This design comes from an exercise in tuning for small area and a short achievable clock period on the open sky130 flow, not from production work.
The RTL was checked by simulation tests, not by an equivalence proof against the original design.
Not every run is shown, and edits may drop behaviour that the tests do not exercise.

$ cat flow/design.v
`default_nettype none
module des(
	input wire clk,
	input wire rst,
	input wire [63:0] id,
	input wire [63:0] key,
	input wire invalid,
	output reg [63:0] od,
	output reg outvalid
);
	reg [31:0] l[0:16];
	reg [31:0] r[0:16];
	reg [31:0] x[0:16];
	reg [27:0] kl[0:16], kr[0:16];
	reg [16:0] valid;
	reg [3:0] sbox0[0:63], sbox1[0:63], sbox2[0:63], sbox3[0:63], sbox4[0:63], sbox5[0:63], sbox6[0:63], sbox7[0:63];
	always @(posedge clk) begin
		l[0] <= {
			id[ 6], id[14], id[22], id[30], id[38], id[46], id[54], id[62],
			id[ 4], id[12], id[20], id[28], id[36], id[44], id[52], id[60],
			id[ 2], id[10], id[18], id[26], id[34], id[42], id[50], id[58],
			id[ 0], id[ 8], id[16], id[24], id[32], id[40], id[48], id[56]
		};
		r[0] <= {
			id[ 7], id[15], id[23], id[31], id[39], id[47], id[55], id[63],
			id[ 5], id[13], id[21], id[29], id[37], id[45], id[53], id[61],
			id[ 3], id[11], id[19], id[27], id[35], id[43], id[51], id[59],
			id[ 1], id[ 9], id[17], id[25], id[33], id[41], id[49], id[57]
		};
		x[0] <= 32'h0;
		kl[0] <= {
			key[ 7], key[15], key[23], key[31], key[39], key[47], key[55],
			key[63], key[ 6], key[14], key[22], key[30], key[38], key[46],
			key[54], key[62], key[ 5], key[13], key[21], key[29], key[37],
			key[45], key[53], key[61], key[ 4], key[12], key[20], key[28]
		};
		kr[0] <= {
			key[ 1], key[ 9], key[17], key[25], key[33], key[41], key[49],
			key[57], key[ 2], key[10], key[18], key[26], key[34], key[42],
			key[50], key[58], key[ 3], key[11], key[19], key[27], key[35],
			key[43], key[51], key[59], key[36], key[44], key[52], key[60]
		};
		valid[0] <= invalid & ~rst;
	end
	wire [63:0] rout = {r[16] ^ x[16], l[16]};
	always @(posedge clk) begin
		od <= {
			rout[24], rout[56], rout[16], rout[48], rout[ 8], rout[40], rout[ 0], rout[32],
			rout[25], rout[57], rout[17], rout[49], rout[ 9], rout[41], rout[ 1], rout[33],
			rout[26], rout[58], rout[18], rout[50], rout[10], rout[42], rout[ 2], rout[34],
			rout[27], rout[59], rout[19], rout[51], rout[11], rout[43], rout[ 3], rout[35],
			rout[28], rout[60], rout[20], rout[52], rout[12], rout[44], rout[ 4], rout[36],
			rout[29], rout[61], rout[21], rout[53], rout[13], rout[45], rout[ 5], rout[37],
			rout[30], rout[62], rout[22], rout[54], rout[14], rout[46], rout[ 6], rout[38],
			rout[31], rout[63], rout[23], rout[55], rout[15], rout[47], rout[ 7], rout[39]
		};
		outvalid <= valid[16] & ~rst;
	end
	genvar i;
	generate
		for(i = 0; i < 16; i = i + 1) begin
			wire [27:0] nkl = (i == 0 || i == 1 || i == 8 || i == 15) ? {kl[i][26:0], kl[i][27]} : {kl[i][25:0], kl[i][27:26]};
			wire [27:0] nkr = (i == 0 || i == 1 || i == 8 || i == 15) ? {kr[i][26:0], kr[i][27]} : {kr[i][25:0], kr[i][27:26]};
			wire [55:0] rkey = {nkl, nkr};
			wire [47:0] subkey = {
				rkey[42], rkey[39], rkey[45], rkey[32], rkey[55], rkey[51], rkey[53],
				rkey[28], rkey[41], rkey[50], rkey[35], rkey[46], rkey[33], rkey[37],
				rkey[44], rkey[52], rkey[30], rkey[48], rkey[40], rkey[49], rkey[29],
				rkey[36], rkey[43], rkey[54], rkey[15], rkey[ 4], rkey[25], rkey[19],
				rkey[ 9], rkey[ 1], rkey[26], rkey[16], rkey[ 5], rkey[11], rkey[23],
				rkey[ 8], rkey[12], rkey[ 7], rkey[17], rkey[ 0], rkey[22], rkey[ 3],
				rkey[10], rkey[14], rkey[ 6], rkey[20], rkey[27], rkey[24]
			};
			wire [31:0] rid = r[i] ^ x[i];
			wire [47:0] idex = {rid[0], rid[31:27], rid[28:23], rid[24:19], rid[20:15], rid[16:11], rid[12:7], rid[8:3], rid[4:0], rid[31]};
			wire [47:0] idxor = idex ^ subkey;
			wire [31:0] foutp = {sbox0[idxor[47:42]], sbox1[idxor[41:36]], sbox2[idxor[35:30]], sbox3[idxor[29:24]], sbox4[idxor[23:18]], sbox5[idxor[17:12]], sbox6[idxor[11:6]], sbox7[idxor[5:0]]};
			wire [31:0] fout = {
				foutp[16], foutp[25], foutp[12], foutp[11], foutp[3], foutp[20], foutp[4], foutp[15],
		 		foutp[31], foutp[17], foutp[9], foutp[6], foutp[27], foutp[14], foutp[1], foutp[22],
				foutp[30], foutp[24], foutp[8], foutp[18], foutp[0], foutp[5], foutp[29], foutp[23],
				foutp[13], foutp[19], foutp[2], foutp[26], foutp[10], foutp[21], foutp[28], foutp[7]
			};
			always @(posedge clk) begin
				kl[i+1] <= nkl;
				kr[i+1] <= nkr;
				l[i+1] <= r[i] ^ x[i];
				r[i+1] <= l[i];
				x[i+1] <= fout;
				valid[i+1] <= valid[i] & ~rst;
			end
		end
	endgenerate
	initial begin
	sbox0[0] = 14;
	sbox0[1] = 0;
	sbox0[2] = 4;
	sbox0[3] = 15;
	sbox0[4] = 13;
	sbox0[5] = 7;
	sbox0[6] = 1;
	sbox0[7] = 4;
	sbox0[8] = 2;
	sbox0[9] = 14;
	sbox0[10] = 15;
	sbox0[11] = 2;
	sbox0[12] = 11;
	sbox0[13] = 13;
	sbox0[14] = 8;
	sbox0[15] = 1;
	sbox0[16] = 3;
	sbox0[17] = 10;
	sbox0[18] = 10;
	sbox0[19] = 6;
	sbox0[20] = 6;
	sbox0[21] = 12;
	sbox0[22] = 12;
	sbox0[23] = 11;
	sbox0[24] = 5;
	sbox0[25] = 9;
	sbox0[26] = 9;
	sbox0[27] = 5;
	sbox0[28] = 0;
	sbox0[29] = 3;
	sbox0[30] = 7;
	sbox0[31] = 8;
	sbox0[32] = 4;
	sbox0[33] = 15;
	sbox0[34] = 1;
	sbox0[35] = 12;
	sbox0[36] = 14;
	sbox0[37] = 8;
	sbox0[38] = 8;
	sbox0[39] = 2;
	sbox0[40] = 13;
	sbox0[41] = 4;
	sbox0[42] = 6;
	sbox0[43] = 9;
	sbox0[44] = 2;
	sbox0[45] = 1;
	sbox0[46] = 11;
	sbox0[47] = 7;
	sbox0[48] = 15;
	sbox0[49] = 5;
	sbox0[50] = 12;
	sbox0[51] = 11;
	sbox0[52] = 9;
	sbox0[53] = 3;
	sbox0[54] = 7;
	sbox0[55] = 14;
	sbox0[56] = 3;
	sbox0[57] = 10;
	sbox0[58] = 10;
	sbox0[59] = 0;
	sbox0[60] = 5;
	sbox0[61] = 6;
	sbox0[62] = 0;
	sbox0[63] = 13;
	sbox1[0] = 15;
	sbox1[1] = 3;
	sbox1[2] = 1;
	sbox1[3] = 13;
	sbox1[4] = 8;
	sbox1[5] = 4;
	sbox1[6] = 14;
	sbox1[7] = 7;
	sbox1[8] = 6;
	sbox1[9] = 15;
	sbox1[10] = 11;
	sbox1[11] = 2;
	sbox1[12] = 3;
	sbox1[13] = 8;
	sbox1[14] = 4;
	sbox1[15] = 14;
	sbox1[16] = 9;
	sbox1[17] = 12;
	sbox1[18] = 7;
	sbox1[19] = 0;
	sbox1[20] = 2;
	sbox1[21] = 1;
	sbox1[22] = 13;
	sbox1[23] = 10;
	sbox1[24] = 12;
	sbox1[25] = 6;
	sbox1[26] = 0;
	sbox1[27] = 9;
	sbox1[28] = 5;
	sbox1[29] = 11;
	sbox1[30] = 10;
	sbox1[31] = 5;
	sbox1[32] = 0;
	sbox1[33] = 13;
	sbox1[34] = 14;
	sbox1[35] = 8;
	sbox1[36] = 7;
	sbox1[37] = 10;
	sbox1[38] = 11;
	sbox1[39] = 1;
	sbox1[40] = 10;
	sbox1[41] = 3;
	sbox1[42] = 4;
	sbox1[43] = 15;
	sbox1[44] = 13;
	sbox1[45] = 4;
	sbox1[46] = 1;
	sbox1[47] = 2;
	sbox1[48] = 5;
	sbox1[49] = 11;
	sbox1[50] = 8;
	sbox1[51] = 6;
	sbox1[52] = 12;
	sbox1[53] = 7;
	sbox1[54] = 6;
	sbox1[55] = 12;
	sbox1[56] = 9;
	sbox1[57] = 0;
	sbox1[58] = 3;
	sbox1[59] = 5;
	sbox1[60] = 2;
	sbox1[61] = 14;
	sbox1[62] = 15;
	sbox1[63] = 9;
	sbox2[0] = 10;
	sbox2[1] = 13;
	sbox2[2] = 0;
	sbox2[3] = 7;
	sbox2[4] = 9;
	sbox2[5] = 0;
	sbox2[6] = 14;
	sbox2[7] = 9;
	sbox2[8] = 6;
	sbox2[9] = 3;
	sbox2[10] = 3;
	sbox2[11] = 4;
	sbox2[12] = 15;
	sbox2[13] = 6;
	sbox2[14] = 5;
	sbox2[15] = 10;
	sbox2[16] = 1;
	sbox2[17] = 2;
	sbox2[18] = 13;
	sbox2[19] = 8;
	sbox2[20] = 12;
	sbox2[21] = 5;
	sbox2[22] = 7;
	sbox2[23] = 14;
	sbox2[24] = 11;
	sbox2[25] = 12;
	sbox2[26] = 4;
	sbox2[27] = 11;
	sbox2[28] = 2;
	sbox2[29] = 15;
	sbox2[30] = 8;
	sbox2[31] = 1;
	sbox2[32] = 13;
	sbox2[33] = 1;
	sbox2[34] = 6;
	sbox2[35] = 10;
	sbox2[36] = 4;
	sbox2[37] = 13;
	sbox2[38] = 9;
	sbox2[39] = 0;
	sbox2[40] = 8;
	sbox2[41] = 6;
	sbox2[42] = 15;
	sbox2[43] = 9;
	sbox2[44] = 3;
	sbox2[45] = 8;
	sbox2[46] = 0;
	sbox2[47] = 7;
	sbox2[48] = 11;
	sbox2[49] = 4;
	sbox2[50] = 1;
	sbox2[51] = 15;
	sbox2[52] = 2;
	sbox2[53] = 14;
	sbox2[54] = 12;
	sbox2[55] = 3;
	sbox2[56] = 5;
	sbox2[57] = 11;
	sbox2[58] = 10;
	sbox2[59] = 5;
	sbox2[60] = 14;
	sbox2[61] = 2;
	sbox2[62] = 7;
	sbox2[63] = 12;
	sbox3[0] = 7;
	sbox3[1] = 13;
	sbox3[2] = 13;
	sbox3[3] = 8;
	sbox3[4] = 14;
	sbox3[5] = 11;
	sbox3[6] = 3;
	sbox3[7] = 5;
	sbox3[8] = 0;
	sbox3[9] = 6;
	sbox3[10] = 6;
	sbox3[11] = 15;
	sbox3[12] = 9;
	sbox3[13] = 0;
	sbox3[14] = 10;
	sbox3[15] = 3;
	sbox3[16] = 1;
	sbox3[17] = 4;
	sbox3[18] = 2;
	sbox3[19] = 7;
	sbox3[20] = 8;
	sbox3[21] = 2;
	sbox3[22] = 5;
	sbox3[23] = 12;
	sbox3[24] = 11;
	sbox3[25] = 1;
	sbox3[26] = 12;
	sbox3[27] = 10;
	sbox3[28] = 4;
	sbox3[29] = 14;
	sbox3[30] = 15;
	sbox3[31] = 9;
	sbox3[32] = 10;
	sbox3[33] = 3;
	sbox3[34] = 6;
	sbox3[35] = 15;
	sbox3[36] = 9;
	sbox3[37] = 0;
	sbox3[38] = 0;
	sbox3[39] = 6;
	sbox3[40] = 12;
	sbox3[41] = 10;
	sbox3[42] = 11;
	sbox3[43] = 1;
	sbox3[44] = 7;
	sbox3[45] = 13;
	sbox3[46] = 13;
	sbox3[47] = 8;
	sbox3[48] = 15;
	sbox3[49] = 9;
	sbox3[50] = 1;
	sbox3[51] = 4;
	sbox3[52] = 3;
	sbox3[53] = 5;
	sbox3[54] = 14;
	sbox3[55] = 11;
	sbox3[56] = 5;
	sbox3[57] = 12;
	sbox3[58] = 2;
	sbox3[59] = 7;
	sbox3[60] = 8;
	sbox3[61] = 2;
	sbox3[62] = 4;
	sbox3[63] = 14;
	sbox4[0] = 2;
	sbox4[1] = 14;
	sbox4[2] = 12;
	sbox4[3] = 11;
	sbox4[4] = 4;
	sbox4[5] = 2;
	sbox4[6] = 1;
	sbox4[7] = 12;
	sbox4[8] = 7;
	sbox4[9] = 4;
	sbox4[10] = 10;
	sbox4[11] = 7;
	sbox4[12] = 11;
	sbox4[13] = 13;
	sbox4[14] = 6;
	sbox4[15] = 1;
	sbox4[16] = 8;
	sbox4[17] = 5;
	sbox4[18] = 5;
	sbox4[19] = 0;
	sbox4[20] = 3;
	sbox4[21] = 15;
	sbox4[22] = 15;
	sbox4[23] = 10;
	sbox4[24] = 13;
	sbox4[25] = 3;
	sbox4[26] = 0;
	sbox4[27] = 9;
	sbox4[28] = 14;
	sbox4[29] = 8;
	sbox4[30] = 9;
	sbox4[31] = 6;
	sbox4[32] = 4;
	sbox4[33] = 11;
	sbox4[34] = 2;
	sbox4[35] = 8;
	sbox4[36] = 1;
	sbox4[37] = 12;
	sbox4[38] = 11;
	sbox4[39] = 7;
	sbox4[40] = 10;
	sbox4[41] = 1;
	sbox4[42] = 13;
	sbox4[43] = 14;
	sbox4[44] = 7;
	sbox4[45] = 2;
	sbox4[46] = 8;
	sbox4[47] = 13;
	sbox4[48] = 15;
	sbox4[49] = 6;
	sbox4[50] = 9;
	sbox4[51] = 15;
	sbox4[52] = 12;
	sbox4[53] = 0;
	sbox4[54] = 5;
	sbox4[55] = 9;
	sbox4[56] = 6;
	sbox4[57] = 10;
	sbox4[58] = 3;
	sbox4[59] = 4;
	sbox4[60] = 0;
	sbox4[61] = 5;
	sbox4[62] = 14;
	sbox4[63] = 3;
	sbox5[0] = 12;
	sbox5[1] = 10;
	sbox5[2] = 1;
	sbox5[3] = 15;
	sbox5[4] = 10;
	sbox5[5] = 4;
	sbox5[6] = 15;
	sbox5[7] = 2;
	sbox5[8] = 9;
	sbox5[9] = 7;
	sbox5[10] = 2;
	sbox5[11] = 12;
	sbox5[12] = 6;
	sbox5[13] = 9;
	sbox5[14] = 8;
	sbox5[15] = 5;
	sbox5[16] = 0;
	sbox5[17] = 6;
	sbox5[18] = 13;
	sbox5[19] = 1;
	sbox5[20] = 3;
	sbox5[21] = 13;
	sbox5[22] = 4;
	sbox5[23] = 14;
	sbox5[24] = 14;
	sbox5[25] = 0;
	sbox5[26] = 7;
	sbox5[27] = 11;
	sbox5[28] = 5;
	sbox5[29] = 3;
	sbox5[30] = 11;
	sbox5[31] = 8;
	sbox5[32] = 9;
	sbox5[33] = 4;
	sbox5[34] = 14;
	sbox5[35] = 3;
	sbox5[36] = 15;
	sbox5[37] = 2;
	sbox5[38] = 5;
	sbox5[39] = 12;
	sbox5[40] = 2;
	sbox5[41] = 9;
	sbox5[42] = 8;
	sbox5[43] = 5;
	sbox5[44] = 12;
	sbox5[45] = 15;
	sbox5[46] = 3;
	sbox5[47] = 10;
	sbox5[48] = 7;
	sbox5[49] = 11;
	sbox5[50] = 0;
	sbox5[51] = 14;
	sbox5[52] = 4;
	sbox5[53] = 1;
	sbox5[54] = 10;
	sbox5[55] = 7;
	sbox5[56] = 1;
	sbox5[57] = 6;
	sbox5[58] = 13;
	sbox5[59] = 0;
	sbox5[60] = 11;
	sbox5[61] = 8;
	sbox5[62] = 6;
	sbox5[63] = 13;
	sbox6[0] = 4;
	sbox6[1] = 13;
	sbox6[2] = 11;
	sbox6[3] = 0;
	sbox6[4] = 2;
	sbox6[5] = 11;
	sbox6[6] = 14;
	sbox6[7] = 7;
	sbox6[8] = 15;
	sbox6[9] = 4;
	sbox6[10] = 0;
	sbox6[11] = 9;
	sbox6[12] = 8;
	sbox6[13] = 1;
	sbox6[14] = 13;
	sbox6[15] = 10;
	sbox6[16] = 3;
	sbox6[17] = 14;
	sbox6[18] = 12;
	sbox6[19] = 3;
	sbox6[20] = 9;
	sbox6[21] = 5;
	sbox6[22] = 7;
	sbox6[23] = 12;
	sbox6[24] = 5;
	sbox6[25] = 2;
	sbox6[26] = 10;
	sbox6[27] = 15;
	sbox6[28] = 6;
	sbox6[29] = 8;
	sbox6[30] = 1;
	sbox6[31] = 6;
	sbox6[32] = 1;
	sbox6[33] = 6;
	sbox6[34] = 4;
	sbox6[35] = 11;
	sbox6[36] = 11;
	sbox6[37] = 13;
	sbox6[38] = 13;
	sbox6[39] = 8;
	sbox6[40] = 12;
	sbox6[41] = 1;
	sbox6[42] = 3;
	sbox6[43] = 4;
	sbox6[44] = 7;
	sbox6[45] = 10;
	sbox6[46] = 14;
	sbox6[47] = 7;
	sbox6[48] = 10;
	sbox6[49] = 9;
	sbox6[50] = 15;
	sbox6[51] = 5;
	sbox6[52] = 6;
	sbox6[53] = 0;
	sbox6[54] = 8;
	sbox6[55] = 15;
	sbox6[56] = 0;
	sbox6[57] = 14;
	sbox6[58] = 5;
	sbox6[59] = 2;
	sbox6[60] = 9;
	sbox6[61] = 3;
	sbox6[62] = 2;
	sbox6[63] = 12;
	sbox7[0] = 13;
	sbox7[1] = 1;
	sbox7[2] = 2;
	sbox7[3] = 15;
	sbox7[4] = 8;
	sbox7[5] = 13;
	sbox7[6] = 4;
	sbox7[7] = 8;
	sbox7[8] = 6;
	sbox7[9] = 10;
	sbox7[10] = 15;
	sbox7[11] = 3;
	sbox7[12] = 11;
	sbox7[13] = 7;
	sbox7[14] = 1;
	sbox7[15] = 4;
	sbox7[16] = 10;
	sbox7[17] = 12;
	sbox7[18] = 9;
	sbox7[19] = 5;
	sbox7[20] = 3;
	sbox7[21] = 6;
	sbox7[22] = 14;
	sbox7[23] = 11;
	sbox7[24] = 5;
	sbox7[25] = 0;
	sbox7[26] = 0;
	sbox7[27] = 14;
	sbox7[28] = 12;
	sbox7[29] = 9;
	sbox7[30] = 7;
	sbox7[31] = 2;
	sbox7[32] = 7;
	sbox7[33] = 2;
	sbox7[34] = 11;
	sbox7[35] = 1;
	sbox7[36] = 4;
	sbox7[37] = 14;
	sbox7[38] = 1;
	sbox7[39] = 7;
	sbox7[40] = 9;
	sbox7[41] = 4;
	sbox7[42] = 12;
	sbox7[43] = 10;
	sbox7[44] = 14;
	sbox7[45] = 8;
	sbox7[46] = 2;
	sbox7[47] = 13;
	sbox7[48] = 0;
	sbox7[49] = 15;
	sbox7[50] = 6;
	sbox7[51] = 12;
	sbox7[52] = 10;
	sbox7[53] = 9;
	sbox7[54] = 13;
	sbox7[55] = 0;
	sbox7[56] = 15;
	sbox7[57] = 3;
	sbox7[58] = 3;
	sbox7[59] = 5;
	sbox7[60] = 5;
	sbox7[61] = 6;
	sbox7[62] = 8;
	sbox7[63] = 11;
	end
endmodule
$ cat flow/run.sh
#!/bin/bash
# synth_recipe.tcl (not shown) runs the flow's synth.tcl, then flattens the netlist and writes it again
# the make line also repeats each setting of config.mk as NAME=value (left out here)
make -C /OpenROAD-flow-scripts/flow DESIGN_CONFIG=/design/flow/config.mk WORK_HOME=/design/flow/orfs CLKGATE_MAP_FILE= SYNTH_SCRIPT=/design/flow/synth_recipe.tcl finish
$ cat flow/config.mk
export PLATFORM = sky130hd
export DESIGN_NAME = des
export DESIGN_NICKNAME = des
export VERILOG_FILES = /design/flow/design.v
export SDC_FILE = /design/flow/constraint.sdc
export NUM_CORES = 4
export LEC_CHECK = 0
export CAP_MARGIN = 20
export CORE_MARGIN = 2
export CORE_UTILIZATION = 40
export PLACE_DENSITY = 0.6
export SLEW_MARGIN = 20
$ cat flow/constraint.sdc
create_clock -name core_clock -period 3.3 [get_ports {clk}]
set_input_delay 0.6600 -clock core_clock [delete_from_list [all_inputs] [get_ports {clk}]]
set_output_delay 0.6600 -clock core_clock [all_outputs]
set_load 0.01 [all_outputs]
==> run_1/congestion.png <==
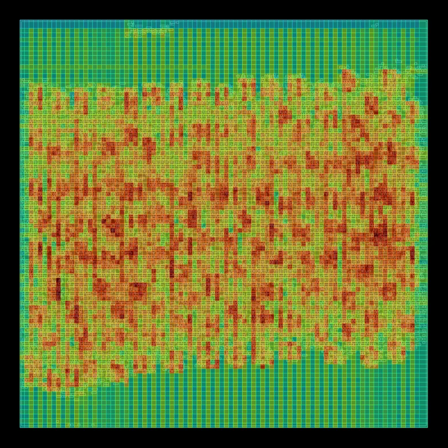
grt met3 use: 1.97%
Total GRT Usage: 21.5%
busiest layer in global routing: met2

==> run_1/placement_by_type.png <==
(1 px per um) Fill, decap, tap and diode cells in gray.
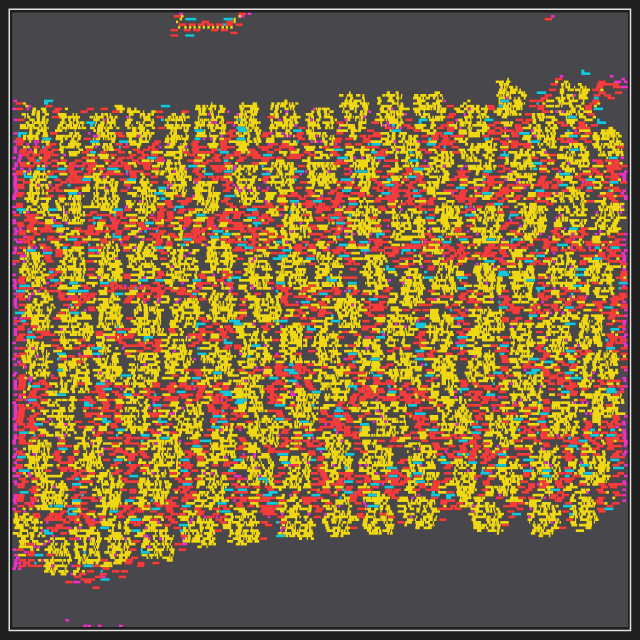
- other buffers and delay cells: magenta (cells 631; share of their area 3.2%)
- combinational and other logic: yellow (cells 11035; share of their area 59%)
- clock drivers and dummy loads: cyan (cells 510; share of their area 6.1%)
- flops: red (cells 2570; share of their area 31%)
row cnt: 226
cell area after layout: 0.170 sq mm
Seq area share: 30.2%

==> impl_results.md, run 1 <==
- Number of buffers added on ports: 187
- Critical path's slowest cell: dfxtp_1
- Slew Limit Fails: 0
- CTS sink count: 2570
- Max H-tree Level: 5
- Critical path depth: 8
- Worst path bufs/invs: 2
- R2R Path End: x[9][23]$_DFF_P_
- Initial Utilization: 40.1%
- Worst slew pin tran: 1070 ps
- Synth Flop Type: dfxtp_1
- Nets: 15600
- DP Wirelength: 333000 um
- Post-synth EDFFs: 0
- Post-Syn Area: 0.152 sq mm
- CP most frequent cell: nand2_1
- Commonest non-fill, non-tap cell in the layout: dfxtp_1
- Final WL: 429000 um
- Outcome: timing/DRC/antenna clean
- Fillers: 35200
- Crit share post-route: 93.6%
- Hold Startpoint: key[55]
- Crit path capture type: flop
- Routed wire per std cell: 21.6 um
==> run_1/flops_by_reg.png <==
(1 px per um)
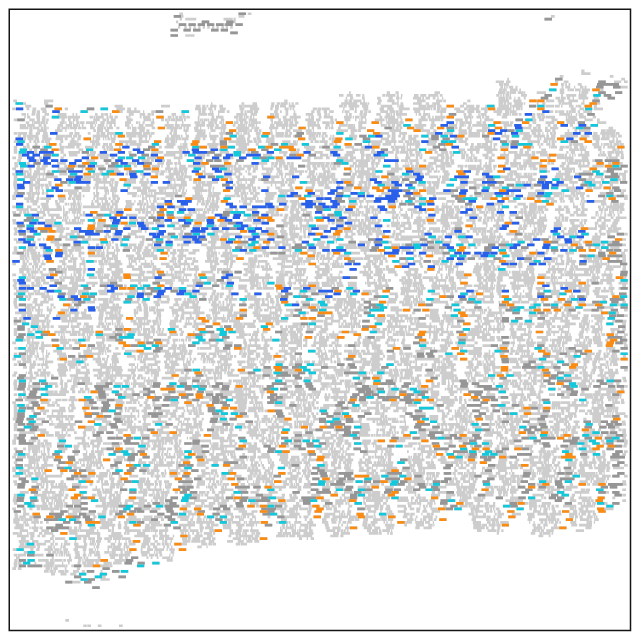
- r: cyan (sequential cells 544)
- kl: blue (sequential cells 444)
- x: orange (sequential cells 512)
- not colored: 1070
Final Core Density: 45.0%

==> run 1: how the worst max path moves through the flow <==
stage,endpoint,slack [ps]
after floorplan,x[11][13]$_DFF_P_,570
after global placement,x[9][23]$_DFF_P_,330
after detailed placement,x[9][23]$_DFF_P_,250
after CTS,x[9][23]$_DFF_P_,210
after global routing,x[9][23]$_DFF_P_,140
final,x[9][23]$_DFF_P_,210
==> run 1: area by class of cell <==
class	instances	area [sq um]	area share, %
Tap cell	5016	6280	3.68
Timing Repair Buffer	631	5220	3.06
Clock buffer	369	8020	4.71
Sequential cell	2570	51400	30.2
Multi-Input combinational cell	10300	94400	55.4
Antenna cell	96	240	0.141
Inverter	768	2880	1.69
Clock inverter	141	1900	1.12
==> run 1: through the flow <==
step	worst slack [ps]	instance area, sq um	hold slack (ps)
after global routing	138	170000	140
final	210	170000	182
after floorplan	566	152000	310
after global placement	332	160000	310
after detailed placement	250	160000	312
after CTS	214	170000	104
==> run 1: flip-flops by register name, summed over array words and instances, names as in the netlist <==
| register | count |
|---|---|
| l | 544 |
| r | 544 |
| x | 512 |
| kl | 444 |
| kr | 444 |
| od | 64 |
| valid | 17 |
| outvalid | 1 |
==> run 1: cell usage after synthesis (48+ instances only) <==
cell type	count	area, sq um
dfxtp_1	2570	51400
ha_1	959	12000
nor2_1	957	3590
nand2_1	920	3450
inv_1	736	2760
mux2i_1	669	6700
xor2_1	609	5330
o21ai_0	595	2980
clkbuf_1	553	2080
a21oi_1	552	2760
mux4_2	531	12000
xnor2_1	455	3990
a211oi_1	396	2970
xnor3_1	379	8540
xor3_1	362	8610
o211ai_1	335	2510
nor3_1	305	1530
nand3_1	303	1520
a31oi_1	211	1320
buf_2	176	881
o221ai_1	121	1060
o311ai_0	111	972
mux2_2	107	1200
a311oi_1	93	815
o31ai_1	92	691
a21o_1	77	578
a221oi_1	74	648
or3_1	68	425
o2111ai_1	66	578
o22ai_1	65	407
nand2b_1	56	350
a211o_1	55	482
and2_1	53	332
and3_1	48	300
==> run 1: worst reg2reg max path: cells and delay by family, from the launching register on <==
kind	cells	cell delay (ps)
AND/OR/NAND/NOR	2	190
multiplexers	1	460
AO/OA/AOI/OAI	1	290
buffers and inverters	2	350
flip-flops	1	610
XOR/XNOR	1	610
adder cells (fa/ha/maj)	1	490
==> run 1: cells by family (layout without fill, tap and decap cells) <==
group                      after synthesis  in the layout  share of synthesized area [%]
AOI/OAI and AO/OA                     3324           3324                           15.2
xor gates and xnor gates              1828           1828                           17.7
adders and majority gates              959            959                           7.91
buffers and inverters                 1526           1909                           3.93
DFF                                   2570           2570                           33.9
muxes                                 1311           1311                           13.2
other                                    0             96                              0
and+or+nand+nor                       2845           2845                           8.18
==> run 1: per-layer routing <==
| metal | vias up | part of all wire [%] |
|---|---|---|
| met5 | - | 0 |
| met3 | 899 | 4.4 |
| met1 | 52700 | 40 |
| met4 | 0 | 9.6 |
| met2 | 3849 | 46 |
| li1 | 52900 | - |
==> run_1/layout.png <==
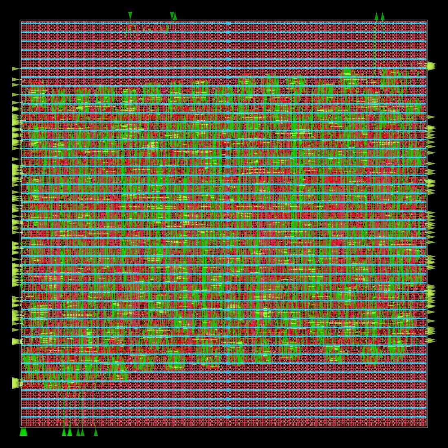

--- run 2: outline of the changes from run 1 ---
flow/design.v: 608 -> 1513 lines; modules unchanged: 0
  des: edited, 607 -> 474 lines
  des_sb0: new, 131 lines
  des_sb1: new, 127 lines
  des_sb2: new, 118 lines
  des_sb3: new, 126 lines
  des_sb4: new, 142 lines
  des_sb5: new, 145 lines
  des_sb6: new, 114 lines
  des_sb7: new, 135 lines
==> module des_sb0 as of run 2 <==
module des_sb0 ( 
    x5, x4, x3, x2, x1, x0,
    y3, y2, y1, y0  );
  input  x5, x4, x3, x2, x1, x0;
  output y3, y2, y1, y0;
  wire new_n11, new_n12, new_n13, new_n14, new_n15, new_n16, new_n17,
    new_n18, new_n19, new_n20, new_n21, new_n22, new_n23, new_n24, new_n25,
    new_n26, new_n27, new_n28, new_n29, new_n30, new_n31, new_n32, new_n33,
    new_n34, new_n35, new_n36, new_n37, new_n38, new_n39, new_n40, new_n41,
    new_n42, new_n43, new_n44, new_n45, new_n46, new_n47, new_n48, new_n49,
    new_n50, new_n51, new_n52, new_n53, new_n54, new_n55, new_n56, new_n57,
    new_n59, new_n60, new_n61, new_n62, new_n63, new_n64, new_n65, new_n66,
    new_n67, new_n68, new_n69, new_n70, new_n71, new_n72, new_n73, new_n74,
    new_n75, new_n76, new_n77, new_n78, new_n79, new_n81, new_n82, new_n83,
    new_n84, new_n85, new_n86, new_n87, new_n88, new_n89, new_n90, new_n91,
    new_n92, new_n93, new_n94, new_n95, new_n96, new_n97, new_n98, new_n99,
    new_n100, new_n101, new_n102, new_n103, new_n104, new_n105, new_n107,
    new_n108, new_n109, new_n110, new_n111, new_n112, new_n113, new_n114,
    new_n115, new_n116, new_n117, new_n118, new_n119, new_n120;
  assign new_n11 = x5 & x3;
  assign new_n12 = x4 & ~x2;
  assign new_n13 = x1 & ~new_n12;
  assign new_n14 = ~x4 & x2;
  assign new_n15 = ~x0 & ~new_n14;
  assign new_n16 = new_n13 & ~new_n15;
  assign new_n17 = new_n11 & new_n16;
  assign new_n18 = ~x4 & ~x3;
  assign new_n19 = x5 & x2;
  assign new_n20 = x0 & new_n19;
  assign new_n21 = new_n18 & ~new_n20;
  assign new_n22 = x1 & ~x0;
  assign new_n23 = ~x1 & x0;
  assign new_n24 = ~new_n22 & ~new_n23;
  assign new_n25 = ~new_n21 & new_n24;
  assign new_n26 = ~new_n12 & ~new_n14;
  assign new_n27 = ~x5 & new_n26;
  assign new_n28 = new_n15 & ~new_n27;
  assign new_n29 = new_n25 & new_n28;
  assign new_n30 = ~new_n17 & ~new_n29;
  assign new_n31 = x5 & ~new_n12;
  assign new_n32 = new_n15 & new_n31;
  assign new_n33 = new_n30 & new_n32;
  assign new_n34 = x3 & ~x2;
  assign new_n35 = new_n24 & ~new_n34;
  assign new_n36 = ~new_n18 & ~new_n24;
  assign new_n37 = ~x5 & ~new_n36;
  assign new_n38 = ~new_n35 & new_n37;
  assign new_n39 = x5 & ~x3;
  assign new_n40 = x4 & ~x0;
  assign new_n41 = ~new_n19 & ~new_n40;
  assign new_n42 = ~new_n39 & ~new_n41;
  assign new_n43 = x4 & x3;
  assign new_n44 = x5 & x0;
  assign new_n45 = ~new_n43 & new_n44;
  assign new_n46 = ~new_n18 & new_n45;
  assign new_n47 = ~new_n42 & ~new_n46;
  assign new_n48 = ~x1 & ~new_n47;
  assign new_n49 = x1 & x0;
  assign new_n50 = x2 & new_n43;
  assign new_n51 = ~new_n49 & new_n50;
  assign new_n52 = x4 & new_n39;
  assign new_n53 = ~new_n26 & new_n49;
  assign new_n54 = ~new_n52 & new_n53;
  assign new_n55 = ~new_n51 & ~new_n54;
  assign new_n56 = ~new_n48 & new_n55;
  assign new_n57 = ~new_n38 & new_n56;
  assign y3 = ~new_n33 & new_n57;
  assign new_n59 = ~x5 & new_n14;
  assign new_n60 = ~new_n52 & ~new_n59;
  assign new_n61 = ~x1 & ~new_n60;
  assign new_n62 = ~new_n34 & ~new_n61;
  assign new_n63 = ~x4 & ~new_n62;
  assign new_n64 = ~new_n24 & ~new_n63;
  assign new_n65 = ~x5 & ~x2;
  assign new_n66 = ~new_n43 & ~new_n54;
  assign new_n67 = new_n65 & ~new_n66;
  assign new_n68 = ~new_n18 & new_n20;
  assign new_n69 = new_n25 & ~new_n68;
  assign new_n70 = ~new_n67 & new_n69;
  assign new_n71 = ~new_n64 & ~new_n70;
  assign new_n72 = ~new_n27 & ~new_n52;
  assign new_n73 = new_n22 & ~new_n72;
  assign new_n74 = new_n11 & new_n26;
  assign new_n75 = ~new_n19 & ~new_n65;
  assign new_n76 = ~x3 & new_n75;
  assign new_n77 = ~new_n74 & ~new_n76;
  assign new_n78 = ~x1 & ~new_n77;
  assign new_n79 = ~new_n73 & ~new_n78;
  assign y2 = new_n71 | ~new_n79;
  assign new_n81 = ~x4 & x3;
  assign new_n82 = ~new_n39 & ~new_n81;
  assign new_n83 = ~new_n26 & ~new_n82;
  assign new_n84 = ~x3 & new_n27;
  assign new_n85 = ~new_n83 & ~new_n84;
  assign new_n86 = x0 & ~new_n85;
  assign new_n87 = ~new_n32 & ~new_n86;
  assign new_n88 = ~x1 & ~new_n87;
  assign new_n89 = ~x0 & new_n14;
  assign new_n90 = ~new_n34 & ~new_n89;
  assign new_n91 = ~x5 & ~new_n81;
  assign new_n92 = ~new_n90 & new_n91;
  assign new_n93 = ~x4 & new_n75;
  assign new_n94 = new_n16 & new_n93;
  assign new_n95 = ~x2 & ~x1;
  assign new_n96 = new_n43 & ~new_n95;
  assign new_n97 = new_n24 & new_n96;
  assign new_n98 = ~new_n94 & ~new_n97;
  assign new_n99 = ~new_n92 & new_n98;
  assign new_n100 = ~new_n18 & ~new_n76;
  assign new_n101 = new_n22 & ~new_n100;
  assign new_n102 = ~new_n20 & new_n74;
  assign new_n103 = ~new_n47 & new_n102;
  assign new_n104 = ~new_n101 & ~new_n103;
  assign new_n105 = new_n99 & new_n104;
  assign y1 = ~new_n88 & new_n105;
  assign new_n107 = ~x5 & ~new_n24;
  assign new_n108 = ~new_n14 & ~new_n107;
  assign new_n109 = ~x2 & x0;
  assign new_n110 = x3 & ~new_n109;
  assign new_n111 = ~new_n89 & new_n110;
  assign new_n112 = ~new_n108 & new_n111;
  assign new_n113 = ~new_n61 & ~new_n92;
  assign new_n114 = ~new_n112 & new_n113;
  assign new_n115 = ~new_n13 & ~new_n109;
  assign new_n116 = ~new_n16 & new_n39;
  assign new_n117 = ~new_n115 & new_n116;
  assign new_n118 = new_n49 & new_n84;
  assign new_n119 = ~new_n117 & ~new_n118;
  assign new_n120 = new_n114 & new_n119;
  assign y0 = ~new_n30 | ~new_n120;
endmodule
==> module des_sb6 as of run 2 <==
module des_sb6 ( 
    x5, x4, x3, x2, x1, x0,
    y3, y2, y1, y0  );
  input  x5, x4, x3, x2, x1, x0;
  output y3, y2, y1, y0;
  wire new_n11, new_n12, new_n13, new_n14, new_n15, new_n16, new_n17,
    new_n18, new_n19, new_n20, new_n21, new_n22, new_n23, new_n24, new_n25,
    new_n26, new_n27, new_n28, new_n29, new_n30, new_n31, new_n32, new_n33,
    new_n34, new_n35, new_n36, new_n37, new_n38, new_n39, new_n40, new_n41,
    new_n42, new_n43, new_n44, new_n45, new_n46, new_n47, new_n48, new_n49,
    new_n50, new_n51, new_n53, new_n54, new_n55, new_n56, new_n57, new_n58,
    new_n59, new_n60, new_n61, new_n62, new_n63, new_n64, new_n65, new_n66,
    new_n67, new_n68, new_n69, new_n70, new_n71, new_n73, new_n74, new_n75,
    new_n76, new_n77, new_n78, new_n79, new_n80, new_n81, new_n82, new_n83,
    new_n84, new_n85, new_n86, new_n87, new_n88, new_n89, new_n91, new_n92,
    new_n93, new_n94, new_n95, new_n96, new_n97, new_n98, new_n99,
    new_n100, new_n101, new_n102, new_n103, new_n104, new_n105;
  assign new_n11 = ~x1 & ~x0;
  assign new_n12 = x2 & new_n11;
  assign new_n13 = ~x2 & x1;
  assign new_n14 = x2 & ~x1;
  assign new_n15 = ~new_n13 & ~new_n14;
  assign new_n16 = ~x5 & ~new_n15;
  assign new_n17 = x5 & new_n15;
  assign new_n18 = ~new_n16 & ~new_n17;
  assign new_n19 = x3 & new_n18;
  assign new_n20 = ~new_n12 & new_n19;
  assign new_n21 = x3 & ~x0;
  assign new_n22 = ~x3 & x0;
  assign new_n23 = ~new_n21 & ~new_n22;
  assign new_n24 = ~new_n18 & new_n23;
  assign new_n25 = x0 & new_n15;
  assign new_n26 = ~x0 & new_n13;
  assign new_n27 = ~new_n25 & ~new_n26;
  assign new_n28 = ~new_n19 & new_n27;
  assign new_n29 = ~new_n24 & new_n28;
  assign new_n30 = ~new_n20 & ~new_n29;
  assign new_n31 = x5 & new_n23;
  assign new_n32 = x5 & ~x3;
  assign new_n33 = x3 & x2;
  assign new_n34 = ~new_n32 & ~new_n33;
  assign new_n35 = ~new_n23 & new_n34;
  assign new_n36 = ~new_n31 & ~new_n35;
  assign new_n37 = ~x1 & ~new_n23;
  assign new_n38 = x1 & new_n23;
  assign new_n39 = ~new_n37 & ~new_n38;
  assign new_n40 = new_n36 & new_n39;
  assign new_n41 = ~new_n30 & ~new_n40;
  assign new_n42 = ~x1 & ~new_n35;
  assign new_n43 = ~new_n41 & new_n42;
  assign new_n44 = x1 & ~new_n36;
  assign new_n45 = ~x4 & ~new_n44;
  assign new_n46 = ~new_n43 & new_n45;
  assign new_n47 = ~x0 & ~new_n18;
  assign new_n48 = ~new_n11 & new_n32;
  assign new_n49 = new_n47 & new_n48;
  assign new_n50 = x4 & new_n30;
  assign new_n51 = ~new_n49 & ~new_n50;
  assign y3 = new_n46 | ~new_n51;
  assign new_n53 = ~new_n12 & ~new_n13;
  assign new_n54 = new_n32 & ~new_n53;
  assign new_n55 = ~x5 & x3;
  assign new_n56 = ~new_n38 & new_n55;
  assign new_n57 = ~x3 & ~x2;
  assign new_n58 = ~new_n27 & ~new_n57;
  assign new_n59 = ~new_n56 & new_n58;
  assign new_n60 = ~new_n54 & ~new_n59;
  assign new_n61 = x4 & ~new_n60;
  assign new_n62 = x5 & ~x4;
  assign new_n63 = ~x5 & x4;
  assign new_n64 = ~new_n62 & ~new_n63;
  assign new_n65 = ~new_n39 & ~new_n64;
  assign new_n66 = ~x5 & ~new_n33;
  assign new_n67 = x1 & new_n21;
  assign new_n68 = ~new_n66 & ~new_n67;
  assign new_n69 = ~x4 & new_n15;
  assign new_n70 = ~new_n68 & new_n69;
  assign new_n71 = ~new_n65 & ~new_n70;
  assign y2 = new_n61 | ~new_n71;
  assign new_n73 = ~new_n13 & new_n39;
  assign new_n74 = ~x2 & new_n38;
  assign new_n75 = ~new_n73 & ~new_n74;
  assign new_n76 = ~new_n48 & ~new_n56;
  assign new_n77 = ~x2 & ~new_n26;
  assign new_n78 = ~new_n76 & new_n77;
  assign new_n79 = ~x5 & ~new_n78;
  assign new_n80 = new_n75 & ~new_n79;
  assign new_n81 = ~new_n22 & new_n75;
  assign new_n82 = ~x5 & ~new_n77;
  assign new_n83 = ~new_n81 & new_n82;
  assign new_n84 = ~new_n80 & ~new_n83;
  assign new_n85 = x4 & ~new_n84;
  assign new_n86 = new_n75 & new_n78;
  assign new_n87 = new_n76 & ~new_n77;
  assign new_n88 = ~x4 & ~new_n87;
  assign new_n89 = ~new_n86 & new_n88;
  assign y1 = ~new_n85 & ~new_n89;
  assign new_n91 = new_n15 & new_n62;
  assign new_n92 = ~x5 & new_n13;
  assign new_n93 = x0 & ~new_n92;
  assign new_n94 = new_n14 & new_n64;
  assign new_n95 = new_n93 & ~new_n94;
  assign new_n96 = ~new_n91 & new_n95;
  assign new_n97 = ~new_n47 & ~new_n96;
  assign new_n98 = x3 & ~new_n97;
  assign new_n99 = ~new_n26 & ~new_n93;
  assign new_n100 = x4 & new_n14;
  assign new_n101 = new_n64 & ~new_n100;
  assign new_n102 = ~new_n99 & new_n101;
  assign new_n103 = new_n27 & ~new_n64;
  assign new_n104 = ~x3 & ~new_n103;
  assign new_n105 = ~new_n102 & new_n104;
  assign y0 = ~new_n98 & ~new_n105;
endmodule
==> module des_sb1 as of run 2 <==
module des_sb1 ( 
    x5, x4, x3, x2, x1, x0,
    y3, y2, y1, y0  );
  input  x5, x4, x3, x2, x1, x0;
  output y3, y2, y1, y0;
  wire new_n11, new_n12, new_n13, new_n14, new_n15, new_n16, new_n17,
    new_n18, new_n19, new_n20, new_n21, new_n22, new_n23, new_n24, new_n25,
    new_n26, new_n27, new_n28, new_n29, new_n30, new_n31, new_n32, new_n33,
    new_n34, new_n35, new_n36, new_n37, new_n38, new_n39, new_n40, new_n41,
    new_n42, new_n43, new_n44, new_n45, new_n46, new_n47, new_n49, new_n50,
    new_n51, new_n52, new_n53, new_n54, new_n55, new_n56, new_n57, new_n58,
    new_n59, new_n60, new_n61, new_n62, new_n63, new_n64, new_n65, new_n66,
    new_n67, new_n68, new_n70, new_n71, new_n72, new_n73, new_n74, new_n75,
    new_n76, new_n77, new_n78, new_n79, new_n80, new_n81, new_n82, new_n83,
    new_n84, new_n85, new_n86, new_n87, new_n88, new_n89, new_n90, new_n91,
    new_n92, new_n93, new_n94, new_n96, new_n97, new_n98, new_n99,
    new_n100, new_n101, new_n102, new_n103, new_n104, new_n105, new_n106,
    new_n107, new_n108, new_n109, new_n110, new_n111, new_n112, new_n113,
    new_n114, new_n115, new_n116;
  assign new_n11 = ~x3 & x1;
  assign new_n12 = x5 & ~new_n11;
  assign new_n13 = x5 & x1;
  assign new_n14 = ~x5 & ~x1;
  assign new_n15 = ~new_n13 & ~new_n14;
  assign new_n16 = ~x0 & ~new_n15;
  assign new_n17 = x1 & x0;
  assign new_n18 = x3 & ~x1;
  assign new_n19 = x0 & new_n18;
  assign new_n20 = ~x1 & ~new_n19;
  assign new_n21 = ~new_n17 & ~new_n20;
  assign new_n22 = x3 & ~new_n21;
  assign new_n23 = ~new_n16 & ~new_n22;
  assign new_n24 = ~new_n12 & ~new_n23;
  assign new_n25 = ~x3 & ~x0;
  assign new_n26 = new_n20 & ~new_n25;
  assign new_n27 = ~new_n24 & ~new_n26;
  assign new_n28 = ~x2 & ~new_n27;
  assign new_n29 = x2 & new_n27;
  assign new_n30 = x4 & ~new_n29;
  assign new_n31 = ~new_n28 & new_n30;
  assign new_n32 = x5 & new_n26;
  assign new_n33 = ~x5 & x3;
  assign new_n34 = ~x2 & x1;
  assign new_n35 = ~new_n33 & ~new_n34;
  assign new_n36 = new_n33 & new_n34;
  assign new_n37 = x0 & ~new_n36;
  assign new_n38 = ~new_n35 & new_n37;
  assign new_n39 = x2 & x1;
  assign new_n40 = ~x3 & new_n39;
  assign new_n41 = ~new_n36 & ~new_n40;
  assign new_n42 = ~x0 & ~new_n41;
  assign new_n43 = ~new_n15 & new_n25;
  assign new_n44 = ~x4 & ~new_n43;
  assign new_n45 = ~new_n42 & new_n44;
  assign new_n46 = ~new_n38 & new_n45;
  assign new_n47 = ~new_n32 & new_n46;
  assign y3 = ~new_n31 & ~new_n47;
  assign new_n49 = ~x2 & new_n15;
  assign new_n50 = ~x2 & ~x1;
  assign new_n51 = ~x5 & ~new_n50;
  assign new_n52 = ~new_n49 & ~new_n51;
  assign new_n53 = x0 & ~new_n52;
  assign new_n54 = x4 & ~new_n53;
  assign new_n55 = ~x4 & new_n53;
  assign new_n56 = ~new_n54 & ~new_n55;
  assign new_n57 = ~x3 & ~new_n16;
  assign new_n58 = ~new_n56 & new_n57;
  assign new_n59 = x2 & ~new_n15;
  assign new_n60 = x4 & ~x0;
  assign new_n61 = ~x3 & x0;
  assign new_n62 = ~new_n60 & ~new_n61;
  assign new_n63 = ~new_n49 & new_n62;
  assign new_n64 = ~new_n59 & new_n63;
  assign new_n65 = ~new_n18 & ~new_n39;
  assign new_n66 = ~new_n15 & new_n60;
  assign new_n67 = ~new_n65 & new_n66;
  assign new_n68 = ~new_n64 & ~new_n67;
  assign y2 = new_n58 | ~new_n68;
  assign new_n70 = ~new_n17 & ~new_n49;
  assign new_n71 = x5 & new_n70;
  assign new_n72 = ~x3 & ~new_n71;
  assign new_n73 = x3 & new_n70;
  assign new_n74 = ~new_n24 & new_n73;
  assign new_n75 = ~new_n72 & ~new_n74;
  assign new_n76 = ~new_n40 & ~new_n50;
  assign new_n77 = ~x5 & ~new_n76;
  assign new_n78 = ~x4 & ~new_n77;
  assign new_n79 = ~new_n75 & new_n78;
  assign new_n80 = x0 & new_n39;
  assign new_n81 = ~x0 & ~new_n39;
  assign new_n82 = ~x3 & ~new_n81;
  assign new_n83 = ~new_n80 & new_n82;
  assign new_n84 = x3 & ~new_n39;
  assign new_n85 = ~x2 & x0;
  assign new_n86 = ~new_n50 & ~new_n85;
  assign new_n87 = new_n84 & new_n86;
  assign new_n88 = ~new_n83 & ~new_n87;
  assign new_n89 = x5 & ~new_n88;
  assign new_n90 = ~x3 & new_n51;
  assign new_n91 = new_n88 & new_n90;
  assign new_n92 = x4 & ~new_n91;
  assign new_n93 = ~new_n89 & new_n92;
  assign new_n94 = ~new_n74 & new_n93;
  assign y1 = ~new_n79 & ~new_n94;
  assign new_n96 = x0 & ~new_n76;
  assign new_n97 = x5 & x2;
  assign new_n98 = ~x0 & new_n97;
  assign new_n99 = ~new_n96 & ~new_n98;
  assign new_n100 = ~x4 & ~new_n99;
  assign new_n101 = x2 & ~x1;
  assign new_n102 = ~x0 & new_n101;
  assign new_n103 = x4 & ~new_n102;
  assign new_n104 = x2 & ~new_n103;
  assign new_n105 = ~x5 & ~new_n104;
  assign new_n106 = ~new_n22 & new_n105;
  assign new_n107 = ~new_n100 & ~new_n106;
  assign new_n108 = x4 & ~new_n25;
  assign new_n109 = ~new_n101 & new_n108;
  assign new_n110 = ~new_n107 & ~new_n109;
  assign new_n111 = ~new_n85 & ~new_n103;
  assign new_n112 = new_n12 & ~new_n19;
  assign new_n113 = ~new_n111 & new_n112;
  assign new_n114 = new_n22 & new_n51;
  assign new_n115 = ~new_n55 & new_n114;
  assign new_n116 = ~new_n113 & ~new_n115;
  assign y0 = new_n110 | ~new_n116;
endmodule
==> flow/flow/run.sh (new file) <==
#!/bin/bash
# The standard layout, with two changes to synthesis only: ABC maps with an
# area-oriented script (flow/abc_map.script) and full/half adders are not extracted.
# Registers come out of the same dfflibmap step as in the standard synthesis.
set -euo pipefail
W=$PWD
sed -e "s#SYNTH_SCRIPT=[^ ]*#SYNTH_SCRIPT=$W/flow/my_synth.tcl ADDER_MAP_FILE=#" standard.sh > my_standard.sh
export MY_ABC_SCRIPT=$W/flow/abc_map.script
bash my_standard.sh > flow_make.log 2>&1
==> flow/flow/abc_map.script (new file) <==
&get -n
&st
&dch
&nf
&put
buffer -c
topo
stime -c
upsize -c
dnsize -c
==> flow/flow/my_synth.tcl (new file) <==
# synth_recipe.tcl with ABC's mapping script replaced by $::env(MY_ABC_SCRIPT)
proc synth {args} { yosys synth -nofsm -noshare {*}$args }
proc abc {args} {
  set i [lsearch -exact $args -script]
  if { $i >= 0 && [info exists ::env(MY_ABC_SCRIPT)] } { lset args [expr {$i+1}] $::env(MY_ABC_SCRIPT) }
  yosys abc {*}$args
}
source $::env(SCRIPTS_DIR)/synth.tcl
# left out here: clear keep_hierarchy, flatten, clean up, hide names made inside functions, write 1_2_yosys.v
==> flow/standard.sh (new file) <==
#!/bin/bash
# synth_recipe.tcl (not shown) runs the flow's synth.tcl, then flattens the netlist and writes it again
# the make line also repeats each setting of config.mk as NAME=value (left out here)
make -C /OpenROAD-flow-scripts/flow DESIGN_CONFIG=/design/flow/config.mk WORK_HOME=/design/flow/orfs CLKGATE_MAP_FILE= SYNTH_SCRIPT=/design/flow/synth_recipe.tcl "${@:-finish}"
--- a/flow/config.mk
+++ b/flow/config.mk
@@ -10,3 +10,4 @@
 export CORE_UTILIZATION = 40
 export PLACE_DENSITY = 0.6
+export SETUP_SLACK_MARGIN = 1.2
 export SLEW_MARGIN = 20
removed: flow/run.sh
==> run_2/layout.png <==
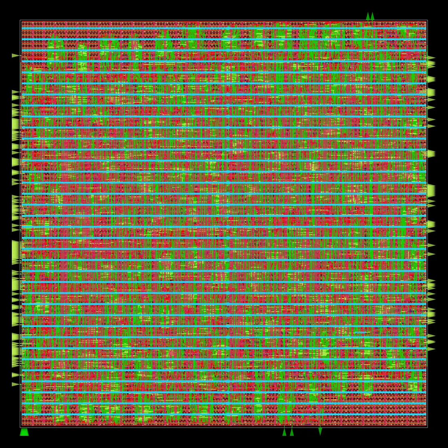
chip height: 502 um
Final Core Density: 63.3%
Die Wd: 502 um

==> impl_results.md, run 2 <==
- Nets: 14200
- CTS sink count: 1872
- R2R Path End: r_s13[27]$_DFF_P_
- Hold endpoint: l_s1[4]$_DFF_P_
- Crit share post-route: 73.7%
- Post-synth EDFFs: 0
- Register area share after synthesis: 37.7%
- Initial DRC Count: 11900
- Hold Slack: 25.2 ps
- Slew Limit Fails: 0
- Commonest non-fill, non-tap cell in the layout: buf_4
- Worst r2r src: r_s12[4]$_DFF_P_
- Leading cell type by number of instances after synthesis: dfxtp_1
- CTS tree: yes
- Synth Flop Type: dfxtp_1
- Outcome: timing/DRC/antenna clean
- Crit path capture type: flop
- Number of remaining DRC errors: 0
- Area growth, synth to finish: 57.8%
- Commonest cells in the synthesized netlist: 1872 x dfxtp_1, 1365 x xnor2_1, 1270 x nand2_1
- Final WL: 434000 um
- DP Wirelength: 309000 um
- Skew-Pair Late Insertion Delay: 890 ps
- Synth top area share: 37.7%
- Number of buffers added on ports: 187
- Routed wire per std cell: 24.7 um
- HP Class: in2reg
- Worst slew margin: 45.0%
- CTS Buffer Depth: 3
- Hold Startpoint: id[25]
- RSZ-0062 raised after global routing: yes
- Vias in the first global route: 96600
- Router iterations before antenna repair: 10
- Synth area leader: dfxtp_1
- Initial Utilization: 40.1%
- Largest cells by area after synthesis: dfxtp_1 38%, xnor2_1 12%, xor2_1 7.7%
- I/O pins: 196
- Worst slew pin tran: 821 ps
- Total GRT Usage: 31.1%
- Post-Syn Area: 0.0994 sq mm
- Max H-tree Level: 4
==> run_2/placement_by_type.png <==
(1 px per um) Fill, decap, tap and diode cells in gray.
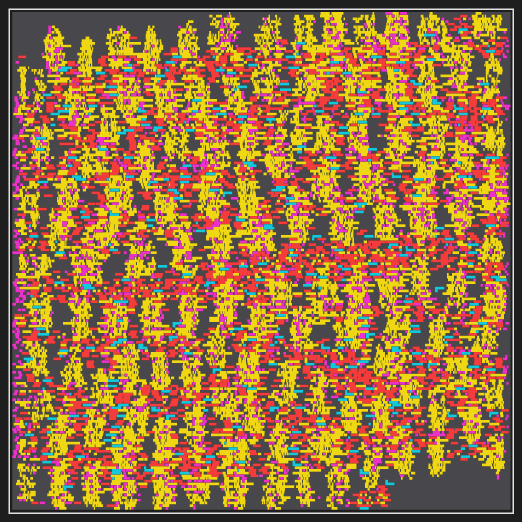
- flops: red (cells 1872; share of their area 26%)
- other buffers and delay cells: magenta (cells 2292; share of their area 13%)
- clock drivers and dummy loads: cyan (cells 380; share of their area 4.9%)
- combinational and other logic: yellow (cells 9723; share of their area 56%)
cell area after layout: 0.157 sq mm
row cnt: 183
Core Area: 0.248 sq mm
Seq area share: 25.2%

[run 2: cell types whose count changed after synthesis, sizes merged, moves of 365 or more]
cell and change:
inv -735, clkbuf -456, dfxtp -698, a21oi +380, mux4 -535, mux2i -641
ha -959, xnor2 +921, xor3 -365
[run 2: cell families after synthesis]
family | synth area share [%]
flops | 37.7
compound gates | 22.9
buf+inv | 0.423
simple gates | 16.7
mux | 0.282
xor+xnor | 22.0
[run 2: area by class of cell]
class | count | area (sq um)
clock buffers | 259 | 5730
diodes | 4 | 10.0
clock inverters | 121 | 1770
multi-input cells | 9712 | 85700
flip-flops and latches | 1872 | 39500
well taps | 3330 | 4170
repair buffers | 2292 | 19900
inverters | 11 | 41.3
fillers | 18900 | 91100
[run 2: worst max path at each step]
stage / end / slack [ps] / startpoint
after CTS: r_s15[12]$_DFF_P_ / 980 / r_s14[20]$_DFF_P_
after detailed placement: r_s13[27]$_DFF_P_ / 160 / r_s12[4]$_DFF_P_
after floorplan: r_s11[23]$_DFF_P_ / 1160 / r_s10[31]$_DFF_P_
final: r_s13[27]$_DFF_P_ / 870 / r_s12[4]$_DFF_P_
after global placement: r_s13[27]$_DFF_P_ / 100 / r_s12[4]$_DFF_P_
after global routing: r_s8[12]$_DFF_P_ / 810 / r_s7[15]$_DFF_P_
[run 2: routing by layer]
| layer | wire length, um | up-vias | global-route usage [%] |
|---|---|---|---|
| met1 | 143000 | 49600 | 31.3 |
| met5 | 11 | - | 0 |
| li1 | - | 47700 | - |
| met4 | 57200 | 2 | 35.2 |
| met3 | 23600 | 1731 | 3.64 |
| met2 | 211000 | 6192 | 53.1 |
[run 2: what timing repair did]
action | in CTS | in global routing
endpoints found under the setup margin | 551 | 478
buffers inserted | 468 | 882
cloned | 1 | 6
resized for setup | 3074 | 2425
pin swaps | 524 | 1125
hold buffers | 0 | 0
[run 2: worst max-delay path: stages, from the launching register on]
cell and delay [ps]:
dfxtp_4 500, xor2_4 170, buf_4 170, nand2_1 90, o21ai_1 100, nand2_1 130, a31oi_4 110, a311o_1 370
a311oi_4 390, buf_4 190, xor2_2 130
[run 2: stage by stage]
| step | setup slack (ps) | util, % | instances | cell area [sq um] |
|---|---|---|---|---|
| 2_1_floorplan | 1160 | - | 11700 | 100000 |
| 3_3_place_gp | 95.8 | 45.0 | 15900 | 112000 |
| 3_5_place_dp | 156 | 45.0 | 15900 | 112000 |
| 4_1_cts | 982 | 55.5 | 16700 | 138000 |
| 5_1_grt | 808 | 63.2 | 17600 | 157000 |
| 6_report | 868 | 63.3 | 17600 | 157000 |
==> run_2/congestion.png <==
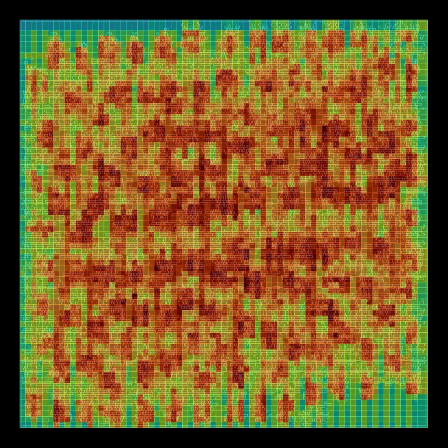

==> run 3, diff against run 2 <==
--- a/flow/config.mk
+++ b/flow/config.mk
@@ -11,3 +11,3 @@
 export PLACE_DENSITY = 0.6
-export SETUP_SLACK_MARGIN = 1.2
+export SETUP_SLACK_MARGIN = 0.6
 export SLEW_MARGIN = 20
==> run_3/congestion.png <==
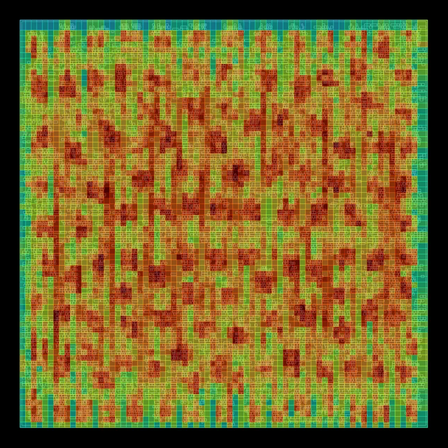
Final Core Density: 48.7%
Total GRT Usage: 29.9%
GR Util met2: 51.2%
grt met3 use: 3.32%
Routed wire per std cell: 24.1 um

==> run_3/io_placement.png <==
(1 px per um) Pins as bars across the die edge, other pins in gray.
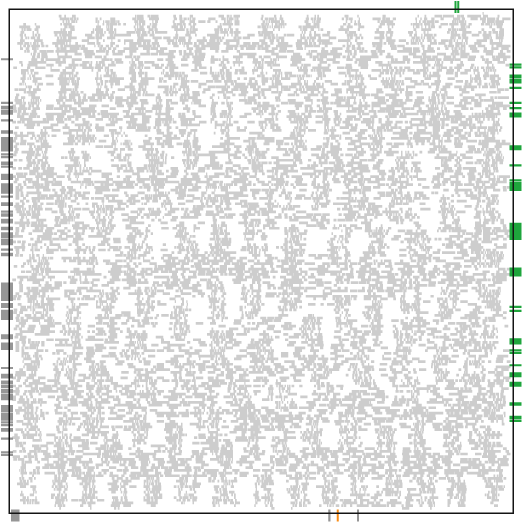
- rst: orange (pins 1; direction input; edge south)
- od: green (pins 64; direction output; edge 62 east, 2 north)
number of buffers added on ports: 187

==> impl_results.md, run 3 <==
- Outcome: timing/DRC/antenna clean
- Core Area: 0.248 sq mm
- Synth Flop Type: dfxtp_1
- Area growth, synth to finish: 21.4%
- CTS Buffer Depth: 3
- CTS buffer count: 205
- Post-Syn Area: 0.0994 sq mm
- Placed cells: 16000
- RSZ-0062 raised after global routing: yes
- Final WL: 394000 um
- Setup crit start: r_s4[15]$_DFF_P_
- Nets: 13000
- Commonest non-fill, non-tap cell in the layout: dfxtp_1
- Final Skew: 25.5 ps
- Worst slew margin: 23.5%
- Router iterations before antenna repair: 8
- Largest cells by area after synthesis: dfxtp_1 38%, xnor2_1 12%, xor2_1 7.7%
- Leading cell type by number of instances after synthesis: dfxtp_1
- Post-synth EDFFs: 0
- Commonest cells in the synthesized netlist: 1872 x dfxtp_1, 1365 x xnor2_1, 1270 x nand2_1
- Vias in the first global route: 90600
- Synth top area share: 37.7%
- Worst slew pin tran: 1140 ps
- Slew Limit Fails: 0
- Register area share after synthesis: 37.7%
- CTS sink count: 1872
- I/O pins: 196
- Initial DRC Count: 10300
- Placement Cell Area: 0.112 sq mm
- Synth area leader: dfxtp_1
- Final std cells w/o fill: 16400
- Initial Utilization: 40.1%
- Fin crit period: 2720 ps
- Max H-tree Level: 4
- Crit path capture type: flop
- Chip height: 502 um
- DP Wirelength: 319000 um
- HP Class: in2reg
- Crit share post-route: 82.4%
- Hold Startpoint: key[21]
- Worst r2r src: r_s4[15]$_DFF_P_
- Worst Path Required: 4020 ps
- Skew-Pair Late Insertion Delay: 870 ps
- Cell area after layout: 0.121 sq mm
==> run 3: cell types whose count changed in the layout (fill, tap and decap cells not counted), moves of 216 or more <==
cell / delta
buf_4: -887
buf_6: -216
dfxtp_1: +758
dfxtp_2: -382
dfxtp_4: -376
nor2_1: +233
o21ai_0: +266
xnor2_1: +635
xnor2_2: -219
xnor2_4: -416
xor2_1: +363
xor2_4: -279
==> run 3: worst max-delay path, cell delays in order, from the launching register on <==
cell and delay [ps]:
dfxtp_2 530, xnor2_1 110, buf_4 180, nor2_1 350, a21oi_1 110, o211ai_1 410
o31ai_1 170, a221oi_1 580, xnor2_1 130
==> run 3: kinds of logic (layout without fill, tap and decap cells) <==
kind of cell	count (synthesis)	in the layout	synth area share, %
and+or+nand+nor	3773	3773	16.7
AOI/OAI and AO/OA	3551	3551	22.9
xor gates and xnor gates	2358	2358	22.0
DFF	1872	1872	37.7
buffers and inverters	111	1440	0.423
muxes	28	28	0.282
other	0	2	0
==> run 3: repair_timing <==
| action | in CTS | in global routing |
|---|---|---|
| resized for setup | 72 | 263 |
| hold buffers | 0 | 0 |
| setup endpoints to repair | 65 | 162 |
| pin swaps | 0 | 5 |
| setup buffers | 0 | 8 |
==> run 3: worst paths after layout <==
kind                       endpoint  slack [ps]  cells after the start
setup / recovery   r_s5[24]$_DFF_P_         580                      8
hold reg to reg   k_s13[33]$_DFF_P_         320                      0
hold / removal     k_s1[18]$_DFF_P_         240                      1
setup reg to reg   r_s5[24]$_DFF_P_         580                      8
==> run 3: area by class of cell <==
| cell class | instances | area [sq um] | area share [%] |
|---|---|---|---|
| diodes | 2 | 5.00 | 0.00415 |
| well taps | 3330 | 4170 | 3.45 |
| inverters | 11 | 41.3 | 0.0342 |
| clock inverters | 109 | 1420 | 1.17 |
| repair buffers | 1048 | 8340 | 6.91 |
| clock buffers | 272 | 5770 | 4.78 |
| multi-input cells | 9710 | 63300 | 52.5 |
| flip-flops and latches | 1872 | 37600 | 31.2 |
==> run 3: metal layers <==
layer	GRT usage, %	vias up	share of wire (%)
met3	3.32	1270	5.0
met5	0	-	0
met4	34.8	0	14
met1	29.8	43900	34
li1	-	45200	-
met2	51.2	4913	47
==> run 3: through the flow <==
stage	hold slack [ps]	worst slack [ps]
floorplan	310	831
global placement	310	9.28
detailed placement	312	13.0
CTS	168	499
global route	195	539
finish	238	581
==> run_3/layout.png <==
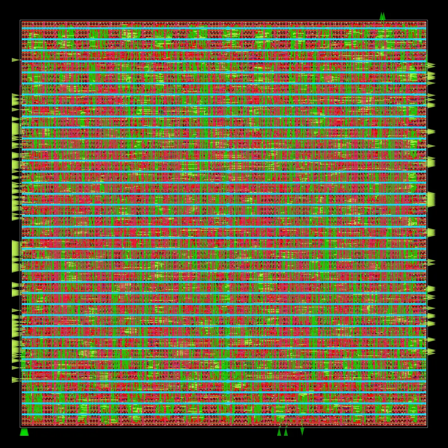

==> run 4, diff against run 3 <==
==> flow/flow/abc_map.script (replaced) <==
&get -n
&st
&dch -f
&nf -R 1000
&put
topo
stime -c
buffer -c
upsize -c
dnsize -c
--- a/flow/config.mk
+++ b/flow/config.mk
@@ -9,5 +9,5 @@
 export CORE_MARGIN = 2
-export CORE_UTILIZATION = 40
-export PLACE_DENSITY = 0.6
-export SETUP_SLACK_MARGIN = 0.6
+export CORE_UTILIZATION = 50
+export PLACE_DENSITY = 0.65
+export SETUP_SLACK_MARGIN = 0.8
 export SLEW_MARGIN = 20
==> run_4/layout.png <==
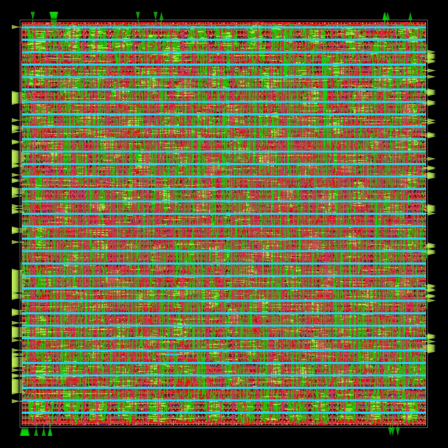
I/O pins: 196
die area: 0.199 sq mm
chip height: 446 um
row cnt: 162
cell area after layout: 0.121 sq mm

==> impl_results.md, run 4 <==
- Outcome: timing/DRC/antenna clean
- DP Wirelength: 290000 um
- CTS tree: yes
- RSZ-0062 raised after global routing: yes
- Post-Syn Area: 0.0977 sq mm
- Number of remaining DRC errors: 0
- Vias in the first global route: 90200
- CTS Buffer Depth: 3
- Skew-Pair Late Insertion Delay: 880 ps
- Worst slew margin: 37.7%
- Synth Flop Type: dfxtp_1
- Hold depth: 1
- Register area share after synthesis: 38.4%
- Post-synth EDFFs: 0
- Commonest non-fill, non-tap cell in the layout: dfxtp_1
- Hold endpoint: k_s1[45]$_DFF_P_
- Number of buffers added on ports: 187
- Synth area leader: dfxtp_1
- Area growth, synth to finish: 23.7%
- Fin crit period: 2650 ps
- Placement Cell Area: 0.107 sq mm
- Worst r2r src: r_s5[20]$_DFF_P_
- Routed wire per std cell: 23.8 um
- Slew Limit Fails: 0
==> run_4/io_placement.png <==
(1 px per um) Pins as bars across the die edge, other pins in gray.
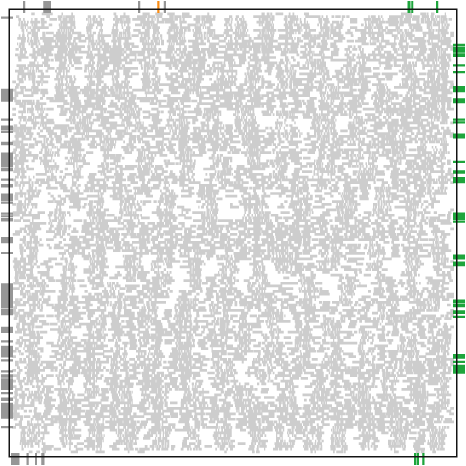
- rst: orange (pins 1; direction input; edge north)
- od: green (pins 64; direction output; edge 57 east, 4 north, 3 south)
- all pins by edge: 109 west, 57 east, 15 north, 15 south
Die Wd: 446 um

[run 4: kinds of logic after synthesis]
| logic type | after synthesis | synth area share (%) |
|---|---|---|
| muxes | 3 | 0.0307 |
| xor gates and xnor gates | 2281 | 21.0 |
| buffers and inverters | 109 | 0.419 |
| DFF | 1872 | 38.4 |
| AOI/OAI and AO/OA | 3566 | 23.0 |
| and+or+nand+nor | 3968 | 17.1 |
[run 4: critical path: stages, from the launching register on]
cell and delay [ps]:
dfxtp_4 400, xnor2_4 320, xnor2_2 220, o21ai_0 160, o211ai_1 130, o21ai_1 130
o32ai_2 290, nand4_1 510, xor2_1 330
[run 4: final cells by class]
| cell class | instances | area (sq um) |
|---|---|---|
| Inverter | 14 | 52.6 |
| Fill cell | 16300 | 73700 |
| Timing Repair Buffer | 908 | 7300 |
| Clock buffer | 257 | 5490 |
| Sequential cell | 1872 | 38000 |
| Tap cell | 2542 | 3180 |
| Clock inverter | 106 | 1400 |
| Antenna cell | 4 | 10.0 |
| Multi-Input combinational cell | 9818 | 65500 |
[run 4: per-stage QoR]
step | instances | utilization (%) | setup WS [ps]
2_1_floorplan | 11800 | - | 847
3_3_place_gp | 15100 | 55.2 | 96.9
3_5_place_dp | 15100 | 55.2 | 106
4_1_cts | 15500 | 59.6 | 578
5_1_grt | 15500 | 62.1 | 620
6_report | 15500 | 62.1 | 651
[run 4: repair_timing]
item                                    in CTS  in global routing
gates resized for setup                    318                817
cloned                                       0                  0
pin swaps                                    4                 69
endpoints found under the setup margin     233                335
buffers inserted                             3                 52
[run 4: how the worst max path moves through the flow]
stage	endpoint	start	slack, ps	cells after the start
CTS	r_s7[27]$_DFF_P_	k_s6[29]$_DFF_P_	580	9
global placement	r_s1[9]$_DFF_P_	id[7]	100	10
detailed placement	r_s1[9]$_DFF_P_	id[7]	110	10
global route	r_s6[12]$_DFF_P_	r_s5[20]$_DFF_P_	620	8
floorplan	r_s1[24]$_DFF_P_	key[27]	850	11
finish	r_s6[12]$_DFF_P_	r_s5[20]$_DFF_P_	650	8
[run 4: metal layers]
layer  up-vias  routed length, um  global-route usage, %
met5         -                 12                 0.0488
met1     44400             120000                   35.6
met3      1638              23300                   4.47
met2      6195             174000                   60.2
li1      44900                  -                      -
met4         2              51900                   40.8

## Gallery

Wires at chosen ports, followed through buffers.
(1 px per um)
panel A
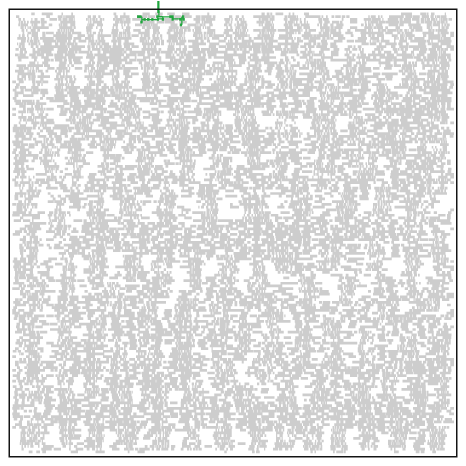
panel B
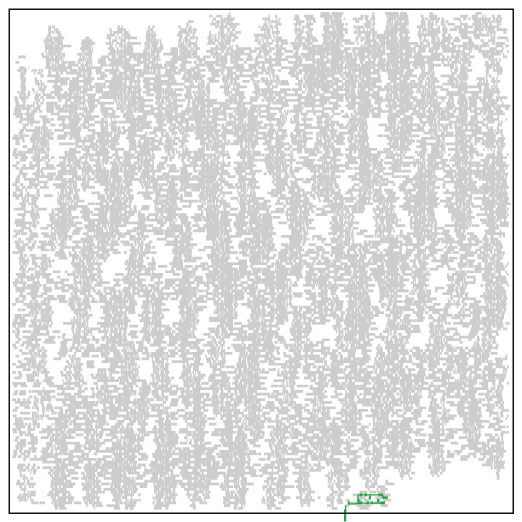
panel C
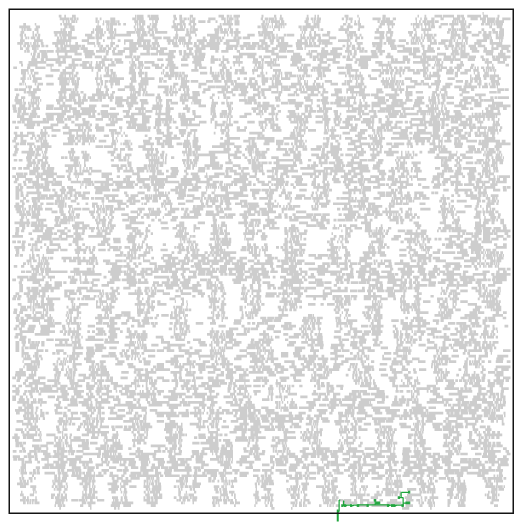
panel D
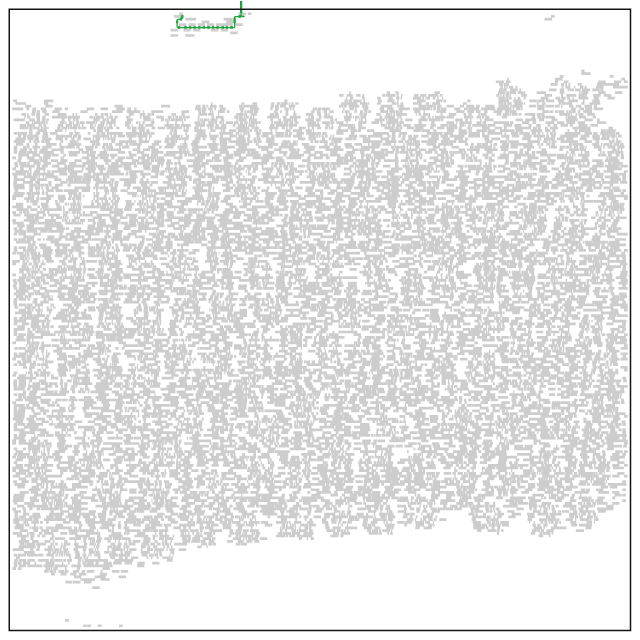
The one with the largest die is panel D.
The one with the smallest die is panel A.
run 4 -> panel A
run 2 -> panel B
run 3 -> panel C
run 1 -> panel D

Key to panel B:
- rst: green (direction input; end cells 16; buffers 1; wire 91.4 um)

[static timing again, ports no longer ideal]
The results above use ideal ports. As a check the final layouts listed here were re-extracted and re-timed, cells and wires unchanged. Step 1: set_driving_cell puts a clkbuf_16 on clk and a buf_2 on each other input, an assumption about the parent block. Step 2 times the ports against the registers' clock, not the clock port: input delays grow and output delays shrink by t, the midpoint of the rising clock arrivals with the driver on. Three values: ideal, step 1, step 2; two values: the first two.
run | t, ns | slack for setup (ns) | worst hold slack (ns) | worst slew at a driven data input, ns
run 1 | 1.006 | 0.210 / 0.210 / 0.210 | 0.182 / 0.101 / 0.311 | 0.05
run 2 | 0.970 | 0.868 / 0.868 / 0.399 | 0.025 / -0.053 / 0.318 | 0.05
run 3 | 0.960 | 0.581 / 0.581 / -0.008 | 0.238 / 0.161 / 0.324 | 0.05
run 4 | 0.957 | 0.651 / 0.651 / 0.096 | 0.239 / 0.169 / 0.312 | 0.05
With both steps, setup timing fails in run 3, where it was met with ideal ports. The setup slack of run 3, which loses most, moves by 0.000 ns with the drivers and by -0.589 ns with both steps.
